This is an optimization exercise on Yosys and OpenROAD, whose aim is small area and a short achievable clock period, not a production implementation.
RTL that was checked went through simulation tests only; none was proved equivalent to the original.
Some runs may be left out. An edit can pass the tests and still lose a function that they never use.
Only the layout flow was run in runs 4 to 7 and 10; the RTL was not checked for function there.
The clock port is modelled as an ideal driver; clocking choices that lean on that would not hold on a real chip.

Fig. 1: run 1, pin map
Drawn at 2 px/um. Pins as bars across the die edge, other pins in grey.
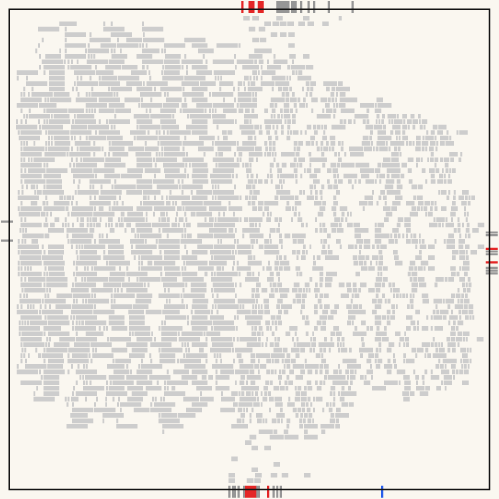
Fig. 2: run 1, close-up of the layout
Region (100, 100) to (140, 140) um. Cells in grey, sequential cells in the stronger grey; small squares are vias.
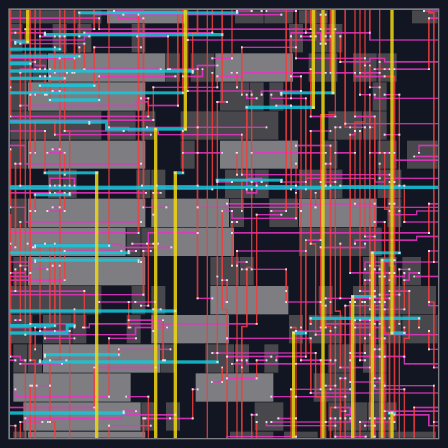
Fig. 3: run 1, the whole layout, all layers
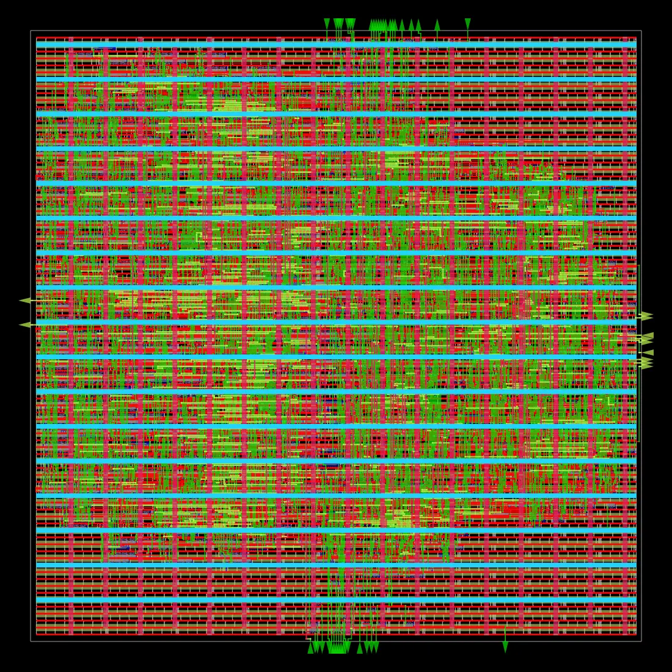
`design/flow/run.sh`:
```
#!/bin/bash
# synth_recipe.tcl (not shown) runs the flow's synth.tcl, then flattens the netlist and writes it again
# the make line also repeats each setting of config.mk as NAME=value (left out here)
make -C /OpenROAD-flow-scripts/flow DESIGN_CONFIG=/design/flow/config.mk WORK_HOME=/design/flow/orfs CLKGATE_MAP_FILE= SYNTH_SCRIPT=/design/flow/synth_recipe.tcl finish
```
`design/flow/config.mk`:
```
export PLATFORM = sky130hd
export DESIGN_NAME = cpu_core
export DESIGN_NICKNAME = cpu_core
export VERILOG_FILES = /design/flow/design.v
export SDC_FILE = /design/flow/constraint.sdc
export NUM_CORES = 4
export LEC_CHECK = 0
export CAP_MARGIN = 20
export CORE_MARGIN = 2
export CORE_UTILIZATION = 40
export SLEW_MARGIN = 20
```
`design/flow/constraint.sdc`:
```
create_clock -name core_clock -period 10.0 [get_ports {clk}]
set_input_delay 2.0000 -clock core_clock [delete_from_list [all_inputs] [get_ports {clk}]]
set_output_delay 2.0000 -clock core_clock [all_outputs]
set_load 0.01 [all_outputs]
```
`design/flow/design.v`:
```
module mux2 #(parameter WIDTH=16)(
	input s, 
	input [WIDTH-1:0] in1, in2,
	output [WIDTH-1:0] out);
	assign out = s ? in2 : in1;
endmodule
module mux3 #(parameter WIDTH=16)(
	input[1:0] s, 
	input[WIDTH-1:0] a, b, c,
	output reg[WIDTH-1:0] out);
	always@(*) begin
		case(s)
			2'b0:  out <= a;
			2'b1:  out <= b;
			2'b10: out <= c;
			default: out <= a;
		endcase
	end
endmodule 
module mux4 #(parameter WIDTH=16)(
	input[1:0] s, 
	input[WIDTH-1:0] a, b, c, d,
	output reg[WIDTH-1:0] out);
	always@(*) begin
		case(s)
			2'b0:  out <= a;
			2'b1:  out <= b;
			2'b10: out <= c;
			2'b11: out <= d;
			default: out <= a;
		endcase
	end
endmodule 
module en_register #(parameter SIZE=16)
	(input reset, clk, en,
	input [SIZE-1:0] d, 
	output reg [SIZE-1:0] q);
	always @(posedge clk) begin
		if(~reset)
			q <= 16'b0;
		else if(en)
			q <= d;
		else
			q <= q;
	end
endmodule 
module PSR_reg
	(input reset, clk, en,
	input [1:0] cond_group1,  
	input [2:0] cond_group2,  
	output reg [1:0] final_group1, 
	output reg [2:0] final_group2
	);
	always @(posedge clk) begin
		if(!reset) begin
			final_group1 <= 2'b00;
			final_group2 <= 3'b000;
		end
		else
			begin
				if(en) begin
					final_group1 <= cond_group1;
					final_group2 <= cond_group2;
				end
				else begin
					final_group1 <= final_group1;
					final_group2 <= final_group2;
				end
			end
	end
endmodule 
`timescale 1ns / 1ns
module registerFile #(parameter SIZE = 16, REGBITS = 4) (	
	input								clk, reset,
	input 							writeEn,						 
	input[SIZE-1:0] 				writeData,					 
	input[REGBITS-1:0]			srcAddr, dstAddr,			 
	output reg[SIZE-1:0] 		readData1, readData2		 
	);
	reg [SIZE-1:0] regFile [(1<<REGBITS)-1:0];  
	integer i;
	always @(negedge clk) begin
		if(!reset) begin
			for(i = 0; i < SIZE; i = i + 1) begin 
				regFile[i] <= 0;							
			end
		end
		else begin	
			if(writeEn) begin
				regFile[dstAddr] <= writeData;	 
			end
		end
		readData1 <= regFile[dstAddr];			 
		readData2 <= regFile[srcAddr];
	end
endmodule 
module alu
(	input clk, reset, setZNL,
	input 		[3:0] aluOp,
	input     	[15:0] aluIn1, aluIn2,	 
	output reg 	[15:0] aluOut, 
	output reg	[1:0]cond_group1,	 
	output reg	[2:0] cond_group2
);
parameter WIDTH = 16;
parameter AND		=	4'b0000;
parameter OR		=	4'b0001;
parameter XOR 		= 	4'b0010;
parameter ADD 		= 	4'b0011;
parameter SUB		=	4'b0100;
parameter NOT 		= 	4'b0101;
parameter SLL 		= 	4'b0110; 	 
parameter SRL 		= 	4'b0111; 	 
reg cOut;
always@(posedge clk) begin 
	if(!reset) begin
		cond_group1 <= 2'b0;
		cond_group2 <= 3'b0;
	end
	else begin
	if(setZNL) begin
		cond_group2[2:0] <= 3'b0;
		if(aluIn1 == aluIn2)
			cond_group2[1] <= 1'b1;
	end
		casex(aluOp) 
			ADD: begin
				cond_group1[1:0] <= 2'b0;
				if ((~aluOut[WIDTH-1] & aluIn1[WIDTH-1] & aluIn2[WIDTH-1]) | (aluOut[WIDTH-1] & ~aluIn1[WIDTH-1] & ~aluIn2[WIDTH-1]))
					cond_group1[1] <= 1'b1;
				if(cOut == 1'b1)
					cond_group1[0] <= 1'b1;
			end
			SUB: begin
				cond_group1[1:0] <= 2'b0;
				if ((~aluOut[WIDTH-1] & aluIn1[WIDTH-1] & aluIn2[WIDTH-1]) | (aluOut[WIDTH-1] & ~aluIn1[WIDTH-1] & ~aluIn2[WIDTH-1]))
					cond_group1[1] <= 1'b1;  
				if(aluIn1 < aluIn2) begin
					cond_group1[0] <= 1'b1; 		 
					if(setZNL)
						cond_group2[0] <= 1'b1;  
				end	
				if($signed(aluIn1) < $signed(aluIn2))
				begin
					cond_group1[1] <= 1'b1;
					if(setZNL)
						cond_group2[2] <= 1'b1;  
				end
				if(setZNL)
					if(aluIn1 == aluIn2)
						cond_group2[1] <= 1'b1;  
				end
			endcase
	end
		end
		always@(posedge clk) begin  
			aluOut <= {WIDTH{1'b0}};
			casex(aluOp)
				AND:begin 
				aluOut <= aluIn1 & aluIn2;
			end
			OR: begin
				aluOut <= aluIn1 | aluIn2;
			end
			XOR: begin
				aluOut <= aluIn1 ^ aluIn2;
			end
			ADD: begin
				{cOut, aluOut} <= $signed(aluIn1) + $signed(aluIn2);
			end
			SUB:
			begin
				aluOut <= aluIn1 - aluIn2;					
				{cOut, aluOut} <= $signed(aluIn1) - $signed(aluIn2);
			end
			NOT:
			begin
				aluOut <= ~aluIn1;
			end
			SLL: 
			begin
				if(aluIn2[WIDTH-1])
					aluOut <= aluIn1 >> (~aluIn2+1'b1);
				else
					aluOut <= aluIn1 << aluIn2;
			end
			SRL:
			begin
				aluOut <= aluIn1 >> 1;
			end
		endcase
		if(!reset)
			cOut <= 1'b0;
	end
endmodule
module datapath #(parameter SIZE = 16) (
	input clk, reset,
	input MemW1en, RFen, PSRen, PCen, INSTRen,	 
	input Movm, A1m, setZNL,										 
	input[1:0] PCm, MAm, A2m, RWm,								 
	input[3:0] aluOp,
	output[(SIZE-1):0] memAddr, memWData,
	output memWe,
	input[(SIZE-1):0] memRData,
	output[(SIZE-1):0] instr,										 
	output[1:0] flags1out,
	output[2:0] flags2out
	);
	wire[(SIZE-1):0] PC, nextPC;											 
	wire[(SIZE-1):0] RFwrite, RFread1, RFread2;						 
	wire[(SIZE-1):0] MemWrite1, MemWrite2, MemRead1, MemRead2,
						  MemAddr1, MemAddr2;								 
	wire[(SIZE-1):0] A1MuxOut, A2MuxOut, aluOut, 					
						  LuiMuxOut, MovMuxOut, PcMuxOut, AddrOut;	 
	wire[1:0] flags1;	
	wire[2:0] flags2;
	wire[(SIZE-1):0] immd;
	assign immd = instr[7:0];  
	wire[SIZE-1:0] luiImmd;
	assign luiImmd = immd << 8;  
	wire[(SIZE-1):0] seImmd; 
	assign seImmd = instr[7] ? {{8{1'b1}},instr[7:0]} : {{8{1'b0}},instr[7:0]};  
	assign nextPC = MemAddr1 + 1'b1;  
	en_register		PC_Reg(.clk(clk), .reset(reset), .d(PcMuxOut), .q(MemAddr1), .en(PCen));
	en_register		Instr_Reg(.clk(clk), .reset(reset), .d(MemRead1), .q(instr), .en(INSTRen)); 
	assign memAddr = AddrOut;
	assign memWData = RFread1;
	assign memWe = MemW1en;
	assign MemRead1 = memRData;
	registerFile	regFile(
		.clk(clk), .reset(reset),
		.writeEn(RFen), .writeData(RFwrite),
		.srcAddr(instr[3:0]), .dstAddr(instr[11:8]),
		.readData1(RFread1), .readData2(RFread2)
	);
	alu	myAlu(
		.clk(clk), .reset(reset),
		.setZNL(setZNL),
		.aluOp(aluOp),
		.aluIn1(A1MuxOut), .aluIn2(A2MuxOut),  
		.aluOut(aluOut),
		.cond_group1(flags1), .cond_group2(flags2)
	);
	PSR_reg	psr(
		.clk(clk), .reset(reset), 
		.en(PSRen),
		.cond_group1(flags1), .cond_group2(flags2),
		.final_group1(flags1out), .final_group2(flags2out)
	);
	mux3	PCmux(
		.s(PCm),
		.a(nextPC), .b(RFread2), .c(aluOut),
		.out(PcMuxOut)
	);
	mux2	MemAddrMux(
		.s(MAm),
		.in1(MemAddr1),
		.in2(RFread2),
		.out(AddrOut)
	);
	mux4	RWritemux(
		.s(RWm),
		.a(MemRead1), .b(nextPC), .c(MovMuxOut), .d(luiImmd),
		.out(RFwrite)
	);
	mux2	MovMux(
		.s(Movm),
		.in1(A2MuxOut), .in2(aluOut),
		.out(MovMuxOut)
	);
	mux2	Alu1Mux(
		.s(A1m),
		.in1(RFread1),
		.in2(MemAddr1),
		.out(A1MuxOut)	 
	);
	mux3 	Alu2Mux(
		.s(A2m),
		.a(RFread2), .b( {instr[3:0]} ), .c( seImmd ),
		.out(A2MuxOut)	 
	);
endmodule 
module controller (
	input clk, reset,
	input[15:0] instr,	 
	input[1:0] flag1, 
	input[2:0] flag2,
	output reg RFen, PSRen,	INSTRen,		 
	output reg[3:0] AluOp,					 
	output reg PCen, setZNL,				 
	output reg[1:0] PCm, 					 
	output reg MemW1en, MemW2en,			 
	output reg Movm, A1m, MAm,					 
	output reg[1:0] A2m, RWm 				 
	); 
	wire[3:0] op, opExt; 
	assign op		= instr[15:12];
	assign opExt	= instr[7:4];
	parameter SIZE = 16;
	parameter FETCH		= 4'd0;
	parameter DECODE	= 4'd1;
	parameter REX		= 4'd2;
	parameter IEX		= 4'd3;
	parameter LEX		= 4'd4;
	parameter JEX		= 4'd5;
	parameter SEX		= 4'd6;
	parameter BEX		= 4'd7;
	parameter RWB		= 4'd8;
	parameter IWB		= 4'd9;
	parameter LWB		= 4'd10;
	parameter JWB		= 4'd11;
	parameter SWB		= 4'd12;
	parameter BWB		= 4'd13;
	parameter EXT0		= 4'b0000;
	parameter ADD		= 4'b0101;
	parameter SUB		= 4'b1001;
	parameter CMP		= 4'b1011;
	parameter AND		= 4'b0001;
	parameter OR 		= 4'b0010;
	parameter XOR		= 4'b0011;
	parameter MOV		= 4'b1101;
	parameter LSH		= 4'b1000;
	parameter E_LSH	= 4'b0100;
	parameter E_LSHI	= 4'b000x;
	parameter LUI		= 4'b1111;
	parameter LJS		= 4'b0100;
	parameter E_LOAD	= 4'b0000;
	parameter E_STORE	= 4'b0100;
	parameter B			= 4'b1100;
	parameter E_J		= 4'b1100;
	parameter E_JAL		= 4'b1000;
	parameter ALU_AND			=	4'b0000;
	parameter ALU_OR			=	4'b0001;
	parameter ALU_XOR 		= 	4'b0010;
	parameter ALU_ADD 		= 	4'b0011;
	parameter ALU_SUB			=	4'b0100;
	parameter ALU_NOT 		= 	4'b0101;
	parameter ALU_SLL 		= 	4'b0110; 	 
	parameter ALU_SRL 		= 	4'b0111; 	 
	parameter EQ		= 4'b0000;
	parameter NE		= 4'b0001;
	parameter CS		= 4'b0010;
	parameter CC		= 4'b0011;
	parameter HI		= 4'b0100;
	parameter LS		= 4'b0101;
	parameter GT		= 4'b0110;
	parameter LE		= 4'b0111;
	parameter FS		= 4'b1000;
	parameter FC		= 4'b1001;
	parameter LO		= 4'b1010;
	parameter HS		= 4'b1011;
	parameter LT		= 4'b1100;
	parameter GE		= 4'b1101;
	parameter UC		= 4'b1110;
	parameter NJ		= 4'b1111; 
	wire carry, overFlow, low, zero, neg;
	assign carry		= flag1[0];
	assign overFlow	= flag1[1];
	assign low			= flag2[0];
	assign zero			= flag2[1];
	assign neg			= flag2[2];
	reg[3:0] state, nextState;
	always @(posedge clk)
		if (~reset)	state <= FETCH;
		else			state <= nextState;
	always @(*) begin
		case(state)
			FETCH: nextState <= DECODE;
			DECODE:	case(op)  
					EXT0:	nextState <= REX;
					ADD:	nextState <= IEX;
					SUB:	nextState <= IEX;
					CMP:	nextState <= IEX;
					AND:	nextState <= IEX;
					OR:	nextState <= IEX;
					XOR:	nextState <= IEX;
					MOV:	nextState <= IEX;
					LSH:	nextState <= opExt[2] ? REX : IEX;
					LUI:	nextState <= IEX;
					LJS: case(opExt)
						E_LOAD: nextState <= LEX;
						E_STORE: nextState <= SEX;
						default: nextState <= JEX;
					endcase
					B:		nextState <= BEX;
					default: nextState <= FETCH;  
				endcase
			REX:	nextState <= RWB;
			IEX:	nextState <= IWB;
			LEX:	nextState <= LWB;
			JEX:	nextState <= JWB;
			SEX:	nextState <= SWB;
			BEX:	nextState <= BWB;
			default: nextState <= FETCH;
		endcase
	end
	always @(*) begin
		INSTRen <= 1'b0;
		MAm <= 1'b1;
		RFen <= 1'b0; PSRen <= 1'b0;
		AluOp <= 4'b0000; 
		setZNL <= 1'b0;
		PCm <= 2'b0;  
		PCen <= 1'b0;
		MemW1en <= 1'b0; MemW2en <= 1'b0;
		Movm <= 1'b0;
		A1m <= 1'b0;
		A2m <= 2'b00; RWm <= 2'b00;
		case(state)
			FETCH: begin
				INSTRen <= 1'b1;
				MAm <= 1'b0;
			end
			DECODE: begin
				MAm <= 1'b0;
				INSTRen <= 1'b1;
			end
			REX: begin
				PSRen <= 1'b1;
				case(opExt)
					AND:  AluOp <= ALU_AND;
					OR:   AluOp <= ALU_OR;
					XOR:  AluOp <= ALU_XOR;
					ADD:  AluOp <= ALU_ADD;
					SUB:  AluOp <= ALU_SUB;
					E_LSH: AluOp <= ALU_SLL;  
					CMP: begin
						AluOp <= ALU_SUB;
						setZNL <= 1'b1;
					end
					default: AluOp <= ALU_AND;
				endcase
				RWm <= 2'd2;
				A2m <= 2'b0;
				A1m <= 1'b0;
				PCm <= 2'b0;
				Movm <= (opExt == MOV) ? 1'b0 : 1'b1;
			end
			IEX: begin
				PSRen <= 1'b1;
				case(op)
					AND:  AluOp <= ALU_AND;
					OR:   AluOp <= ALU_OR;
					XOR:  AluOp <= ALU_XOR;
					ADD:  AluOp <= ALU_ADD;
					SUB:  AluOp <= ALU_SUB;
					LSH:  AluOp <= ALU_SLL;
					CMP: begin
						AluOp <= ALU_SUB;
						setZNL <= 1'b1;
					end
					default: AluOp <= ALU_AND;
				endcase
				RWm <= (op == LUI) ? 2'd3 : 2'd2;
				A2m <= 2'd2;
				A1m <= 1'b0;
				PCm <= 2'b0;
				Movm <= (op == MOV) ? 1'b0: 1'b1;
			end
			LEX: begin
				RWm <= 2'b0;
				PCm <= 2'b0;
				MAm <= 1'b1;
			end
			SEX: begin
				MAm <= 1'b1;
			end
			JEX: begin
				case(instr[11:8])
					EQ: PCm <= zero ? 2'b1 : 2'b0;
					NE: PCm <= ~zero ? 2'b1 : 2'b0;
					GE: PCm <= (neg | zero) ? 2'b1 : 2'b0;
					CS: PCm <= carry ? 2'b1 : 2'b0;
					CC: PCm <= ~carry ? 2'b1 : 2'b0;
					HI: PCm <= low ? 2'b1 : 2'b0;
					LS: PCm <= ~low ? 2'b1 : 2'b0;
					LO: PCm <= (~low & ~zero) ? 2'b1 : 2'b0;
					HS: PCm <= (low & zero) ? 2'b1 : 2'b0;
					GT: PCm <= neg ? 2'b1 : 2'b0;
					LE: PCm <= ~neg ? 2'b1 : 2'b0;
					FS: PCm <= overFlow ? 2'b1 : 2'b0;
					FC: PCm <= ~overFlow ? 2'b1 : 2'b0;
					LT: PCm <= (~neg & ~zero) ? 2'b1 : 2'b0;
					UC: PCm <= 2'b1;
					default: PCm <= 2'b0;  
				endcase
				if(opExt == E_JAL) begin
					RWm <= 2'b1;
				end
			end
			BEX: begin
				case(instr[11:8])
					EQ: PCm <= zero ? 2'd2 : 2'b0;
					NE: PCm <= ~zero ? 2'd2 : 2'b0;
					GE: PCm <= (neg | zero) ? 2'd2 : 2'b0;
					CS: PCm <= carry ? 2'd2 : 2'b0;
					CC: PCm <= ~carry ? 2'd2 : 2'b0;
					HI: PCm <= low ? 2'd2 : 2'b0;
					LS: PCm <= ~low ? 2'd2 : 2'b0;
					LO: PCm <= (~low & ~zero) ? 2'd2 : 2'b0;
					HS: PCm <= (low & zero) ? 2'd2 : 2'b0;
					GT: PCm <= neg ? 2'd2 : 2'b0;
					LE: PCm <= ~neg ? 2'd2 : 2'b0;
					FS: PCm <= overFlow ? 2'd2 : 2'b0;
					FC: PCm <= ~overFlow ? 2'd2 : 2'b0;
					LT: PCm <= (~neg & ~zero) ? 2'd2 : 2'b0;
					UC: PCm <= 2'd2;
					default: PCm <= 2'd0;  
				endcase
				A1m <= 1'b1;
				A2m <= 2'd2;
				AluOp <= ALU_ADD;
				PCm <= 2'b10;
			end
			RWB: begin
				if(opExt != CMP)
					RFen <= 1'b1;
				PCen <= 1'b1;
				PSRen <= 1'b1;
				MAm <= 1'b0;
				case(opExt)
					AND:  AluOp <= ALU_AND;
					OR:   AluOp <= ALU_OR;
					XOR:  AluOp <= ALU_XOR;
					ADD:  AluOp <= ALU_ADD;
					SUB:  AluOp <= ALU_SUB;
					CMP: begin
						AluOp <= ALU_SUB;
						setZNL <= 1'b1;
					end
					LSH: AluOp <= ALU_SLL;  
					default: AluOp <= ALU_AND;
				endcase
				RWm <= 2'd2;
				A2m <= 2'b0;
				A1m <= 1'b0;
				PCm <= 2'b0;
				Movm <= (opExt == MOV) ? 1'b0 : 1'b1;
			end
			IWB: begin
				MAm <= 1'b0;
				PSRen <= 1'b1;
				if(op != CMP)
					RFen <= 1'b1;
				case(op)
					AND:  AluOp <= ALU_AND;
					OR:   AluOp <= ALU_OR;
					XOR:  AluOp <= ALU_XOR;
					ADD:  AluOp <= ALU_ADD;
					SUB:  AluOp <= ALU_SUB;
					LSH:  AluOp <= ALU_SLL;
					CMP: begin
						AluOp <= ALU_SUB;
						setZNL <= 1'b1;
					end
					default: AluOp <= ALU_AND;
				endcase
				RWm <= (op == LUI) ? 2'd3 : 2'd2;
				A2m <= 2'd2;
				A1m <= 1'b0;
				PCen <= 1'b1;
				Movm <= (op == MOV) ? 1'b0: 1'b1;
			end
			LWB: begin
				RFen <= 1'b1;
				PCen <= 1'b1;
				RWm <= 2'b0;
				PCm <= 2'b0;
				MAm <= 1'b1;
			end
			SWB: begin
				MemW1en <= 1'b1;
				PCen <= 1'b1;
				MAm <= 1'b1;
			end
			JWB: begin
				case(instr[11:8])
					EQ: PCm <= zero ? 2'b1 : 2'b0;
					NE: PCm <= ~zero ? 2'b1 : 2'b0;
					GE: PCm <= (neg | zero) ? 2'b1 : 2'b0;
					CS: PCm <= carry ? 2'b1 : 2'b0;
					CC: PCm <= ~carry ? 2'b1 : 2'b0;
					HI: PCm <= low ? 2'b1 : 2'b0;
					LS: PCm <= ~low ? 2'b1 : 2'b0;
					LO: PCm <= (~low & ~zero) ? 2'b1 : 2'b0;
					HS: PCm <= (low & zero) ? 2'b1 : 2'b0;
					GT: PCm <= neg ? 2'b1 : 2'b0;
					LE: PCm <= ~neg ? 2'b1 : 2'b0;
					FS: PCm <= overFlow ? 2'b1 : 2'b0;
					FC: PCm <= ~overFlow ? 2'b1 : 2'b0;
					LT: PCm <= (~neg & ~zero) ? 2'b1 : 2'b0;
					UC: PCm <= 2'b1;
					default: PCm <= 2'b0;  
				endcase
				if(opExt == E_JAL) begin
					RWm <= 2'b1;
				end
				PCen <= 1'b1;
				MAm <= 1'b0;
				if(opExt == E_JAL)
					RFen <= 1'b1;
			end
			BWB: begin
				PCen <= 1'b1;
				MAm <= 1'b0;
				case(instr[11:8])
					EQ: PCm <= zero ? 2'd2 : 2'b0;
					NE: PCm <= ~zero ? 2'd2 : 2'b0;
					GE: PCm <= (neg | zero) ? 2'd2 : 2'b0;
					CS: PCm <= carry ? 2'd2 : 2'b0;
					CC: PCm <= ~carry ? 2'd2 : 2'b0;
					HI: PCm <= low ? 2'd2 : 2'b0;
					LS: PCm <= ~low ? 2'd2 : 2'b0;
					LO: PCm <= (~low & ~zero) ? 2'd2 : 2'b0;
					HS: PCm <= (low & zero) ? 2'd2 : 2'b0;
					GT: PCm <= neg ? 2'd2 : 2'b0;
					LE: PCm <= ~neg ? 2'd2 : 2'b0;
					FS: PCm <= overFlow ? 2'd2 : 2'b0;
					FC: PCm <= ~overFlow ? 2'd2 : 2'b0;
					LT: PCm <= (~neg & ~zero) ? 2'd2 : 2'b0;
					UC: PCm <= 2'd2;
					default: PCm <= 2'd0;  
				endcase
				A1m <= 1'b1;
				A2m <= 2'd2;
				AluOp <= ALU_ADD;
			end
			default: PCen <= 1'b0;  
		endcase
	end
endmodule 
module cpu_core(
	input clk, reset,
	output[15:0] mem_addr,
	output[15:0] mem_wdata,
	output mem_we,
	input[15:0] mem_rdata
	);
	wire[15:0] instr;
	wire RFen, PSRen, PCen, MemW1en, MemW2en, Movm, INSTRen, A1m, setZNL;
	wire[3:0] AluOp;
	wire[1:0] A2m, RWm, PCm;
	wire[1:0] flags1out;
	wire[2:0] flags2out;
	wire MAm;
	datapath dp(.clk(clk), .reset(reset),
		.MemW1en(MemW1en), .RFen(RFen),
		.PSRen(PSRen), .PCen(PCen), .INSTRen(INSTRen),
		.Movm(Movm), .A1m(A1m), .setZNL(setZNL),
		.PCm(PCm), .A2m(A2m), .RWm(RWm), .MAm({1'b0, MAm}),
		.aluOp(AluOp),
		.instr(instr),
		.flags1out(flags1out), .flags2out(flags2out),
		.memAddr(mem_addr), .memWData(mem_wdata),
		.memWe(mem_we), .memRData(mem_rdata)
	);
	controller cont(.clk(clk), .reset(reset),
		.instr(instr),
		.flag1(flags1out), .flag2(flags2out),
		.RFen(RFen), .PSRen(PSRen), .INSTRen(INSTRen),
		.PCen(PCen),
		.AluOp(AluOp),
		.PCm(PCm), .setZNL(setZNL),
		.MemW1en(MemW1en), .MemW2en(MemW2en),
		.Movm(Movm), .A1m(A1m), .A2m(A2m), .RWm(RWm), .MAm(MAm)
	);
endmodule
```
==> reports/metrics.yaml, run 1 <==
outcome: "finished clean"
min_path_type: "register to register"
num-multi-input-gates: 1494
drv_slew: 0
nonClkBufAreaFrac_pct: 4.51
dp_hpwl_um: 55200
netlist_instances: 2098
grt_usage_pct: 26.9
ys_seq_area_share_pct: 43.3
arrival_ns: 7.14
post-synth-top-count-cell: "nor2_1"
drv_cap: 0
async_reset_ff_share_pct: 0
hold_end: "dp.psr.final_group1[0]"
yosys.area.top_type: "edfxtp_1"
worst_slack_ns: 0.863
wirelength_um: 76800
grtUsageMet1_pct: 33.6
required_ns: 8.00
grt_util_met3_pct: 5.55
place_area_um2: 23600
cp-endpoint: "mem_addr[5]"
gr-usage-met2_pct: 44.6
top_usage_layer: "met2"
crit_path_cell_trace: "nand2_1 -> o21ai_0 -> clkdlybuf4s50_1"
startpoint: "dp.regFile.readData2[5]"
worstPathMaxFanout: 7
yosysWarnings: 9
syn_avg_cell_area_um2: 10.6
drcViolationCount: 0
path_delay_family: "buffers and inverters"
synth-seq-cells: 351
place_inst: 2806
synth_compound_area_share_pct: 12.7
path_class: "register to output port"
area_growth_pct: 17.2
wl_met1_um: 29800
grt_max_degree: 63
rows: 86
cts_max_level: 2
clock-root-buffer: "clkbuf_16"
synth_edf_count: 256
max_stage_delay_ns: 0.66
clk_pin_slew_ns: 0.07
drtPass1Iterations: 8
numCtsBuffers: 41
fin_hold_ws_ns: 0.499
grt_overflow_total: 0
cpMaxStageDelayCell: "clkdlybuf4s50_1"
synth_top_area_share_pct: 34.7
nClkBuffers: 44
yosys.area_share.simple_pct: 15.0
initial_core_util_pct: 40.3
route.met3.wl_um: 6630
hold_path_startpoint: "dp.psr.final_group1[0]"
instances_no_fill: 3167
worst_setup_path_end_kind: "output port"
multi_input_area_share_pct: 44.6
num_vias: 19000
ioPinCount: 51
r2r_end: "dp.myAlu.aluOut[14]"
cts_tree: "done"
cts_resized: 0
reg2reg_slack_ns: 0.88
ys_types: 89
grt_pass1_wl_um: 115000
hold_buffers: 0
cp.depth: 3
topRoutingLayerUsed: "met4"
dominant_cells: "multi-input gates"
antenna_cells: 0
synth_adder_area_share_pct: 3.17
taps: 748
hold_path_depth: 2
drive_above_1_share_pct: 15.2
synth_common_cells: "nor2_1, edfxtp_1, mux4_2, nand2_1, clkbuf_1"
final_cell_mix: "nor2_1, inv_1, edfxtp_1"
finalNetCount: 2461
ff_latch_area_um2: 9610
crit_buf_inv: 1
finalSetupViolCount: 0
num-nonclk-buffers: 140
grt_pass1_vias: 19100
worst_clock_skew_ns: 0.0660
synthTopCellsByArea: "edfxtp_1, mux4_2, dfxtp_1"
drt_iter0_drc: 2138
multi_input_area_um2: 11600
r2r_start: "dp.regFile.readData2[0]"
synthFlopType: "edfxtp_1"
nFillCells: 5107
ant_nets: 0
core_area_um2: 55000
max_slew_margin_pct: 25.9
rsz0062_at_grt: "no"
clock_area_share_pct: 9.30
via_per_inst: 6.00
route.met2.wl_um: 37300
synth_nets: 2171
setup_tns_ns: 0
post-cts-setup-buffers: 0
synth_xor_area_share_pct: 1.33
n_all_inverters: 72
worst_slew_pin_slew_ns: 1.10
seq_cells: 351
hold_viol_final: 0
cts_sinks: 351
critPathLaunchType: "register"
routabilityCongestion: 0.937
synth.mux.area_fraction_pct: 19.9
Notes on Fig. 1 above:
- blue: mem_we (pins 1; direction output; edge bottom)
- red: mem_rdata (pins 16; direction input; edge 7 bottom, 7 top, 2 right)
die width: 239 um
PortBufs: 50
Die H: 239 um

Notes on Fig. 2 above:
- magenta: M1
- red: M2
- cyan: M3
- yellow: M4
- most frequent: nand2_1 (18), inv_1 (13), nor2_1 (10)
- netlist names of flops here include: dp.regFile.regFile (9), dp.Instr_Reg.q (5), dp.regFile.readData2 (2)
- cells with their middle in the window: 95
- sequential cells in the window: 17

Notes on Fig. 3 above:
Die Footprint: 57300 um^2
fin util: 47.3%
Design Area, Final: 26000 um^2

--- run 2 (changed files replaced; the others as in run 1) ---
==> design/flow/design.v <==
module cpu_core(
	input clk, reset,
	output[15:0] mem_addr,
	output[15:0] mem_wdata,
	output mem_we,
	input[15:0] mem_rdata
	);
	localparam FETCH = 2'd0, DECODE = 2'd1, EX = 2'd2, WB = 2'd3;
	reg [1:0] ph;
	reg [15:0] instr, pc, addr_q, opa, alu_q;
	reg we_q;
	reg cout, b15_q, ult_q, eq_q;
	reg [1:0] cg1, psr1;	 
	reg [2:0] cg2, psr2;	 
	wire fetch = ph == FETCH;
	wire dec = ph == DECODE;
	wire ex = ph == EX;
	wire wb = ph == WB;
	assign mem_addr = addr_q;
	assign mem_wdata = opa;
	assign mem_we = we_q;
	wire [3:0] op = instr[15:12];
	wire [3:0] ox = instr[7:4];
	wire [3:0] rd = instr[11:8];
	wire [3:0] rs = instr[3:0];
	wire c_r = (op == 4'b0000) | (op == 4'b1000 & ox[2]);
	wire c_i = (op == 4'b0101) | (op == 4'b1001) | (op == 4'b1011) | (op == 4'b0001) |
	           (op == 4'b0010) | (op == 4'b0011) | (op == 4'b1101) | (op == 4'b1111) |
	           (op == 4'b1000 & ~ox[2]);
	wire c_l = (op == 4'b0100) & (ox == 4'b0000);
	wire c_s = (op == 4'b0100) & (ox == 4'b0100);
	wire c_j = (op == 4'b0100) & (ox != 4'b0000) & (ox != 4'b0100);
	wire c_b = (op == 4'b1100);
	wire known = c_r | c_i | c_l | c_s | c_j | c_b;
	wire c_ri = c_r | c_i;
	wire [3:0] f = c_r ? ox : op;		 
	wire f_and = f == 4'b0001, f_or = f == 4'b0010, f_xor = f == 4'b0011;
	wire f_add = f == 4'b0101, f_sub = f == 4'b1001, f_cmp = f == 4'b1011;
	wire f_sll = c_r ? (ox == 4'b0100) : (op == 4'b1000);
	wire f_mov = c_r ? (ox == 4'b1101) : (op == 4'b1101 | op == 4'b1111);
	wire lui = ~c_r & (op == 4'b1111);
	wire act = ex | wb;
	wire is_add = act & (c_ri & f_add | c_b);
	wire is_sub = act & c_ri & (f_sub | f_cmp);
	wire setznl = act & c_ri & f_cmp;
	reg [15:0] rf [0:15];
	reg [15:0] rda, rdb;
	integer i;
	always @(*) begin
		rda = 16'd0;
		rdb = 16'd0;
		for (i = 0; i < 16; i = i + 1) begin
			rda = rda | ({16{rd == i}} & rf[i]);
			rdb = rdb | ({16{rs == i}} & rf[i]);
		end
	end
	wire rf_we = wb & (c_r & ~f_cmp | c_i & ~f_cmp | c_l | c_j & (ox == 4'b1000));
	always @(posedge clk)
		for (i = 0; i < 16; i = i + 1)
			if (~reset)
				rf[i] <= 16'd0;
			else if (rf_we & (rd == i))
				rf[i] <= alu_q;
	wire [15:0] se_imm = {{8{instr[7]}}, instr[7:0]};
	wire [15:0] b = c_r ? addr_q : lui ? {instr[7:0], 8'd0} : se_imm;
	wire [15:0] a = opa;
	wire [15:0] bx = is_sub ? ~b : b;
	wire [16:0] sum = {1'b0, a} + {1'b0, bx} + {16'd0, is_sub};
	wire c16 = sum[16];
	wire sign17 = a[15] ^ bx[15] ^ c16;
	wire eq = a == b;
	wire [31:0] shl = {16'd0, a} << b[3:0];
	wire [15:0] sll = b[15] ? ((b[14:4] == 11'h7ff) ? shl[31:16] : 16'd0)
	                        : ((b[14:4] == 11'h000) ? shl[15:0] : 16'd0);
	wire [15:0] pc1 = pc + 16'd1;
	reg [15:0] res;
	always @(*) begin
		if (c_l) res = mem_rdata;
		else if (c_j) res = pc1;
		else if (c_b) res = sum[15:0];
		else if (f_mov) res = b;
		else if (f_or) res = a | b;
		else if (f_xor) res = a ^ b;
		else if (f_add | f_sub | f_cmp) res = sum[15:0];
		else if (f_sll) res = sll;
		else res = a & b;
	end
	wire rwb = wb & c_r;		 
	wire fb15 = rwb ? b15_q : b[15];
	wire fult = rwb ? ult_q : ~c16;
	wire feq = rwb ? eq_q : eq;
	wire fsgn = rwb ? cout : sign17;
	wire p15 = alu_q[15];
	wire ovf = (~p15 & a[15] & fb15) | (p15 & ~a[15] & ~fb15);
	always @(posedge clk) begin
		b15_q <= b[15];
		ult_q <= ~c16;
		eq_q <= eq;
		if (~reset) begin
			cg1 <= 2'b0;
			cg2 <= 3'b0;
			cout <= 1'b0;
		end else begin
			if (is_add) begin
				cg1 <= {ovf, cout};
				cout <= fsgn;
			end
			if (is_sub) begin
				cg1 <= {ovf | fsgn, fult};
				cout <= fsgn;
			end
			if (setznl)
				cg2 <= {fsgn, feq, fult};
		end
	end
	always @(posedge clk)
		if (~reset) begin
			psr1 <= 2'b0;
			psr2 <= 3'b0;
		end else if (act & c_ri) begin
			psr1 <= cg1;
			psr2 <= cg2;
		end
	wire carry = psr1[0], fl = psr1[1], low = psr2[0], zero = psr2[1], neg = psr2[2];
	reg cond;
	always @(*)
		case (rd)
			4'b0000: cond = zero;
			4'b0001: cond = ~zero;
			4'b0010: cond = carry;
			4'b0011: cond = ~carry;
			4'b0100: cond = low;
			4'b0101: cond = ~low;
			4'b0110: cond = neg;
			4'b0111: cond = ~neg;
			4'b1000: cond = fl;
			4'b1001: cond = ~fl;
			4'b1010: cond = ~low & ~zero;
			4'b1011: cond = low & zero;
			4'b1100: cond = ~neg & ~zero;
			4'b1101: cond = neg | zero;
			4'b1110: cond = 1'b1;
			default: cond = 1'b0;
		endcase
	wire [15:0] target = (c_j & cond) ? opa : (c_b & cond) ? alu_q : pc1;
	wire [15:0] pc_next = wb ? target : pc;
	wire next_ma = dec & known | ex & (c_l | c_s);
	always @(posedge clk) begin
		if (~reset) begin
			ph <= FETCH;
			pc <= 16'd0;
			instr <= 16'd0;
			addr_q <= 16'd0;
			we_q <= 1'b0;
		end else begin
			case (ph)
				FETCH: ph <= DECODE;
				DECODE: ph <= known ? EX : FETCH;
				EX: ph <= WB;
				default: ph <= FETCH;
			endcase
			pc <= pc_next;
			if (fetch)
				instr <= mem_rdata;
			addr_q <= next_ma ? rdb : pc_next;
			we_q <= ex & c_s;
		end
		opa <= c_b ? pc : c_j ? rdb : rda;
		alu_q <= dec ? {rda[15] & rdb[15], res[14:0]} : res;
	end
endmodule
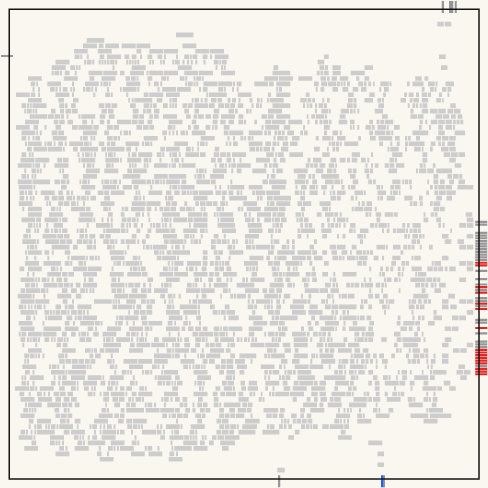
Fig. 4. Pin map (run 2).
Drawn at 2 px/um. Pins as bars across the die edge, other pins in grey.
Die H: 234 um
die width: 234 um

==> run 2 against run 1 <==
  * Still clean on timing, DRC and antenna
  * Critical path depth grew 14
  * Count of clock-buffer cells in the layout up 20
  * First-iteration DRC count grew 46%
  * Routed wire length grew 27%
  * Via count up 17%
  * Utilization fell by 2.4 points
  * Hold slack lost 0.019 ns
  * Largest cell class unchanged
  * Highest routed layer unchanged
==> reports/metrics.yaml, run 2 <==
outcome: "finished clean"
setup_tns_ns: 0  # unchanged
dominant_cells: "multi-input gates"
clock_area_share_pct: 5.41  # -3.9 points
nonClkBufAreaFrac_pct: 4.21  # -0.30 points
synth.mux.area_fraction_pct: 3.27  # -17 points
n_all_inverters: 53  # -26%
cts_max_level: 2  # unchanged
multi_input_area_share_pct: 55.8  # +11 points
drive_above_1_share_pct: 8.26  # -7.0 points
grt_usage_pct: 34.8  # +7.9 points
post-cts-setup-buffers: 0  # unchanged
place_area_um2: 22200  # -5.6%
grt_max_degree: 122  # +94%
path_class: "register to register"
syn_avg_cell_area_um2: 7.84  # -26%
required_ns: 10.42  # +2.42 ns
top_usage_layer: "met2"
worstPathMaxFanout: 22  # +15
synth_nets: 2770  # +28%
synthTopCellsByArea: "dfxtp_1, nand2_1, a21boi_0"
startpoint: "instr[15]"
place_inst: 3268  # +16%
clk_pin_slew_ns: 0.07  # about the same
critPathLaunchType: "register"
hold_end: "rf[5][12]"
route.met2.wl_um: 41700  # +12%
min_path_type: "register to register"
synth_xor_area_share_pct: 1.49  # +0.16 points
hold_path_depth: 2  # unchanged
synthFlopType: "dfxtp_1"
dieArea_um2: 54800  # -4.4%
multi_input_area_um2: 13100  # +13%
ff_latch_area_um2: 7070  # -26%
path_delay_family: "compound AO/OA/AOI/OAI gates"
yosys.area_share.simple_pct: 21.4  # +6.4 points
drt_iter0_drc: 3129  # +46%
grt_overflow_total: 0  # unchanged
r2r_end: "cg2[0]"
fin_hold_ws_ns: 0.480  # -0.0191 ns
arrival_ns: 5.76  # -1.38 ns
synth_common_cells: "nand2_1, dfxtp_1, a21boi_0, clkbuf_1, nor2_1"
reg2reg_slack_ns: 4.66  # +3.78 ns
cts_sinks: 353  # +0.57%
topRoutingLayerUsed: "met4"
drtPass1Iterations: 7  # -1
hold_viol_final: 0  # unchanged
cp-endpoint: "cg2[0]"
synth_edf_count: 0  # -100%
rows: 84  # -2.3%
cp.depth: 17  # +14
hold_buffers: 0  # unchanged
final_cell_mix: "nand2_1, dfxtp_1, a21boi_0"
instances_no_fill: 3340  # +5.5%
synth-seq-cells: 353  # +0.57%
wirelength_um: 97300  # +27%
core_area_um2: 52400  # -4.6%
synth_adder_area_share_pct: 2.99  # -0.18 points
finalSetupViolCount: 0  # unchanged
r2r_start: "instr[15]"
num_vias: 22200  # +17%
async_reset_ff_share_pct: 0  # unchanged
finalNetCount: 2690  # +9.3%
routabilityCongestion: 0.987  # +5.4%
initial_core_util_pct: 40.4  # +0.082 points
nFillCells: 5162  # +1.1%
max_stage_delay_ns: 0.92  # +0.26 ns
worst_setup_path_end_kind: "register"
ys_seq_area_share_pct: 33.4  # -9.9 points
via_per_inst: 6.64  # +11%
max_slew_margin_pct: 11.2  # -15 points
ant_nets: 0  # unchanged
rsz0062_at_grt: "no"
cts_resized: 0  # unchanged
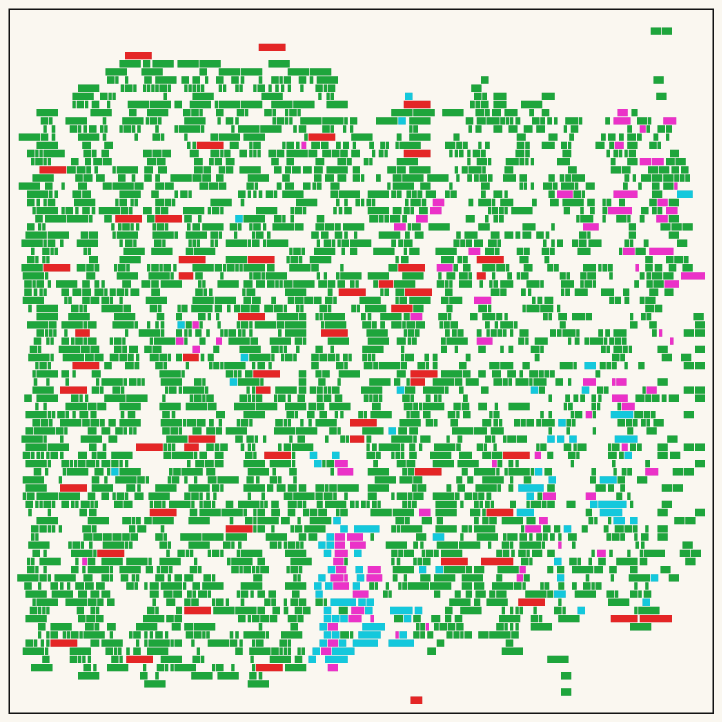
Fig. 5. Cell sizes after repair (run 2).
Drawn at 3 px/um.
- cyan: x3 and x4 (cells 85; share 3.2%; most used buf_4)
- green: x1 and smaller (cells 2433; share 92%; most used nand2_1)
- red: x6 and larger (cells 53; share 2.0%; most used clkbuf_16)
- magenta: x2 (cells 81; share 3.1%)
P&R area growth vs syn: 11.0%
Non-CTS buffers: 114
Setup WS post-layout: 4.66 ns
Design Area, Final: 23500 um^2

--- run 3 (changed files replaced; the others as in run 2) ---
==> design/flow/design.v <==
module cpu_core(
	input clk, reset,
	output[15:0] mem_addr,
	output[15:0] mem_wdata,
	output mem_we,
	input[15:0] mem_rdata
	);
	localparam FETCH = 2'd0, DECODE = 2'd1, EX = 2'd2, WB = 2'd3;
	reg [1:0] ph;
	reg [15:0] instr, pc, addr_q, opa, opb, alu_q;
	reg we_q, rst_q;
	reg cout;
	reg [1:0] cg1, psr1;	 
	reg [2:0] cg2, psr2;	 
	wire fetch = ph == FETCH;
	wire dec = ph == DECODE;
	wire ex = ph == EX;
	wire wb = ph == WB;
	assign mem_addr = addr_q;	 
	assign mem_wdata = opa;		 
	assign mem_we = we_q;
	wire [3:0] op = instr[15:12];
	wire [3:0] ox = instr[7:4];
	wire [3:0] rd = instr[11:8];
	wire [3:0] rs = instr[3:0];
	wire c_r = (op == 4'b0000) | (op == 4'b1000 & ox[2]);
	wire c_i = (op == 4'b0101) | (op == 4'b1001) | (op == 4'b1011) | (op == 4'b0001) |
	           (op == 4'b0010) | (op == 4'b0011) | (op == 4'b1101) | (op == 4'b1111) |
	           (op == 4'b1000 & ~ox[2]);
	wire c_l = (op == 4'b0100) & (ox == 4'b0000);
	wire c_s = (op == 4'b0100) & (ox == 4'b0100);
	wire c_j = (op == 4'b0100) & (ox != 4'b0000) & (ox != 4'b0100);
	wire c_b = (op == 4'b1100);
	wire known = c_r | c_i | c_l | c_s | c_j | c_b;
	wire c_ri = c_r | c_i;
	wire [3:0] f = c_r ? ox : op;		 
	wire f_or = f == 4'b0010, f_xor = f == 4'b0011;
	wire f_add = f == 4'b0101, f_sub = f == 4'b1001, f_cmp = f == 4'b1011;
	wire f_sll = c_r ? (ox == 4'b0100) : (op == 4'b1000);
	wire lui = ~c_r & (op == 4'b1111);
	wire f_mov = c_r ? (ox == 4'b1101) : (op == 4'b1101) | lui;
	wire d_sub = c_ri & (f_sub | f_cmp);
	wire nx_act = dec & known | ex;
	reg is_add, is_sub, setznl, psr_en, rf_we;
	reg s_l, s_j, s_sum, s_mov, s_or, s_xor, s_sll;
	always @(posedge clk) begin
		is_add <= nx_act & (c_ri & f_add | c_b);
		is_sub <= nx_act & d_sub;
		setznl <= nx_act & c_ri & f_cmp;
		psr_en <= nx_act & c_ri;
		rf_we <= ex & (c_ri & ~f_cmp | c_l | c_j & (ox == 4'b1000));
		s_l <= c_l;
		s_j <= c_j;
		s_sum <= nx_act & (c_b | c_ri & (f_add | f_sub | f_cmp));
		s_mov <= c_ri & f_mov;
		s_or <= c_ri & f_or;
		s_xor <= c_ri & f_xor;
		s_sll <= c_ri & f_sll;
	end
	reg [15:0] rf [0:15];
	reg [15:0] rda, rdb;
	integer i;
	always @(*) begin
		rda = 16'd0;
		rdb = 16'd0;
		for (i = 0; i < 16; i = i + 1) begin
			rda = rda | ({16{rd == i}} & rf[i]);
			rdb = rdb | ({16{rs == i}} & rf[i]);
		end
	end
	always @(posedge clk)
		rst_q <= ~reset;
	wire [15:0] rf_d = alu_q & {16{~rst_q}};
	always @(posedge clk)
		for (i = 0; i < 16; i = i + 1)
			if (rst_q | rf_we & (rd == i))
				rf[i] <= rf_d;
	wire [15:0] se_imm = {{8{instr[7]}}, instr[7:0]};
	wire [15:0] b_src = c_r ? rdb : lui ? {instr[7:0], 8'd0} : se_imm;
	wire [15:0] a = opa;
	wire [15:0] b = opb ^ {16{is_sub}};
	wire [16:0] sum = {1'b0, a} + {1'b0, opb} + {16'd0, is_sub};
	wire c16 = sum[16];
	wire sign17 = a[15] ^ opb[15] ^ c16;	 
	wire eq = &(a ^ opb);			 
	wire [31:0] shl = {16'd0, a} << b[3:0];
	wire [15:0] sll = b[15] ? ((b[14:4] == 11'h7ff) ? shl[31:16] : 16'd0)
	                        : ((b[14:4] == 11'h000) ? shl[15:0] : 16'd0);
	wire [15:0] pc1 = pc + 16'd1;
	reg [15:0] other;
	always @(*) begin
		if (s_l) other = mem_rdata;
		else if (s_j) other = pc1;
		else if (s_mov) other = b;
		else if (s_or) other = a | b;
		else if (s_xor) other = a ^ b;
		else if (s_sll) other = sll;
		else other = a & b;
		if (dec) other[15] = rda[15] & rdb[15];
	end
	wire [15:0] res = s_sum ? sum[15:0] : other;
	wire p15 = alu_q[15];
	wire ovf = (~p15 & a[15] & b[15]) | (p15 & ~a[15] & ~b[15]);
	always @(posedge clk) begin
		if (rst_q) begin
			cg1 <= 2'b0;
			cg2 <= 3'b0;
			cout <= 1'b0;
		end else begin
			if (is_add) begin
				cg1 <= {ovf, cout};
				cout <= sign17;
			end
			if (is_sub) begin
				cg1 <= {ovf | sign17, ~c16};
				cout <= sign17;
			end
			if (setznl)
				cg2 <= {sign17, eq, ~c16};
		end
		if (rst_q) begin
			psr1 <= 2'b0;
			psr2 <= 3'b0;
		end else if (psr_en) begin
			psr1 <= cg1;
			psr2 <= cg2;
		end
	end
	wire carry = psr1[0], fl = psr1[1], low = psr2[0], zero = psr2[1], neg = psr2[2];
	reg cond;
	always @(*)
		case (rd)
			4'b0000: cond = zero;
			4'b0001: cond = ~zero;
			4'b0010: cond = carry;
			4'b0011: cond = ~carry;
			4'b0100: cond = low;
			4'b0101: cond = ~low;
			4'b0110: cond = neg;
			4'b0111: cond = ~neg;
			4'b1000: cond = fl;
			4'b1001: cond = ~fl;
			4'b1010: cond = ~low & ~zero;
			4'b1011: cond = low & zero;
			4'b1100: cond = ~neg & ~zero;
			4'b1101: cond = neg | zero;
			4'b1110: cond = 1'b1;
			default: cond = 1'b0;
		endcase
	wire [15:0] target = (c_j & cond) ? opa : (c_b & cond) ? alu_q : pc1;
	wire [15:0] pc_next = wb ? target : pc;
	wire next_ma = dec & known | ex & (c_l | c_s);
	always @(posedge clk) begin
		if (~reset) begin
			ph <= FETCH;
			pc <= 16'd0;
			addr_q <= 16'd0;
			we_q <= 1'b0;
		end else begin
			case (ph)
				FETCH: ph <= DECODE;
				DECODE: ph <= known ? EX : FETCH;
				EX: ph <= WB;
				default: ph <= FETCH;
			endcase
			pc <= pc_next;
			addr_q <= next_ma ? rdb : pc_next;
			we_q <= ex & c_s;
		end
		if (fetch)
			instr <= mem_rdata;
		opa <= c_b ? pc : c_j ? rdb : rda;
		opb <= b_src ^ {16{d_sub}};
		alu_q <= res;
	end
endmodule
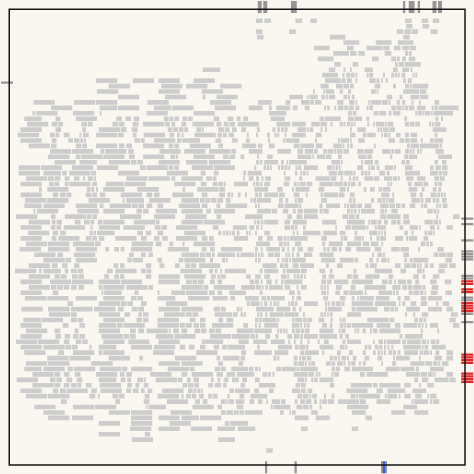
Fig. 6. Pin map (run 3).
Drawn at 2 px/um. Pins as bars across the die edge, other pins in grey.
Die H: 227 um
die width: 227 um

==> run 3 against run 2 <==
  * Final area shrank 4.1%
  * Hold slack gained 0.00056 ns
  * Flip-flop and latch count grew 26
  * Register-to-register slack gained 1.5 ns
  * Critical path type is now register to output port
  * Highest routed layer is now met5
  * Still clean
  * Maximum frequency grew 31%
  * Via count shrank 23%
  * Synthesized cell count shrank 34%
  * Die area shrank 6.0%
  * Utilization grew 1.1 points
==> reports/metrics.yaml, run 3 <==
via_per_inst: 6.84  # +3.1%
cts_tree: "done"
post-cts-setup-buffers: 0  # unchanged
r2r_end: "alu_q[1]"
drtPass1Iterations: 6  # -1
final_common_cell: "edfxtp_1"
grtUsageMet1_pct: 39.7
arrival_ns: 2.09  # -3.67 ns
dpl_worst_slack_ns: 5.82
grt_pass1_wl_um: 111000
clockBufferDepth: 3
syn_area_um2: 19900
cp-endpoint: "mem_wdata[1]"
seq_share_pct: 45.7
r2r_start: "is_sub"
fin_hold_ws_ns: 0.481  # +0.000563 ns
yosys.area_share.simple_pct: 12.8  # -8.6 points
synth_adder_area_share_pct: 3.34  # +0.36 points
worstRegToRegCells: 8
yosysWarnings: 2
setup_tns_ns: 0  # unchanged
cts_max_level: 2  # unchanged
num-multi-input-gates: 1210
numCtsBuffers: 39
synth_xor_area_share_pct: 2.75  # +1.3 points
synth_common_cells: "edfxtp_1, nor2_1, nand2_1, dfxtp_1, clkbuf_1"
ys_seq_area_share_pct: 51.8  # +18 points
place_inst: 2426  # -26%
dominant_cells: "registers"
async_reset_ff_share_pct: 0  # unchanged
fin_crit_ns: 4.09
topRoutingLayerUsed: "met5"
hold_end: "cg2[0]"
place_area_um2: 21400  # -3.9%
rows: 81  # -3.6%
ant_nets: 0  # unchanged
path_delay_family: "flip-flops"
hold_buffers: 0  # unchanged
gr-usage-met2_pct: 45.1
cpMaxStageDelayCell: "dfxtp_1"
route.met2.wl_um: 34000  # -19%
num-nonclk-buffers: 112  # -1.8%
clk_pin_slew_ns: 0.06  # about the same
min_path_type: "register to register"
yosys.area.top_type: "edfxtp_1"
nClkBuffers: 48
cp.depth: 1  # -16
antenna_found_initial: 2
route.met3.wl_um: 10000
hold_viol_final: 0  # unchanged
drive_above_1_share_pct: 9.93  # +1.7 points
drv_cap: 0
outcome: "finished clean"
worst_skew_pair.late_latency_ns: 0.57
final_cell_mix: "edfxtp_1, nor2_1, nand2_1"
synth_edf_count: 272  # +272
cts_resized: 0  # unchanged
dieArea_um2: 51600  # -6.0%
wl_met1_um: 29600
synth_compound_area_share_pct: 21.9
taps: 664
instances_no_fill: 2498  # -25%
cts_sinks: 379  # +7.4%
final_util_pct: 46.0
finalNetCount: 1874  # -30%
clock-root-buffer: "clkbuf_16"
top_usage_layer: "met2"
rsz0062_at_grt: "no"
worstPathMaxFanout: 11  # -50%
multi_input_area_um2: 9050  # -31%
routabilityCongestion: 0.932  # -5.5%
nFillCells: 4525  # -12%
largest_reg_flops: 256
regMostFlops: "rf"
worst_setup_path_end_kind: "output port"
hold_path_depth: 2  # unchanged
period_share_pct: 40.9
drcViolationCount: 0
wirelength_um: 78000  # -20%
core_area_um2: 49100  # -6.5%
netlist_instances: 1787
max_stage_delay_ns: 0.84  # -0.08 ns
grt_usage_pct: 29.9  # -4.8 points
numPortBuffers: 50
ff_latch_area_um2: 10300  # +46%
required_ns: 8.00  # -2.42 ns
synth.mux.area_fraction_pct: 3.41  # +0.15 points
syn_avg_cell_area_um2: 11.1  # +42%
grt_overflow_total: 0  # unchanged
area_growth_pct: 13.4
finalSetupViolCount: 0  # unchanged
num_vias: 17100  # -23%
ioPinCount: 51
post-synth-top-count-cell: "edfxtp_1"
worst_slew_pin_slew_ns: 1.23
path_class: "register to output port"
synth_top_family_by_area: "compound AO/OA/AOI/OAI gates"
crit_buf_inv: 1
worst_slack_ns: 5.91  # +1.25 ns
wl_per_cell_um: 31.2
synth_top_area_share_pct: 41.0
grt_util_met3_pct: 8.07
drt_iter0_drc: 2869  # -8.3%
synthTopCellsByArea: "edfxtp_1, dfxtp_1, a221oi_1"
max_slew_margin_pct: 18.0  # +6.8 points
n_all_inverters: 62  # +17%
synth_nets: 1857  # -33%
crit_path_cell_trace: "clkdlybuf4s50_1"
drv_slew: 0
startpoint: "opa[1]"
reg2reg_slack_ns: 6.19  # +1.53 ns
clock_area_share_pct: 5.14  # -0.27 points
fin_area_um2: 22600  # -4.1%
worst_clock_skew_ns: 0.0135
synth-seq-cells: 379  # +7.4%
max_freq_mhz: 245
multi_input_area_share_pct: 40.1  # -16 points
grt_pass1_vias: 16100
dp_hpwl_um: 49000
grt_max_degree: 44  # -64%
antenna_cells: 1
hold_path_startpoint: "cg2[0]"
ys_types: 84
seq_cells: 379
synthFlopType: "edfxtp_1"
initial_core_util_pct: 40.6  # +0.18 points
critPathLaunchType: "register"
nonClkBufAreaFrac_pct: 4.35  # +0.14 points
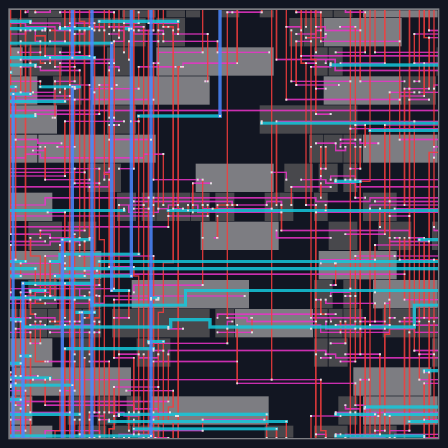
Fig. 7. Close-up of the layout (run 3).
Region (94, 94) to (134, 134) um. Cells in grey, sequential cells in the stronger grey; small squares are vias.
- blue: M4
- red: M2
- magenta: M1
- cyan: M3
- netlist names of flops here include: rf (7), pc (4), addr_q (3)
- sequential cells in the window: 17
- most frequent: dfxtp_1 (10), a22oi_1 (9), nand2_1 (9)
- cells with their middle in the window: 76

==> run 4: a larger rewrite; changed files in full <==
removed: design/flow/run.sh
==> design/flow/design.v <==
module cpu_core(
	input clk, reset,
	output[15:0] mem_addr,
	output[15:0] mem_wdata,
	output mem_we,
	input[15:0] mem_rdata
	);
	localparam FETCH = 2'd0, DECODE = 2'd1, EX = 2'd2, WB = 2'd3;
	reg [1:0] ph;
	reg [15:0] instr, pc, addr_q, opa, opb, alu_q;
	reg we_q, rst_q, r15_q;
	reg cout;
	reg [1:0] cg1, psr1;	 
	reg [2:0] cg2, psr2;	 
	wire fetch = ph == FETCH;
	wire dec = ph == DECODE;
	wire ex = ph == EX;
	wire wb = ph == WB;
	assign mem_addr = addr_q;	 
	assign mem_wdata = opa;		 
	assign mem_we = we_q;
	wire [3:0] op = instr[15:12];
	wire [3:0] ox = instr[7:4];
	wire [3:0] rd = instr[11:8];
	wire [3:0] rs = instr[3:0];
	wire c_r = (op == 4'b0000) | (op == 4'b1000 & ox[2]);
	wire c_i = (op == 4'b0101) | (op == 4'b1001) | (op == 4'b1011) | (op == 4'b0001) |
	           (op == 4'b0010) | (op == 4'b0011) | (op == 4'b1101) | (op == 4'b1111) |
	           (op == 4'b1000 & ~ox[2]);
	wire c_l = (op == 4'b0100) & (ox == 4'b0000);
	wire c_s = (op == 4'b0100) & (ox == 4'b0100);
	wire c_j = (op == 4'b0100) & (ox != 4'b0000) & (ox != 4'b0100);
	wire c_b = (op == 4'b1100);
	wire known = c_r | c_i | c_l | c_s | c_j | c_b;
	wire c_ri = c_r | c_i;
	wire [3:0] f = c_r ? ox : op;		 
	wire f_or = f == 4'b0010, f_xor = f == 4'b0011;
	wire f_add = f == 4'b0101, f_sub = f == 4'b1001, f_cmp = f == 4'b1011;
	wire f_sll = c_r ? (ox == 4'b0100) : (op == 4'b1000);
	wire lui = ~c_r & (op == 4'b1111);
	wire f_mov = c_r ? (ox == 4'b1101) : (op == 4'b1101) | lui;
	wire d_sub = c_ri & (f_sub | f_cmp);
	wire nx_act = dec & known | ex;
	wire nx_wb = ex;
	reg is_add, is_sub, setznl, psr_en, rf_we, imm_ovf;
	reg s_l, s_j, s_sum, s_mov, s_or, s_xor, s_sll;
	always @(posedge clk) begin
		is_add <= nx_wb & (c_ri & f_add | c_b);
		is_sub <= nx_wb & d_sub;
		setznl <= nx_wb & c_ri & f_cmp;
		psr_en <= nx_wb & c_ri;
		imm_ovf <= c_i;
		rf_we <= wb & (c_ri & ~f_cmp | c_l | c_j & (ox == 4'b1000));
		s_l <= c_l;
		s_j <= c_j;
		s_sum <= nx_act & c_b | nx_wb & c_ri & (f_add | f_sub | f_cmp);
		s_mov <= c_ri & f_mov;
		s_or <= c_ri & f_or;
		s_xor <= c_ri & f_xor;
		s_sll <= c_ri & f_sll;
	end
	reg [15:0] rf [0:15];
	wire [3:0] ra = dec ? rs : rd;
	reg [15:0] port;
	integer i;
	always @(*) begin
		port = 16'd0;
		for (i = 0; i < 16; i = i + 1)
			port = port | ({16{ra == i}} & rf[i]);
	end
	always @(posedge clk)
		rst_q <= ~reset;
	wire [15:0] rf_d = alu_q & {16{~rst_q}};
	always @(posedge clk)
		for (i = 0; i < 16; i = i + 1)
			if (rst_q | rf_we & (rd == i))
				rf[i] <= rf_d;
	wire [15:0] se_imm = {{8{instr[7]}}, instr[7:0]};
	wire [15:0] b_src = (c_ri & ~c_r) ? (lui ? {instr[7:0], 8'd0} : se_imm) :
	                    c_b ? se_imm : port;
	wire [15:0] a = opa;
	wire [15:0] b = opb;			 
	wire b15 = opb[15] ^ is_sub;
	wire [16:0] sum = {1'b0, a} + {1'b0, opb} + {16'd0, is_sub};
	wire c16 = sum[16];
	wire sign17 = a[15] ^ opb[15] ^ c16;	 
	wire eq = &(a ^ opb);			 
	wire [31:0] shl = {16'd0, a} << b[3:0];
	wire [15:0] sll = b[15] ? ((b[14:4] == 11'h7ff) ? shl[31:16] : 16'd0)
	                        : ((b[14:4] == 11'h000) ? shl[15:0] : 16'd0);
	wire [15:0] pc1 = pc + 16'd1;
	reg [15:0] other;
	always @(*) begin
		if (s_l) other = ex ? mem_rdata : alu_q;
		else if (s_j) other = pc1;
		else if (s_mov) other = b;
		else if (s_or) other = a | b;
		else if (s_xor) other = a ^ b;
		else if (s_sll) other = sll;
		else other = a & b;
	end
	wire [15:0] res = s_sum ? sum[15:0] : other;
	wire ovf_e = imm_ovf & a[15] & b15 & ~r15_q;
	wire ovf_w = (~sum[15] & a[15] & b15) | (sum[15] & ~a[15] & ~b15);
	always @(posedge clk) begin
		r15_q <= addr_q[15];		 
		if (rst_q) begin
			cg1 <= 2'b0;
			cg2 <= 3'b0;
			cout <= 1'b0;
		end else begin
			if (is_add) begin
				cg1 <= {ovf_w, sign17};
				cout <= sign17;
			end
			if (is_sub) begin
				cg1 <= {ovf_w | sign17, ~c16};
				cout <= sign17;
			end
			if (setznl)
				cg2 <= {sign17, eq, ~c16};
		end
		if (rst_q) begin
			psr1 <= 2'b0;
			psr2 <= 3'b0;
		end else if (psr_en) begin
			psr1 <= is_add ? {ovf_e, cout} : is_sub ? {ovf_e | sign17, ~c16} : cg1;
			psr2 <= setznl ? {sign17, eq, ~c16} : cg2;
		end
	end
	wire carry = psr1[0], fl = psr1[1], low = psr2[0], zero = psr2[1], neg = psr2[2];
	reg cond;
	always @(*)
		case (rd)
			4'b0000: cond = zero;
			4'b0001: cond = ~zero;
			4'b0010: cond = carry;
			4'b0011: cond = ~carry;
			4'b0100: cond = low;
			4'b0101: cond = ~low;
			4'b0110: cond = neg;
			4'b0111: cond = ~neg;
			4'b1000: cond = fl;
			4'b1001: cond = ~fl;
			4'b1010: cond = ~low & ~zero;
			4'b1011: cond = low & zero;
			4'b1100: cond = ~neg & ~zero;
			4'b1101: cond = neg | zero;
			4'b1110: cond = 1'b1;
			default: cond = 1'b0;
		endcase
	wire [15:0] target = (c_j & cond) ? opb : (c_b & cond) ? alu_q : pc1;
	wire [15:0] pc_next = wb ? target : pc;
	always @(posedge clk) begin
		if (~reset) begin
			ph <= FETCH;
			pc <= 16'd0;
			addr_q <= 16'd0;
			we_q <= 1'b0;
		end else begin
			case (ph)
				FETCH: ph <= DECODE;
				DECODE: ph <= known ? EX : FETCH;
				EX: ph <= WB;
				default: ph <= FETCH;
			endcase
			pc <= pc_next;
			addr_q <= (dec & known) ? port : (ex & (c_l | c_s)) ? opb : pc_next;
			we_q <= ex & c_s;
		end
		if (fetch)
			instr <= mem_rdata;
		if (dec)
			opb <= b_src ^ {16{d_sub}};
		if (~wb)
			opa <= c_b ? pc : port;
		alu_q <= res;
	end
endmodule
==> design/flow/flow/run.sh <==
#!/bin/bash
set -euo pipefail
export SETUP_SLACK_MARGIN=7
bash standard.sh > standard.log 2>&1
==> design/flow/standard.sh <==
#!/bin/bash
# synth_recipe.tcl (not shown) runs the flow's synth.tcl, then flattens the netlist and writes it again
# the make line also repeats each setting of config.mk as NAME=value (left out here)
make -C /OpenROAD-flow-scripts/flow DESIGN_CONFIG=/design/flow/config.mk WORK_HOME=/design/flow/orfs CLKGATE_MAP_FILE= SYNTH_SCRIPT=/design/flow/synth_recipe.tcl "${@:-finish}"
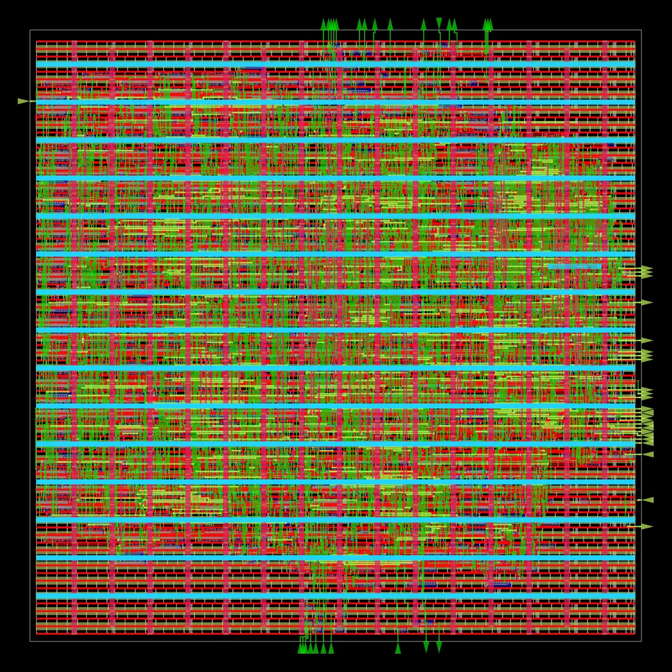
Fig. 8. The whole layout, all layers (run 4).
Design Area, Final: 21900 um^2
Die H: 219 um
fin util: 48.2%
Row Count: 78

==> run 4 against run 3 <==
  * Still clean
  * Register-to-register slack improved by 0.70 ns
  * Hold slack got worse by 0.089 ns
  * Routed wire length decreased by 17%
  * Count of clock-buffer cells in the layout increased by 3
  * Cell count decreased by 8.7%
  * Setup slack improved by 0.81 ns
  * Largest cell class unchanged
==> reports/metrics.yaml, run 4 <==
fin_crit_ns: 3.27  # -0.813 ns
grt_pass1_vias: 13500  # -16%
drt_iter0_drc: 1578  # -45%
dpl_worst_slack_ns: 5.98  # +0.157 ns
drive_above_1_share_pct: 22.0  # +12 points
synthTopCellsByArea: "edfxtp_1, dfxtp_1, a21oi_1"
via_per_inst: 6.32  # -7.7%
num_vias: 14400  # -16%
finalSetupViolCount: 0  # unchanged
synth-seq-cells: 381  # +0.53%
ioPinCount: 51  # unchanged
initial_core_util_pct: 40.6  # +0.066 points
fin_hold_ws_ns: 0.392  # -0.0888 ns
synth_xor_area_share_pct: 1.99  # -0.76 points
grt_overflow_total: 0  # unchanged
n_all_inverters: 60  # -3.2%
synth_edf_count: 320  # +18%
route.met3.wl_um: 5910  # -41%
dominant_cells: "registers"
worst_clock_skew_ns: 0.0186  # +0.00518 ns
cts_resized: 217  # +217
worstRegToRegCells: 13  # +5
setup_tns_ns: 0  # unchanged
core_area_um2: 45500  # -7.3%
ant_nets: 0  # unchanged
routabilityCongestion: 0.939  # +0.70%
final_common_cell: "edfxtp_1"
hold_viol_final: 0  # unchanged
drtPass1Iterations: 6  # unchanged
grt_usage_pct: 26.3  # -3.7 points
grt_max_degree: 46  # +4.5%
clock_area_share_pct: 6.01  # +0.87 points
wl_met1_um: 25100  # -15%
worstPathMaxFanout: 2  # -9
top_usage_layer: "met2"
clk_pin_slew_ns: 0.06  # about the same
synth_compound_area_share_pct: 18.4  # -3.5 points
regMostFlops: "rf"
num-nonclk-buffers: 162  # +45%
period_share_pct: 32.7  # -8.1 points
grt_pass1_wl_um: 91900  # -17%
synth_adder_area_share_pct: 2.52  # -0.83 points
rsz0062_at_grt: "yes"
crit_path_cell_trace: "buf_2"
synth_top_area_share_pct: 52.0  # +11 points
ys_seq_area_share_pct: 58.6  # +6.8 points
hold_end: "r15_q"
synth_top_family_by_area: "compound AO/OA/AOI/OAI gates"
outcome: "finished clean"
grt_util_met3_pct: 4.14  # -3.9 points
numPortBuffers: 50  # unchanged
reg2reg_slack_ns: 6.89  # +0.70 ns
hold_buffers: 0  # unchanged
final_cell_mix: "edfxtp_1, nor2_1, a21oi_1"
multi_input_area_um2: 7410  # -18%
min_path_type: "register to register"
path_delay_family: "flip-flops"
antenna_found_initial: 1  # -1
synthFlopType: "edfxtp_1"
seq_cells: 381  # +0.53%
cp.depth: 1  # unchanged
max_slew_margin_pct: 26.6  # +8.5 points
hold_path_startpoint: "addr_q[15]"
post-cts-setup-buffers: 29  # +29
area_growth_pct: 18.7
cts_tree: "done"
syn_avg_cell_area_um2: 11.9  # +7.0%
clockBufferDepth: 3  # unchanged
drv_slew: 0  # unchanged
nonClkBufAreaFrac_pct: 6.10  # +1.8 points
drcViolationCount: 0  # unchanged
synth.mux.area_fraction_pct: 3.53  # +0.12 points
worst_setup_path_end_kind: "output port"
yosysWarnings: 2  # unchanged
worst_slack_ns: 6.73  # +0.813 ns
cts_sinks: 381  # +0.53%
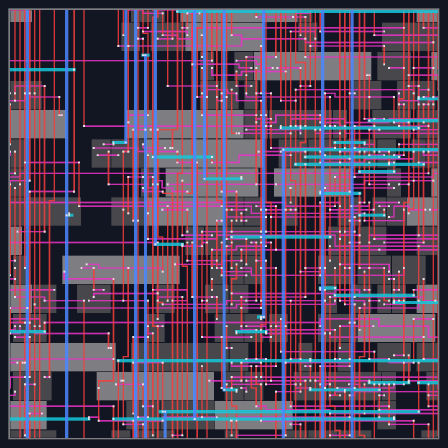
Fig. 9. Close-up of the layout (run 4).
Region (89, 89) to (129, 129) um. Cells in grey, sequential cells in the stronger grey; small squares are vias.
- cyan: M3
- red: M2
- magenta: M1
- blue: M4
- netlist names of flops here include: pc (5), opb (4)
- cells with their middle in the window: 94
- sequential cells in the window: 12
- most frequent: a21oi_1 (16), nor2_1 (14), xnor2_1 (7)

==> run 5, diff against run 4 <==
--- a/design/flow/design.v
+++ b/design/flow/design.v
@@ -11,2 +11,3 @@
 	reg we_q, rst_q, r15_q;
+	reg [15:0] wdata_q;
 	reg cout;
@@ -19,3 +20,3 @@
 	assign mem_addr = addr_q;	 
-	assign mem_wdata = opa;		 
+	assign mem_wdata = wdata_q;	 
 	assign mem_we = we_q;
@@ -87,3 +88,7 @@
 	wire eq = &(a ^ opb);			 
-	wire [31:0] shl = {16'd0, a} << b[3:0];
+	reg [3:0] sh_amt;
+	always @(posedge clk)
+		if (dec)
+			sh_amt <= b_src[3:0];
+	wire [31:0] shl = {16'd0, a} << sh_amt;
 	wire [15:0] sll = b[15] ? ((b[14:4] == 11'h7ff) ? shl[31:16] : 16'd0)
@@ -176,2 +181,3 @@
 			opa <= c_b ? pc : port;
+		wdata_q <= port;		 
 		alu_q <= res;
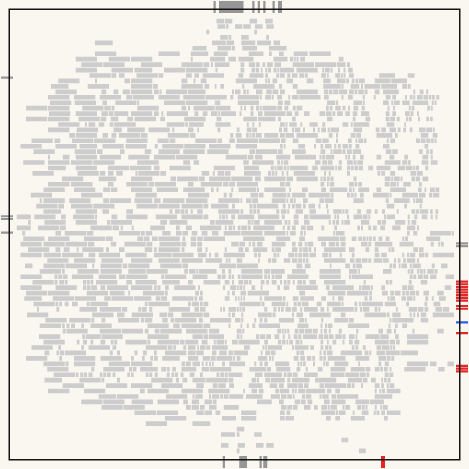
Fig. 10. Pin map (run 5).
Drawn at 2 px/um. Pins as bars across the die edge, other pins in grey.
- blue: mem_we (pins 1; direction output; edge right)
- red: mem_rdata (pins 16; direction input; edge 14 right, 2 bottom)
Die H: 225 um
die width: 225 um

==> run 5 against run 4 <==
  * Still clean
  * Via count increased by 6.7%
  * Flip-flop and latch count increased by 20
  * Hold slack got worse by 0.018 ns
  * Critical path type unchanged
  * Largest cell class unchanged
==> reports/metrics.yaml, run 5 <==
regMostFlops: "rf"
cts_sinks: 401  # +5.2%
dpl_worst_slack_ns: 5.90  # -0.0764 ns
wl_met1_um: 27100  # +8.3%
grt_pass1_wl_um: 97700  # +6.3%
ant_nets: 0  # unchanged
nClkBuffers: 51
rsz0062_at_grt: "yes"
synth_compound_area_share_pct: 16.0  # -2.3 points
max_stage_delay_ns: 0.38
finalNetCount: 1861
synth_common_cells: "edfxtp_1, nor2_1, nand3_1, a21oi_1, nand2_1"
synth_edf_count: 324  # +1.3%
fin_crit_ns: 3.07  # -0.199 ns
max_slew_margin_pct: 24.0  # -2.6 points
cts_max_level: 2
post-cts-setup-buffers: 44  # +52%
yosys.area_share.simple_pct: 14.1
nFillCells: 4313
ys_types: 89
via_per_inst: 6.25  # -1.0%
path_delay_family: "flip-flops"
setup_tns_ns: 0  # unchanged
seq_cells: 401  # +5.2%
worst_slew_pin_slew_ns: 1.14
ioPinCount: 51  # unchanged
synth_nets: 1753
clockBufferDepth: 3  # unchanged
ff_latch_area_um2: 11300
critPathLaunchType: "register"
drcViolationCount: 0  # unchanged
multi_input_area_share_pct: 33.5
final_cell_mix: "edfxtp_1, nor2_1, nand3_1"
route.met2.wl_um: 31000
worst_skew_pair.late_latency_ns: 0.59
grt_overflow_total: 0  # unchanged
synth_xor_area_share_pct: 1.89  # -0.099 points
final_common_cell: "edfxtp_1"
hold_viol_final: 0  # unchanged
numCtsBuffers: 43
dp_hpwl_um: 44000
instances_no_fill: 2458
reg2reg_slack_ns: 7.01  # +0.12 ns
async_reset_ff_share_pct: 0
drv_slew: 0  # unchanged
synth-seq-cells: 401  # +5.2%
max_freq_mhz: 325
arrival_ns: 1.07
yosys.area.top_type: "edfxtp_1"
synthFlopType: "edfxtp_1"
dieArea_um2: 50400
core_area_um2: 47800  # +5.2%
wl_per_cell_um: 27.7
num-nonclk-buffers: 178  # +9.9%
synth.mux.area_fraction_pct: 3.60  # +0.069 points
routabilityCongestion: 0.990  # +5.5%
period_share_pct: 30.7  # -2.0 points
antenna_cells: 0
drive_above_1_share_pct: 20.3  # -1.6 points
drt_iter0_drc: 1879  # +19%
clk_pin_slew_ns: 0.06  # about the same
syn_avg_cell_area_um2: 11.4  # -4.0%
worst_setup_path_end_kind: "output port"
drv_cap: 0
fin_area_um2: 23100  # +5.5%
synthTopCellsByArea: "edfxtp_1, dfxtp_1, nand3_1"
cp-endpoint: "mem_addr[9]"
grt_util_met3_pct: 3.93  # -0.21 points
gr-usage-met2_pct: 41.8
antenna_found_initial: 1  # unchanged
num-multi-input-gates: 1108
crit_path_cell_trace: "buf_6"
post-synth-top-count-cell: "edfxtp_1"
top_usage_layer: "met2"
topRoutingLayerUsed: "met5"
place_area_um2: 20600
hold_buffers: 0  # unchanged
clock_area_share_pct: 6.02  # about the same
grt_max_degree: 44  # -4.3%
synth_top_family_by_area: "compound AO/OA/AOI/OAI gates"
nonClkBufAreaFrac_pct: 6.93  # +0.83 points
multi_input_area_um2: 7760  # +4.7%
outcome: "finished clean"
path_class: "register to output port"
worst_slack_ns: 6.93  # +0.199 ns
hold_path_startpoint: "addr_q[15]"
numPortBuffers: 50  # unchanged
syn_area_um2: 19400
grt_usage_pct: 26.3  # +0.032 points
startpoint: "addr_q[9]"
rows: 80  # +2.6%
route.met3.wl_um: 6330  # +7.2%
r2r_end: "psr2[0]"
cp.depth: 1  # unchanged
cts_resized: 231  # +6.5%
netlist_instances: 1700
largest_reg_flops: 256
initial_core_util_pct: 40.7  # about the same
drtPass1Iterations: 6  # unchanged
cts_tree: "done"
r2r_start: "opb[0]"
cpMaxStageDelayCell: "dfxtp_4"
fin_hold_ws_ns: 0.374  # -0.0183 ns
grt_pass1_vias: 14500  # +7.3%
synth_top_area_share_pct: 50.0  # -2.0 points
finalSetupViolCount: 0  # unchanged
crit_buf_inv: 1
area_growth_pct: 19.0
yosysWarnings: 2  # unchanged
final_util_pct: 48.4  # +0.13 points
required_ns: 8.00
hold_path_depth: 0
clock-root-buffer: "clkbuf_16"
worstRegToRegCells: 11  # -2
n_all_inverters: 76  # +27%
taps: 615
place_inst: 2278
worstPathMaxFanout: 1  # -1
synth_adder_area_share_pct: 2.33  # -0.19 points
seq_share_pct: 48.9
min_path_type: "register to register"
worst_clock_skew_ns: 0.0139  # -0.00477 ns
dominant_cells: "registers"
ys_seq_area_share_pct: 57.9  # -0.64 points
hold_end: "r15_q"
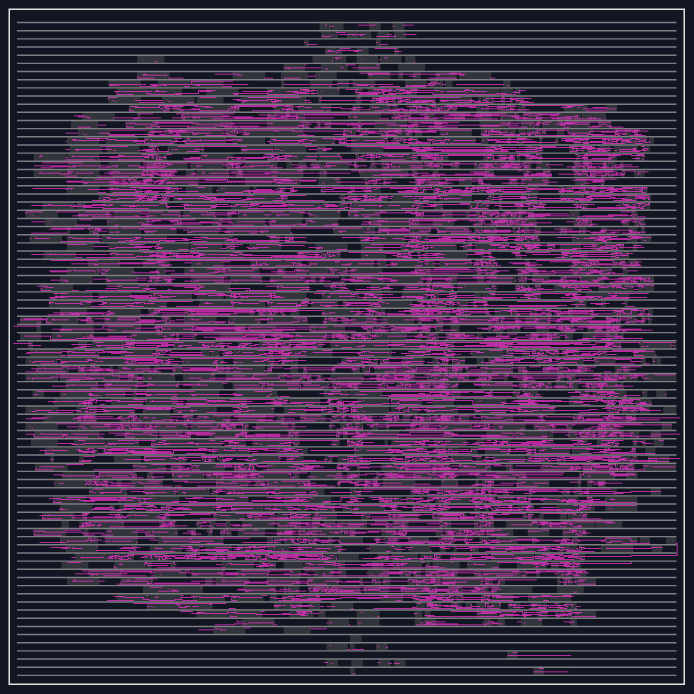
Fig. 11. Metal 1 (run 5).
Drawn at 3 px/um. Supply wires on this layer in grey.
- nets with wire on the layer: 1748
- main direction: horizontal
- share of all routed wire: 40%
- wire length on this layer: 27.1 mm
met1 usage: 35.7%
Vias: 15400
final WL: 68100 um

==> run 6, diff against run 5 <==
--- a/design/flow/config.mk
+++ b/design/flow/config.mk
@@ -9,3 +9,5 @@
 export CORE_MARGIN = 2
-export CORE_UTILIZATION = 40
+export CORE_UTILIZATION = 60
+export CTS_CLUSTER_DIAMETER = 100
+export CTS_CLUSTER_SIZE = 20
 export SLEW_MARGIN = 20
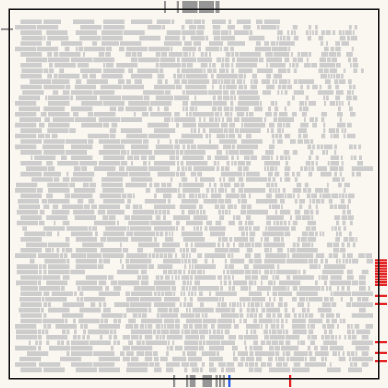
Fig. 12. Pin map (run 6).
Drawn at 2 px/um. Pins as bars across the die edge, other pins in grey.
- red: mem_rdata (pins 16; direction input; edge 15 right, 1 bottom)
- blue: mem_we (pins 1; direction output; edge bottom)
- all pins by edge: 20 top, 15 bottom, 15 right, 1 left
Die H: 184 um
die width: 184 um

==> run 6 against run 5 <==
  * Hold slack better by 0.0070 ns
  * Still clean
  * Critical endpoint unchanged
  * Synthesized cell count unchanged
  * Register-to-register slack got worse by 0.05 ns
  * Die area is 33% lower
  * Critical path type unchanged
  * Utilization increased by 21 points
==> reports/metrics.yaml, run 6 <==
outcome: "finished clean"
critPathLaunchType: "register"
wl_per_cell_um: 28.7  # +3.6%
gr-usage-met2_pct: 57.1  # +15 points
setup_tns_ns: 0  # unchanged
synth_edf_count: 324  # unchanged
worstPathMaxFanout: 1  # unchanged
cts_sinks: 401  # unchanged
multi_input_area_um2: 7830  # +0.84%
clock-root-buffer: "clkbuf_16"
worst_slew_pin_slew_ns: 1.18  # +0.0438 ns
drv_cap: 0  # unchanged
numCtsBuffers: 24  # -44%
period_share_pct: 30.8  # +0.036 points
max_freq_mhz: 325  # -0.12%
n_all_inverters: 76  # unchanged
drtPass1Iterations: 7  # +1
final_cell_mix: "edfxtp_1, nor2_1, nand3_1"
cp-endpoint: "mem_addr[9]"
crit_buf_inv: 1  # unchanged
via_per_inst: 6.96  # +11%
final_util_pct: 69.8  # +21 points
synth.mux.area_fraction_pct: 3.60  # unchanged
yosysWarnings: 2  # unchanged
num_vias: 15300  # -0.18%
route.met2.wl_um: 28900  # -6.8%
route.met3.wl_um: 6620  # +4.6%
top_usage_layer: "met2"
drcViolationCount: 0  # unchanged
largest_reg_flops: 256  # unchanged
synth_nets: 1753  # unchanged
async_reset_ff_share_pct: 0  # unchanged
synth_xor_area_share_pct: 1.89  # unchanged
required_ns: 8.00  # about the same
seq_cells: 401  # unchanged
syn_area_um2: 19400  # unchanged
grt_overflow_total: 0  # unchanged
drt_iter0_drc: 2214  # +18%
nonClkBufAreaFrac_pct: 6.73  # -0.20 points
numPortBuffers: 50  # unchanged
drv_slew: 0  # unchanged
fin_area_um2: 22100  # -4.4%
crit_path_cell_trace: "buf_6"
core_area_um2: 31700  # -34%
cts_resized: 217  # -6.1%
min_path_type: "register to register"
netlist_instances: 1700  # unchanged
hold_path_startpoint: "addr_q[15]"
reg2reg_slack_ns: 6.96  # -0.05 ns
grtUsageMet1_pct: 49.3  # +14 points
max_stage_delay_ns: 0.39  # about the same
routabilityCongestion: 0.996  # +0.55%
max_slew_margin_pct: 20.6  # -3.4 points
multi_input_area_share_pct: 35.4  # +1.8 points
clk_pin_slew_ns: 0.09  # +0.03 ns
ff_latch_area_um2: 11300  # -0.12%
rows: 65  # -19%
rsz0062_at_grt: "yes"
worst_setup_path_end_kind: "output port"
synth_common_cells: "edfxtp_1, nor2_1, nand3_1, a21oi_1, nand2_1"
antenna_cells: 0  # unchanged
cpMaxStageDelayCell: "dfxtp_4"
taps: 402  # -35%
hold_buffers: 0  # unchanged
synth_top_family_by_area: "compound AO/OA/AOI/OAI gates"
worst_skew_pair.late_latency_ns: 0.58  # about the same
dieArea_um2: 33900  # -33%
seq_share_pct: 51.1  # +2.2 points
path_delay_family: "flip-flops"
r2r_start: "instr[10]"
grt_pass1_vias: 14000  # -3.1%
synth-seq-cells: 401  # unchanged
hold_viol_final: 0  # unchanged
grt_pass1_wl_um: 89800  # -8.1%
hold_path_depth: 0  # unchanged
syn_avg_cell_area_um2: 11.4  # unchanged
hold_end: "r15_q"
area_growth_pct: 13.8
grt_util_met3_pct: 4.60  # +0.66 points
synthFlopType: "edfxtp_1"
worst_slack_ns: 6.92  # -0.00358 ns
clock_area_share_pct: 3.21  # -2.8 points
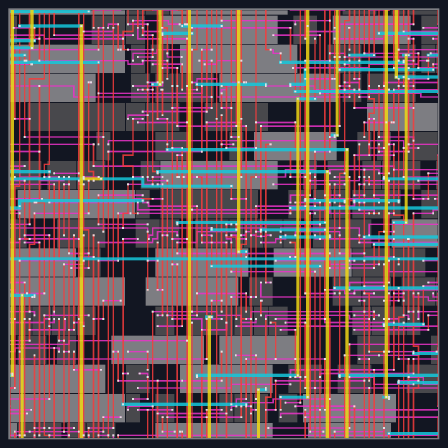
Fig. 13. Close-up of the layout (run 6).
Region (72, 72) to (112, 112) um. Cells in grey, sequential cells in the stronger grey; small squares are vias.
- magenta: M1
- red: M2
- cyan: M3
- yellow: M4
- netlist names of flops here include: addr_q (7), rf (7), pc (4)
- cells with their middle in the window: 116
- sequential cells in the window: 24
- most frequent: nor2_1 (13), edfxtp_1 (13)

==> run 7, diff against run 6 <==
--- a/design/flow/config.mk
+++ b/design/flow/config.mk
@@ -7,2 +7,3 @@
 export LEC_CHECK = 0
+export ABC_AREA = 1
 export CAP_MARGIN = 20
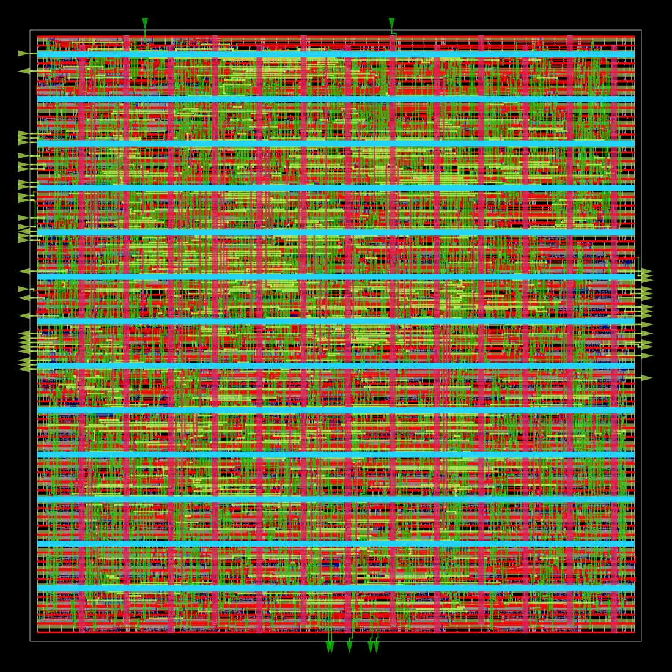
Fig. 14. The whole layout, all layers (run 7).
final WL: 63000 um
I/O pins: 51
die width: 187 um
Row Count: 67

==> run 7 against run 6 <==
  * Still clean
  * Sequential share of layout area grew 0.48 points
  * Flip-flop and latch count stayed put
  * Register-to-register slack better by 0.09 ns
  * Utilization is 3.9 points lower
  * Critical path type unchanged
  * Critical endpoint is now mem_addr[15]
  * Largest cell class unchanged
  * Highest routed layer unchanged
==> reports/metrics.yaml, run 7 <==
numPortBuffers: 50  # unchanged
n_all_inverters: 217  # +190%
max_freq_mhz: 327  # +0.79%
synth.mux.area_fraction_pct: 0  # -3.6 points
wl_per_cell_um: 22.0  # -23%
outcome: "finished clean"
worstPathMaxFanout: 2  # +1
cts_resized: 179  # -18%
worst_slack_ns: 6.95  # +0.0241 ns
worst_slew_pin_slew_ns: 1.11  # -0.0667 ns
worst_setup_path_end_kind: "output port"
netlist_instances: 2369  # +39%
yosysWarnings: 2  # unchanged
grt_pass1_vias: 15600  # +11%
core_area_um2: 33300  # +4.9%
synthFlopType: "edfxtp_1"
multi_input_area_um2: 7650  # -2.3%
num_vias: 17000  # +10%
route.met3.wl_um: 7630  # +15%
synth_edf_count: 324  # unchanged
seq_cells: 401  # unchanged
gr-usage-met2_pct: 54.8  # -2.3 points
max_slew_margin_pct: 25.5  # +4.9 points
syn_area_um2: 20100  # +3.3%
numCtsBuffers: 24  # unchanged
clock-root-buffer: "clkbuf_16"
cp-endpoint: "mem_addr[15]"
drv_cap: 0  # unchanged
multi_input_area_share_pct: 34.9  # -0.46 points
drt_iter0_drc: 2405  # +8.6%
path_delay_family: "flip-flops"
drtPass1Iterations: 6  # -1
seq_share_pct: 51.6  # +0.48 points
hold_buffers: 0  # unchanged
grt_overflow_total: 0  # unchanged
rsz0062_at_grt: "yes"
min_path_type: "register to register"
async_reset_ff_share_pct: 0  # unchanged
critPathLaunchType: "register"
r2r_start: "opb[15]"
syn_avg_cell_area_um2: 8.48  # -26%
route.met2.wl_um: 27600  # -4.5%
hold_path_depth: 0  # unchanged
drcViolationCount: 0  # unchanged
setup_tns_ns: 0  # unchanged
hold_viol_final: 0  # unchanged
cpMaxStageDelayCell: "dfxtp_4"
nonClkBufAreaFrac_pct: 3.90  # -2.8 points
drv_slew: 0  # unchanged
cts_sinks: 401  # unchanged
ff_latch_area_um2: 11300  # about the same
largest_reg_flops: 256  # unchanged
routabilityCongestion: 0.994  # -0.17%
crit_buf_inv: 1  # unchanged
synth_top_family_by_area: "simple AND/OR/NAND/NOR gates"
top_usage_layer: "met2"
grt_pass1_wl_um: 94000  # +4.7%
reg2reg_slack_ns: 7.05  # +0.09 ns
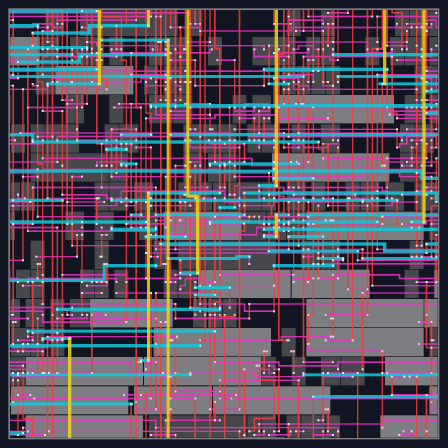
Fig. 15. Close-up of the layout (run 7).
Region (74, 74) to (114, 114) um. Cells in grey, sequential cells in the stronger grey; small squares are vias.
- yellow: M4
- cyan: M3
- red: M2
- magenta: M1
- netlist names of flops here include: rf (5), pc (4), addr_q (2)
- sequential cells in the window: 17
- cells with their middle in the window: 137
- most frequent: nand2_1 (47), nand3_1 (23), inv_1 (18)

==> run 8, diff against run 7 <==
--- a/design/flow/design.v
+++ b/design/flow/design.v
@@ -53,3 +53,3 @@
 		imm_ovf <= c_i;
-		rf_we <= wb & (c_ri & ~f_cmp | c_l | c_j & (ox == 4'b1000));
+		rf_we <= wb & c_ri & ~f_cmp | ex & (c_l | c_j & (ox == 4'b1000));
 		s_l <= c_l;
@@ -88,7 +88,3 @@
 	wire eq = &(a ^ opb);			 
-	reg [3:0] sh_amt;
-	always @(posedge clk)
-		if (dec)
-			sh_amt <= b_src[3:0];
-	wire [31:0] shl = {16'd0, a} << sh_amt;
+	wire [31:0] shl = {16'd0, a} << b[3:0];
 	wire [15:0] sll = b[15] ? ((b[14:4] == 11'h7ff) ? shl[31:16] : 16'd0)
@@ -98,3 +94,3 @@
 	always @(*) begin
-		if (s_l) other = ex ? mem_rdata : alu_q;
+		if (s_l) other = mem_rdata;
 		else if (s_j) other = pc1;
@@ -179,4 +175,3 @@
 			opb <= b_src ^ {16{d_sub}};
-		if (~wb)
-			opa <= c_b ? pc : port;
+		opa <= c_b ? pc : port;
 		wdata_q <= port;		 
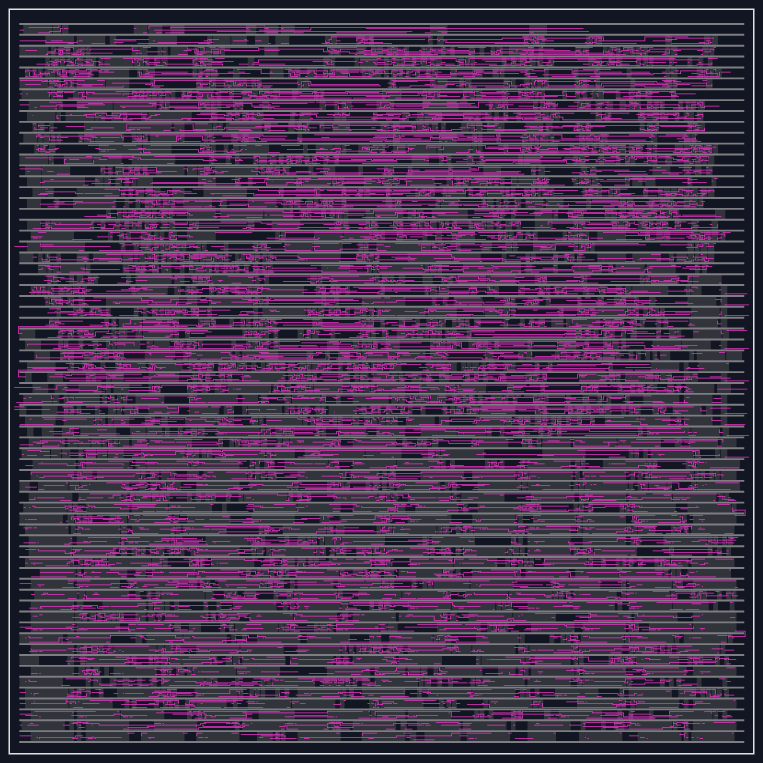
Fig. 16. Metal 1 (run 8).
Drawn at 4 px/um. Supply wires on this layer in grey.
final WL: 67200 um
met1 usage: 57.3%

==> run 8 against run 7 <==
  * Critical path depth unchanged
  * Die area decreased by 1.4%
  * Cell count increased by 0.28%
  * Sequential share of layout area decreased by 1.3 points
  * Flip-flop and latch count decreased by 4
  * Utilization increased by 0.57 points
  * Setup slack got worse by 0.017 ns
  * Hold slack improved by 0.071 ns
  * Maximum frequency decreased by 0.56%
  * First-iteration DRC count increased by 34%
  * Critical path type unchanged
  * Highest routed layer is now met5
==> reports/metrics.yaml, run 8 <==
drv_cap: 0  # unchanged
r2r_start: "instr[11]"
via_per_inst: 6.06
fin_crit_ns: 3.07
max_slew_margin_pct: 21.8  # -3.7 points
cts_resized: 170  # -5.0%
num-multi-input-gates: 1672
post-cts-setup-buffers: 9
synth_nets: 2430
dpl_worst_slack_ns: 6.41
cp.depth: 1
hold_end: "cg1[1]"
syn_avg_cell_area_um2: 8.34  # -1.7%
period_share_pct: 30.7
max_stage_delay_ns: 0.42
cts_tree: "done"
hold_viol_final: 0  # unchanged
drcViolationCount: 0  # unchanged
worst_slew_pin_slew_ns: 1.17  # +0.0554 ns
netlist_instances: 2376  # +0.30%
worstPathMaxFanout: 2  # unchanged
worst_clock_skew_ns: 0.0352
synth_adder_area_share_pct: 2.35
regMostFlops: "rf"
top_usage_layer: "met2"
ys_seq_area_share_pct: 54.7
core_area_um2: 32500  # -2.2%
wl_met1_um: 26500
drive_above_1_share_pct: 8.78
yosys.area_share.simple_pct: 29.0
synth_top_family_by_area: "simple AND/OR/NAND/NOR gates"
arrival_ns: 1.07
rsz0062_at_grt: "yes"
seq_cells: 397  # -1.0%
synth.mux.area_fraction_pct: 0  # unchanged
cts_max_level: 1
final_cell_mix: "nand2_1, edfxtp_1, nand3_1"
yosysWarnings: 2  # unchanged
hold_path_startpoint: "cg1[1]"
max_freq_mhz: 326  # -0.56%
antenna_found_initial: 1
grt_overflow_total: 0  # unchanged
seq_share_pct: 50.3  # -1.3 points
clockBufferDepth: 3
ant_nets: 0
syn_area_um2: 19800  # -1.4%
worst_setup_path_end_kind: "output port"
outcome: "finished clean"
worst_slack_ns: 6.93  # -0.0172 ns
clock-root-buffer: "clkbuf_16"
dieArea_um2: 34500
critPathLaunchType: "register"
hold_path_depth: 2  # +2
required_ns: 8.00
final_common_cell: "nand2_1"
synthTopCellsByArea: "edfxtp_1, nand2_1, dfxtp_1"
synth_edf_count: 288  # -11%
async_reset_ff_share_pct: 0  # unchanged
numPortBuffers: 50  # unchanged
multi_input_area_share_pct: 36.6  # +1.6 points
grt_pass1_wl_um: 96900  # +3.0%
synth_compound_area_share_pct: 6.49
crit_path_cell_trace: "buf_6"
largest_reg_flops: 256  # unchanged
path_delay_family: "flip-flops"
cp-endpoint: "mem_addr[15]"
finalNetCount: 2465
synth_xor_area_share_pct: 0.972
ioPinCount: 51  # unchanged
rows: 66  # -1.5%
grt_pass1_vias: 15900  # +1.7%
taps: 442
gr-usage-met2_pct: 57.4  # +2.6 points
nonClkBufAreaFrac_pct: 3.58  # -0.32 points
drv_slew: 0  # unchanged
clk_pin_slew_ns: 0.08
ys_types: 43
setup_tns_ns: 0  # unchanged
cpMaxStageDelayCell: "dfxtp_4"
antenna_cells: 0
routabilityCongestion: 1.02  # +2.8%
reg2reg_slack_ns: 7.06  # about the same
nFillCells: 2739
crit_buf_inv: 1  # unchanged
drt_iter0_drc: 3212  # +34%
n_all_inverters: 221  # +1.8%
min_path_type: "register to register"
place_inst: 2799
grt_util_met3_pct: 6.08
wl_per_cell_um: 23.4  # +6.3%
post-synth-top-count-cell: "nand2_1"
initial_core_util_pct: 60.9
dp_hpwl_um: 45500
grt_max_degree: 33
dieWidth_um: 186  # -0.70%
final_util_pct: 66.4
area_growth_pct: 9.02
clock_area_share_pct: 3.02
synth_common_cells: "nand2_1, edfxtp_1, nand3_1, inv_1, nor2_1"
multi_input_area_um2: 7900  # +3.3%
route.met2.wl_um: 28600  # +3.7%
worstRegToRegCells: 14
grt_usage_pct: 38.6
die-height_um: 186
place_area_um2: 20600
nClkBuffers: 41
synthFlopType: "edfxtp_1"
r2r_end: "addr_q[6]"
instances_no_fill: 2869
synth_top_area_share_pct: 43.6
cts_sinks: 397  # -1.0%
synth-seq-cells: 397
route.met3.wl_um: 9180  # +20%
path_class: "register to output port"
num_vias: 17400  # +2.5%
dominant_cells: "registers"
numCtsBuffers: 23  # -4.2%
finalSetupViolCount: 0
hold_buffers: 0  # unchanged
yosys.area.top_type: "edfxtp_1"
fin_hold_ws_ns: 0.487
startpoint: "addr_q[15]"
topRoutingLayerUsed: "met5"
worst_skew_pair.late_latency_ns: 0.56
drtPass1Iterations: 6  # unchanged
ff_latch_area_um2: 10900  # -3.9%
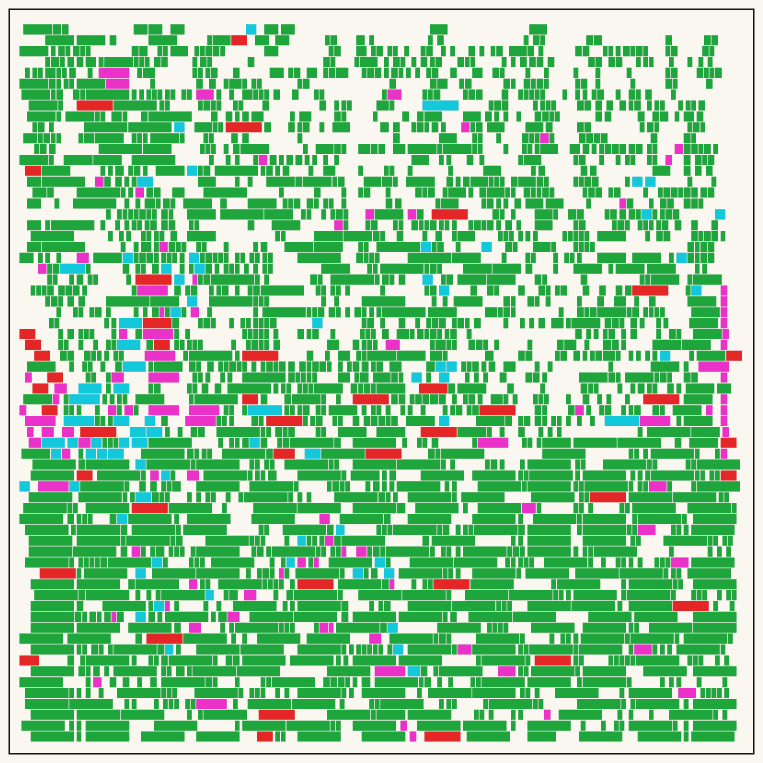
Fig. 17. Cell sizes after repair (run 8).
Drawn at 4 px/um.
- red: x6 and larger (cells 42; share 1.7%; most used clkbuf_16)
- cyan: x3 and x4 (cells 75; share 3.1%; most used buf_4)
- green: x1 and smaller (cells 2214; share 91%; most used nand2_1)
- magenta: x2 (cells 96; share 4.0%; most used buf_2)
Design Area, Final: 21600 um^2
Non-CTS buffers: 96

==> run 9, diff against run 8 <==
==> design/flow/flow/run.sh (replaced) <==
#!/bin/bash
set -euo pipefail
export SETUP_SLACK_MARGIN=7.2
export BUFFER_PORTS_ARGS="-buffer_cell sky130_fd_sc_hd__buf_4"
bash standard.sh > standard.log 2>&1
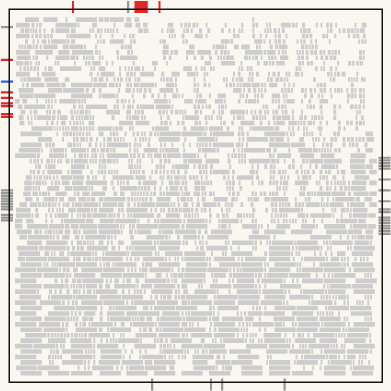
Fig. 18. Pin map (run 9).
Drawn at 2 px/um. Pins as bars across the die edge, other pins in grey.
die width: 186 um
Die H: 186 um

==> run 9 against run 8 <==
  * Count of clock-buffer cells in the layout decreased by 1
  * Non-clock buffer count increased by 20
  * Register-to-register slack improved by 0.18 ns
  * Area after synthesis unchanged
  * Maximum frequency increased by 0.29%
  * Still clean
  * Utilization increased by 1.5 points
  * Setup slack improved by 0.0087 ns
  * Global-route usage increased by 1.4 points
  * Clock skew decreased by 0.0072 ns
  * Die area unchanged
==> reports/metrics.yaml, run 9 <==
synth.mux.area_fraction_pct: 0  # unchanged
crit_buf_inv: 1  # unchanged
syn_avg_cell_area_um2: 8.34  # unchanged
fin_hold_ws_ns: 0.473  # -0.0143 ns
min_path_type: "register to register"
worst_slew_pin_slew_ns: 1.15  # -0.0246 ns
place_inst: 2797  # -0.071%
core_area_um2: 32500  # unchanged
arrival_ns: 1.06  # about the same
crit_path_cell_trace: "buf_6"
cpMaxStageDelayCell: "dfxtp_4"
clock_area_share_pct: 2.96  # -0.068 points
grt_pass1_wl_um: 100000  # +3.3%
place_area_um2: 20500  # -0.64%
clk_pin_slew_ns: 0.09  # about the same
hold_buffers: 0  # unchanged
seq_cells: 397  # unchanged
netlist_instances: 2376  # unchanged
synth-seq-cells: 397  # unchanged
drive_above_1_share_pct: 11.8  # +3.0 points
grt_overflow_total: 0  # unchanged
required_ns: 8.00  # about the same
taps: 442  # unchanged
synth_edf_count: 288  # unchanged
top_usage_layer: "met1"
max_stage_delay_ns: 0.41  # about the same
drv_cap: 0  # unchanged
outcome: "finished clean"
setup_tns_ns: 0  # unchanged
numCtsBuffers: 23  # unchanged
grt_pass1_vias: 16100  # +1.2%
dpl_worst_slack_ns: 6.42  # +0.00573 ns
yosys.area_share.simple_pct: 29.0  # unchanged
async_reset_ff_share_pct: 0  # unchanged
fin_area_um2: 22100  # +2.3%
nClkBuffers: 40  # -2.4%
route.met2.wl_um: 28900  # +0.88%
worstRegToRegCells: 12  # -2
wl_met1_um: 27000  # +2.0%
hold_path_startpoint: "cg1[1]"
r2r_end: "alu_q[2]"
largest_reg_flops: 256  # unchanged
synthTopCellsByArea: "edfxtp_1, nand2_1, dfxtp_1"
yosysWarnings: 2  # unchanged
rows: 66  # unchanged
final_util_pct: 67.9  # +1.5 points
initial_core_util_pct: 60.9  # unchanged
worst_clock_skew_ns: 0.0280  # -0.00725 ns
hold_viol_final: 0  # unchanged
grt_max_degree: 33  # unchanged
instances_no_fill: 2890  # +0.73%
clockBufferDepth: 3  # unchanged
multi_input_area_share_pct: 36.5  # -0.087 points
hold_path_depth: 2  # unchanged
wl_per_cell_um: 23.8  # +1.8%
area_growth_pct: 11.5
synth_xor_area_share_pct: 0.972  # unchanged
rsz0062_at_grt: "yes"
synth_nets: 2430  # unchanged
routabilityCongestion: 1.04  # +1.5%
n_all_inverters: 219  # -0.90%
startpoint: "addr_q[15]"
ys_seq_area_share_pct: 54.7  # unchanged
ys_types: 43  # unchanged
cts_resized: 99  # -42%
synth_adder_area_share_pct: 2.35  # unchanged
cts_sinks: 397  # unchanged
synth_common_cells: "nand2_1, edfxtp_1, nand3_1, inv_1, nor2_1"
numPortBuffers: 50  # unchanged
reg2reg_slack_ns: 7.24  # +0.18 ns
antenna_cells: 0  # unchanged
post-synth-top-count-cell: "nand2_1"
worst_slack_ns: 6.94  # +0.00873 ns
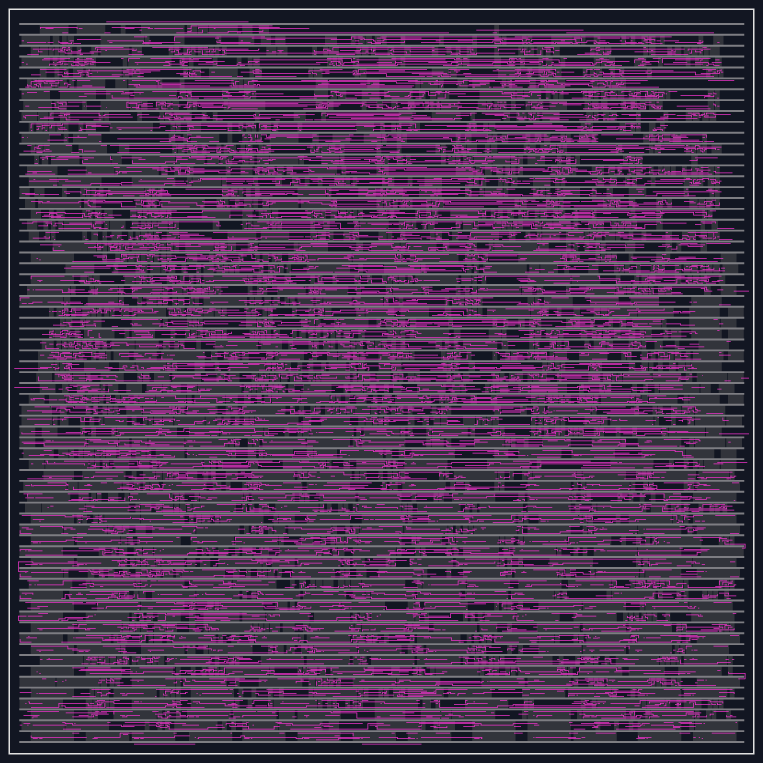
Fig. 19. Metal 1 (run 9).
Drawn at 4 px/um. Supply wires on this layer in grey.
- nets with wire on the layer: 2323
- longest straight run: 99.4 um
- share of all routed wire: 39%
- wire length on this layer: 27.0 mm
- main direction: horizontal
final WL: 68900 um
met1 usage: 59.1%
Vias: 17700

==> run 10, diff against run 9 <==
--- a/design/flow/design.v
+++ b/design/flow/design.v
@@ -11,3 +11,2 @@
 	reg we_q, rst_q, r15_q;
-	reg [15:0] wdata_q;
 	reg cout;
@@ -20,3 +19,3 @@
 	assign mem_addr = addr_q;	 
-	assign mem_wdata = wdata_q;	 
+	assign mem_wdata = opa;		 
 	assign mem_we = we_q;
@@ -176,3 +175,2 @@
 		opa <= c_b ? pc : port;
-		wdata_q <= port;		 
 		alu_q <= res;
==> design/flow/flow/run.sh (replaced) <==
#!/bin/bash
set -euo pipefail
export SETUP_SLACK_MARGIN=7
bash standard.sh > standard.log 2>&1
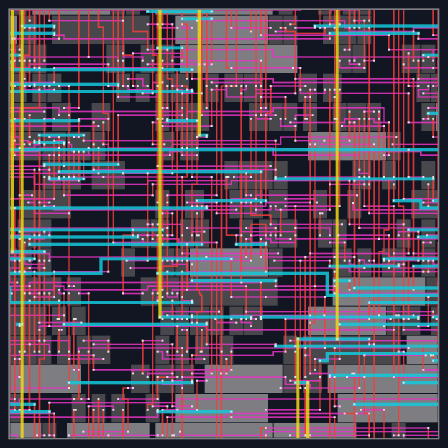
Fig. 20. Close-up of the layout (run 10).
Region (72, 72) to (112, 112) um. Cells in grey, sequential cells in the stronger grey; small squares are vias.
- magenta: M1
- cyan: M3
- red: M2
- yellow: M4
- cells with their middle in the window: 147
- most frequent: nand2_1 (56), inv_1 (20), nand3_1 (20)
- sequential cells in the window: 14
- netlist names of flops here include: addr_q (4), pc (4), rf (3)

==> run 10 against run 9 <==
  * Still clean
  * Setup slack got worse by 0.049 ns
  * Hold slack got worse by 0.059 ns
  * Sequential share of layout area increased by 0.54 points
  * Die area is 2.8% lower
  * Register-to-register slack lost 0.07 ns
  * Area after synthesis shrank 2.9%
  * Flip-flop and latch count shrank 16
  * Critical path depth is 1 higher
  * Critical path type unchanged
  * Largest cell class unchanged
  * Highest routed layer is now met4
==> reports/metrics.yaml, run 10 <==
outcome: "finished clean"
synth_xor_area_share_pct: 1.00  # +0.029 points
final_util_pct: 67.4  # -0.53 points
grt_pass1_vias: 15600  # -3.1%
clockBufferDepth: 3  # unchanged
taps: 402  # -9.0%
min_path_type: "register to register"
multi_input_area_share_pct: 35.7  # -0.78 points
cts_sinks: 381  # -4.0%
r2r_end: "addr_q[6]"
top_usage_layer: "met2"
grt_overflow_total: 0  # unchanged
ys_types: 38  # -12%
cts_resized: 223  # +130%
clk_pin_slew_ns: 0.09  # about the same
synth_edf_count: 288  # unchanged
max_freq_mhz: 321
yosys.area_share.simple_pct: 28.4  # -0.61 points
synth_common_cells: "nand2_1, edfxtp_1, inv_1, nand3_1, nor2_1"
async_reset_ff_share_pct: 0  # unchanged
rows: 65  # -1.5%
synth_adder_area_share_pct: 2.42  # +0.069 points
clock_area_share_pct: 3.10  # +0.15 points
grt_pass1_wl_um: 93600  # -6.4%
max_stage_delay_ns: 0.32  # -0.09 ns
worst_clock_skew_ns: 0.0193  # -0.00864 ns
routabilityCongestion: 1.00  # -3.3%
route.met2.wl_um: 27500  # -4.7%
hold_viol_final: 0  # unchanged
wl_per_cell_um: 22.5  # -5.5%
antenna_cells: 0  # unchanged
post-synth-top-count-cell: "nand2_1"
core_area_um2: 31600  # -3.0%
hold_buffers: 0  # unchanged
cpMaxStageDelayCell: "dfxtp_2"
required_ns: 8.00  # about the same
ys_seq_area_share_pct: 54.6  # about the same
fin_hold_ws_ns: 0.413  # -0.0594 ns
arrival_ns: 1.11  # +0.05 ns
setup_tns_ns: 0  # unchanged
largest_reg_flops: 256  # unchanged
drv_cap: 0  # unchanged
area_growth_pct: 10.5
synth.mux.area_fraction_pct: 0  # unchanged
worst_slew_pin_slew_ns: 1.16  # +0.0191 ns
die-height_um: 183  # -1.4%
place_area_um2: 20000  # -2.4%
reg2reg_slack_ns: 7.17  # -0.07 ns
instances_no_fill: 2813  # -2.7%
wl_met1_um: 25100  # -7.0%
syn_avg_cell_area_um2: 8.21  # -1.5%
drive_above_1_share_pct: 8.92  # -2.8 points
numPortBuffers: 50  # unchanged
worst_slack_ns: 6.89  # -0.0494 ns
nClkBuffers: 40  # unchanged
hold_path_startpoint: "addr_q[15]"
yosysWarnings: 2  # unchanged
crit_buf_inv: 2  # +1
worstRegToRegCells: 14  # +2
place_inst: 2727  # -2.5%
seq_cells: 381  # -4.0%
numCtsBuffers: 23  # unchanged
grt_max_degree: 37  # +12%
netlist_instances: 2344  # -1.3%
n_all_inverters: 234  # +6.8%
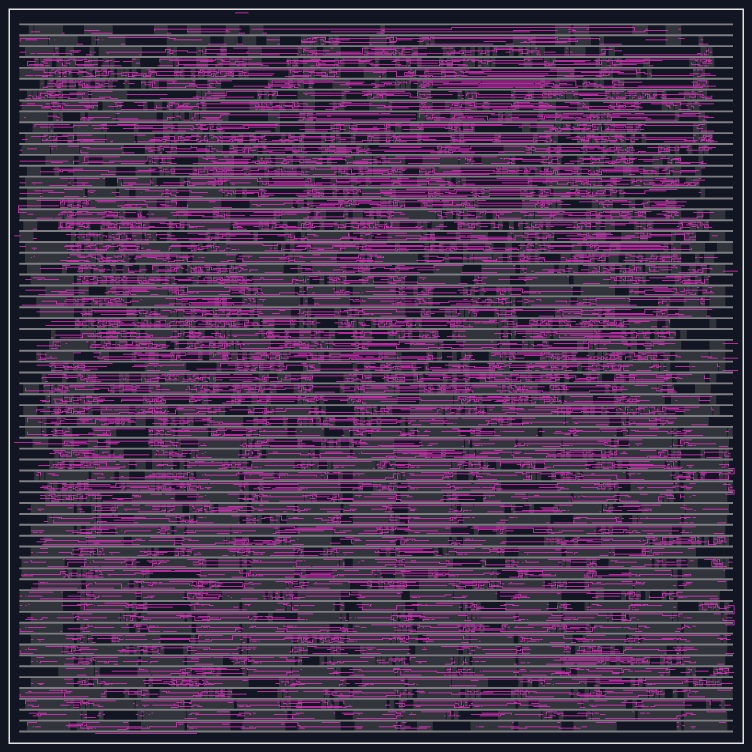
Fig. 21. Metal 1 (run 10).
Drawn at 4 px/um. Supply wires on this layer in grey.
- longest straight run: 68.1 um
- main direction: horizontal
- wire length on this layer: 25.1 mm
- nets with wire on the layer: 2296
- share of all routed wire: 40%
final WL: 63300 um
met1 usage: 55.1%
Vias: 17000

==> run 11, diff against run 10 <==
--- a/design/flow/design.v
+++ b/design/flow/design.v
@@ -11,2 +11,3 @@
 	reg we_q, rst_q, r15_q;
+	reg [15:0] wdata_q;
 	reg cout;
@@ -19,3 +20,3 @@
 	assign mem_addr = addr_q;	 
-	assign mem_wdata = opa;		 
+	assign mem_wdata = wdata_q;	 
 	assign mem_we = we_q;
@@ -175,2 +176,3 @@
 		opa <= c_b ? pc : port;
+		wdata_q <= port;		 
 		alu_q <= res;
==> design/flow/flow/run.sh (replaced) <==
#!/bin/bash
set -euo pipefail
export SETUP_SLACK_MARGIN=7.1
export BUFFER_PORTS_ARGS="-buffer_cell sky130_fd_sc_hd__buf_4"
export POST_CTS_TCL="$PWD/flow/clock_root.tcl"
bash standard.sh > standard.log 2>&1
==> design/flow/flow/clock_root.tcl (new file) <==
# Hook run at the end of the CTS step (POST_CTS_TCL). Clock tree synthesis puts
# one root buffer at the clock port, and that buffer only drives the two or
# three buffers of the tree's first level. Those buffers are driven from the
# port directly instead (the port then feeds at most three cell pins), which
# takes one buffer delay off every register's clock arrival alike.
set block [ord::get_db_block]
set clk_net [$block findNet clk]
set port_loads [$clk_net getITerms]
if { [llength $port_loads] == 1 } {
  set root [[lindex $port_loads 0] getInst]
  set master [[$root getMaster] getName]
  set out_net [[$root findITerm X] getNet]
  set loads {}
  foreach it [$out_net getITerms] {
    if { [$it getInst] != $root } { lappend loads $it }
  }
  puts "clock root $master [$root getName] drives [llength $loads] pins"
  if { [string match "sky130_fd_sc_hd__clkbuf_*" $master] && [llength $loads] <= 3 } {
    foreach it $loads {
      $it disconnect
      $it connect $clk_net
    }
    [$root findITerm A] disconnect
    [$root findITerm X] disconnect
    odb::dbInst_destroy $root
    odb::dbNet_destroy $out_net
    puts "clock root buffer removed; the port drives [llength $loads] buffers"
  }
}
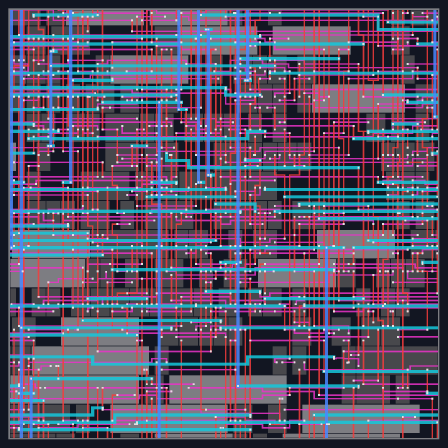
Fig. 22. Close-up of the layout (run 11).
Region (73, 73) to (113, 113) um. Cells in grey, sequential cells in the stronger grey; small squares are vias.

==> run 11 against run 10 <==
  * Flip-flop and latch count grew 16
  * Non-clock buffer count is the same
  * Register-to-register slack lost 0.02 ns
  * Still clean on timing, DRC and antenna
  * Largest cell class unchanged
  * Cell count grew 2.5%
  * Synthesized cell count grew 1.4%
==> reports/metrics.yaml, run 11 <==
wl_met1_um: 27200  # +8.6%
synth_top_area_share_pct: 43.6
top_usage_layer: "met1"
worst_slew_pin_slew_ns: 1.22  # +0.0579 ns
routabilityCongestion: 1.04  # +3.4%
critPathLaunchType: "register"
yosys.area_share.simple_pct: 29.0  # +0.61 points
wirelength_um: 68600  # +8.2%
synthFlopType: "edfxtp_1"
arrival_ns: 0.94  # -0.17 ns
synth_common_cells: "nand2_1, edfxtp_1, nand3_1, inv_1, nor2_1"
seq_cells: 397  # +4.2%
num_vias: 17600  # +3.9%
drive_above_1_share_pct: 10.6  # +1.7 points
grt_pass1_vias: 16000  # +2.7%
grt_max_degree: 33  # -11%
worstRegToRegCells: 12  # -2
synth_nets: 2430
dpl_worst_slack_ns: 6.42
core_area_um2: 32500  # +3.1%
fin_crit_ns: 2.94
post-synth-top-count-cell: "nand2_1"
r2r_end: "alu_q[2]"
die-height_um: 186  # +1.4%
syn_avg_cell_area_um2: 8.34  # +1.6%
nClkBuffers: 39  # -2.5%
multi_input_area_share_pct: 36.5  # +0.78 points
dieArea_um2: 34500
async_reset_ff_share_pct: 0  # unchanged
grt_overflow_total: 0  # unchanged
synth_edf_count: 288  # unchanged
max_stage_delay_ns: 0.42  # +0.10 ns
synth_adder_area_share_pct: 2.35  # -0.069 points
ys_types: 43  # +13%
max_freq_mhz: 340  # +5.8%
synth_top_family_by_area: "simple AND/OR/NAND/NOR gates"
finalSetupViolCount: 0
ant_nets: 0
taps: 442  # +10%
drt_iter0_drc: 3095
cts_sinks: 397  # +4.2%
drv_slew: 0
place_area_um2: 20500  # +2.5%
route.met2.wl_um: 28700  # +4.3%
n_all_inverters: 219  # -6.4%
worst_skew_pair.late_latency_ns: 0.43
multi_input_area_um2: 7960
wl_per_cell_um: 23.8  # +5.6%
grt_pass1_wl_um: 99400  # +6.1%
rows: 66  # +1.5%
grtUsageMet1_pct: 59.0  # +3.9 points
rsz0062_at_grt: "yes"
netlist_instances: 2376  # +1.4%
num-multi-input-gates: 1672
hold_path_startpoint: "cg1[1]"
numPortBuffers: 50  # unchanged
reg2reg_slack_ns: 7.15  # -0.02 ns
drv_cap: 0  # unchanged
min_path_type: "register to register"
crit_buf_inv: 1  # -1
ys_seq_area_share_pct: 54.7  # about the same
antenna_found_initial: 1
yosys.area.top_type: "edfxtp_1"
place_inst: 2797  # +2.6%
finalNetCount: 2477
setup_tns_ns: 0  # unchanged
clock_area_share_pct: 2.88  # -0.22 points
fin_hold_ws_ns: 0.472  # +0.0586 ns
final_util_pct: 67.1  # -0.27 points
yosysWarnings: 2  # unchanged
antenna_cells: 0  # unchanged
outcome: "finished clean"
synth.mux.area_fraction_pct: 0  # unchanged
required_ns: 8.00  # about the same
crit_path_cell_trace: "buf_6"
hold_viol_final: 0  # unchanged
synth_xor_area_share_pct: 0.972  # -0.029 points
largest_reg_flops: 256  # unchanged
cpMaxStageDelayCell: "dfxtp_4"
worst_clock_skew_ns: 0.0290  # +0.00961 ns
instances_no_fill: 2882  # +2.5%
clk_pin_slew_ns: 0.09  # about the same
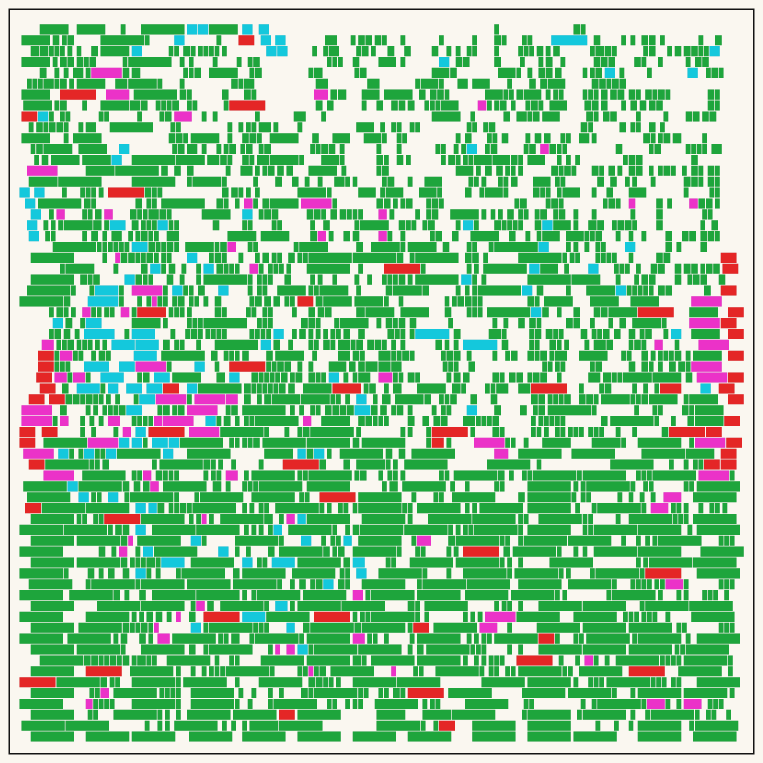
Fig. 23. Cell sizes after repair (run 11).
Drawn at 4 px/um.
- cyan: x3 and x4 (cells 114; share 4.7%; most used buf_4)
- green: x1 and smaller (cells 2182; share 89%; most used nand2_1)
- red: x6 and larger (cells 61; share 2.5%; most used buf_6)
- magenta: x2 (cells 83; share 3.4%; most used dfxtp_2)
Design Area, Final: 21800 um^2
Setup WS post-layout: 7.06 ns
P&R area growth vs syn: 10.2%
Non-CTS buffers: 111


==> screenshots <==
Close-up of the layout.
panel A
Region (92, 92) to (132, 132) um. Cells in grey, sequential cells in the stronger grey; small squares are vias.
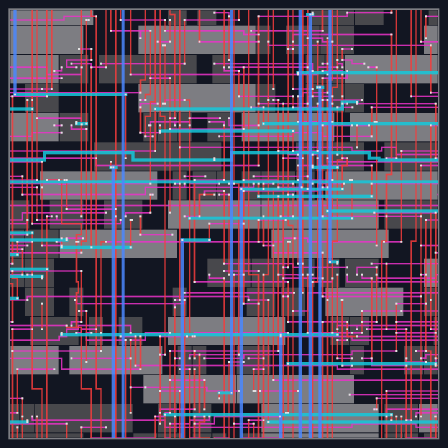
panel B
Region (97, 97) to (137, 137) um. Cells in grey, sequential cells in the stronger grey; small squares are vias.
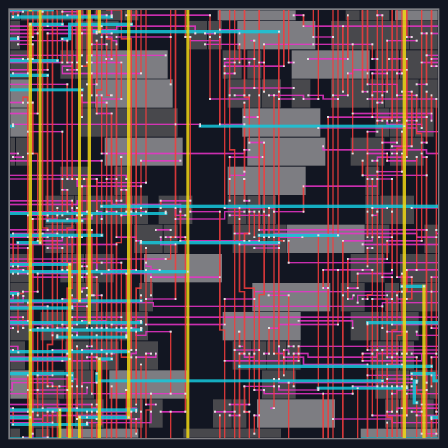
panel C
Region (73, 73) to (113, 113) um. Cells in grey, sequential cells in the stronger grey; small squares are vias.
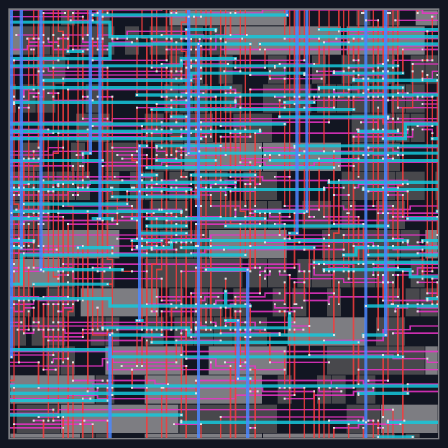
panel D
Region (73, 73) to (113, 113) um. Cells in grey, sequential cells in the stronger grey; small squares are vias.
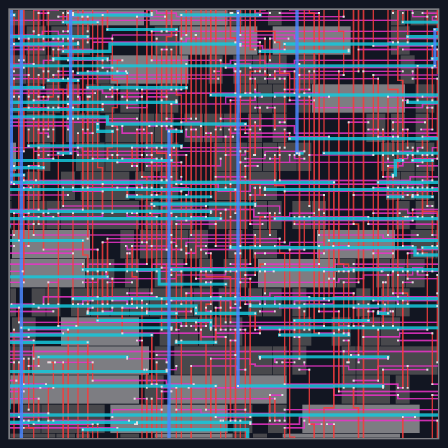
Panel B comes from run 2.
Panel C comes from run 8.
Panel D comes from run 9.
Panel A comes from run 5.

Key to panel B:
- red: M2
- yellow: M4
- magenta: M1
- cyan: M3
- netlist names of flops here include: rf (5), pc (4), addr_q (3)
- cells with their middle in the window: 106
- most frequent: nand2_1 (17), a22oi_1 (16)
- sequential cells in the window: 14


==> gallery <==
Pin map.
Drawn at 2 px/um. Pins as bars across the die edge, other pins in grey.
Plate I
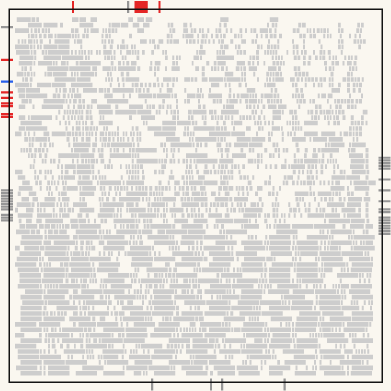
Plate II
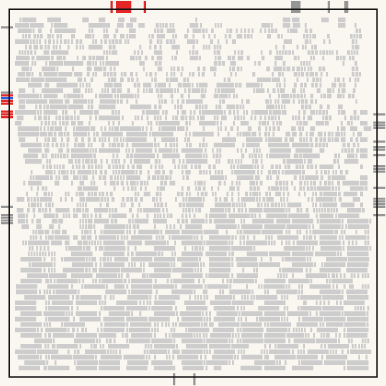
Plate III
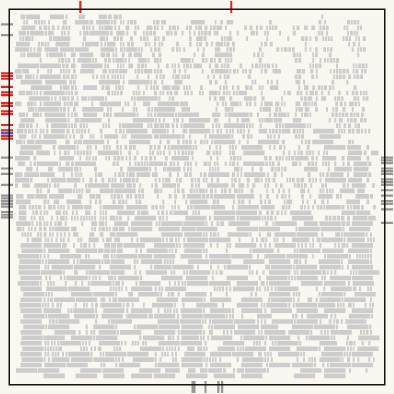
Plate IV
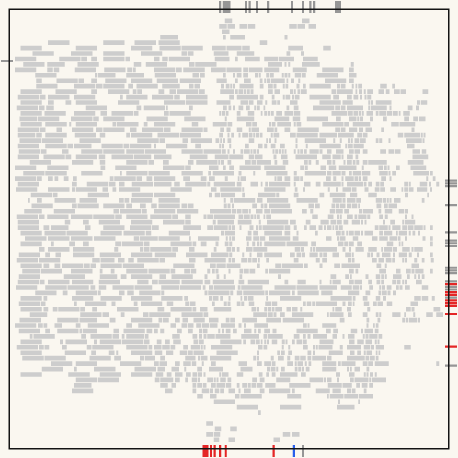
Plate I comes from run 8.
Plate II comes from run 10.
Plate III comes from run 7.
Plate IV comes from run 4.
The one with the largest die is Plate IV.

what the ideal ports hide:
The results above use ideal ports. As a check the final layouts listed here were re-extracted and re-timed, cells and wires unchanged.
Step 1 sets driving cells, clkbuf_16 on the clock port and buf_2 on the other inputs (assumed; they add their load-dependent delay and slew).
Step 2 also shifts input and output timing later by t, the mid clock arrival at the registers, as if the neighbouring blocks saw the same clock.
a / b / c = ideal / step 1 / step 2; a / b = the first two.
run	shift t [ns]	slack for setup (ns)	worst setup path at the end	worst slew at a driven data input, ns	pins driven straight from the clock port
run 2	0.635	4.661 / 4.661 / 4.661	register to register	0.04	1
run 3	0.618	5.914 / 5.859 / 5.668	input to register	0.04	1
run 4	0.595	6.727 / 6.671 / 6.381	input to register	0.04	1
run 5	0.635	6.926 / 6.873 / 6.487	input to register	0.04	1
run 6	0.610	6.922 / 6.868 / 6.500	input to register	0.04	1
run 7	0.624	6.947 / 6.887 / 6.559	input to register	0.03	1
run 8	0.596	6.929 / 6.873 / 6.414	input to register	0.06	1
run 9	0.601	6.938 / 6.881 / 6.918	input to register	0.05	1
run 10	0.587	6.889 / 6.834 / 6.633	input to register	0.04	1
run 11	0.483	7.059 / 6.988 / 6.975	input to register	0.05	2
After both steps setup and hold are still met in every run listed. The setup slack of run 8, which loses most, moves by -0.056 ns with the drivers and by -0.515 ns with both steps.
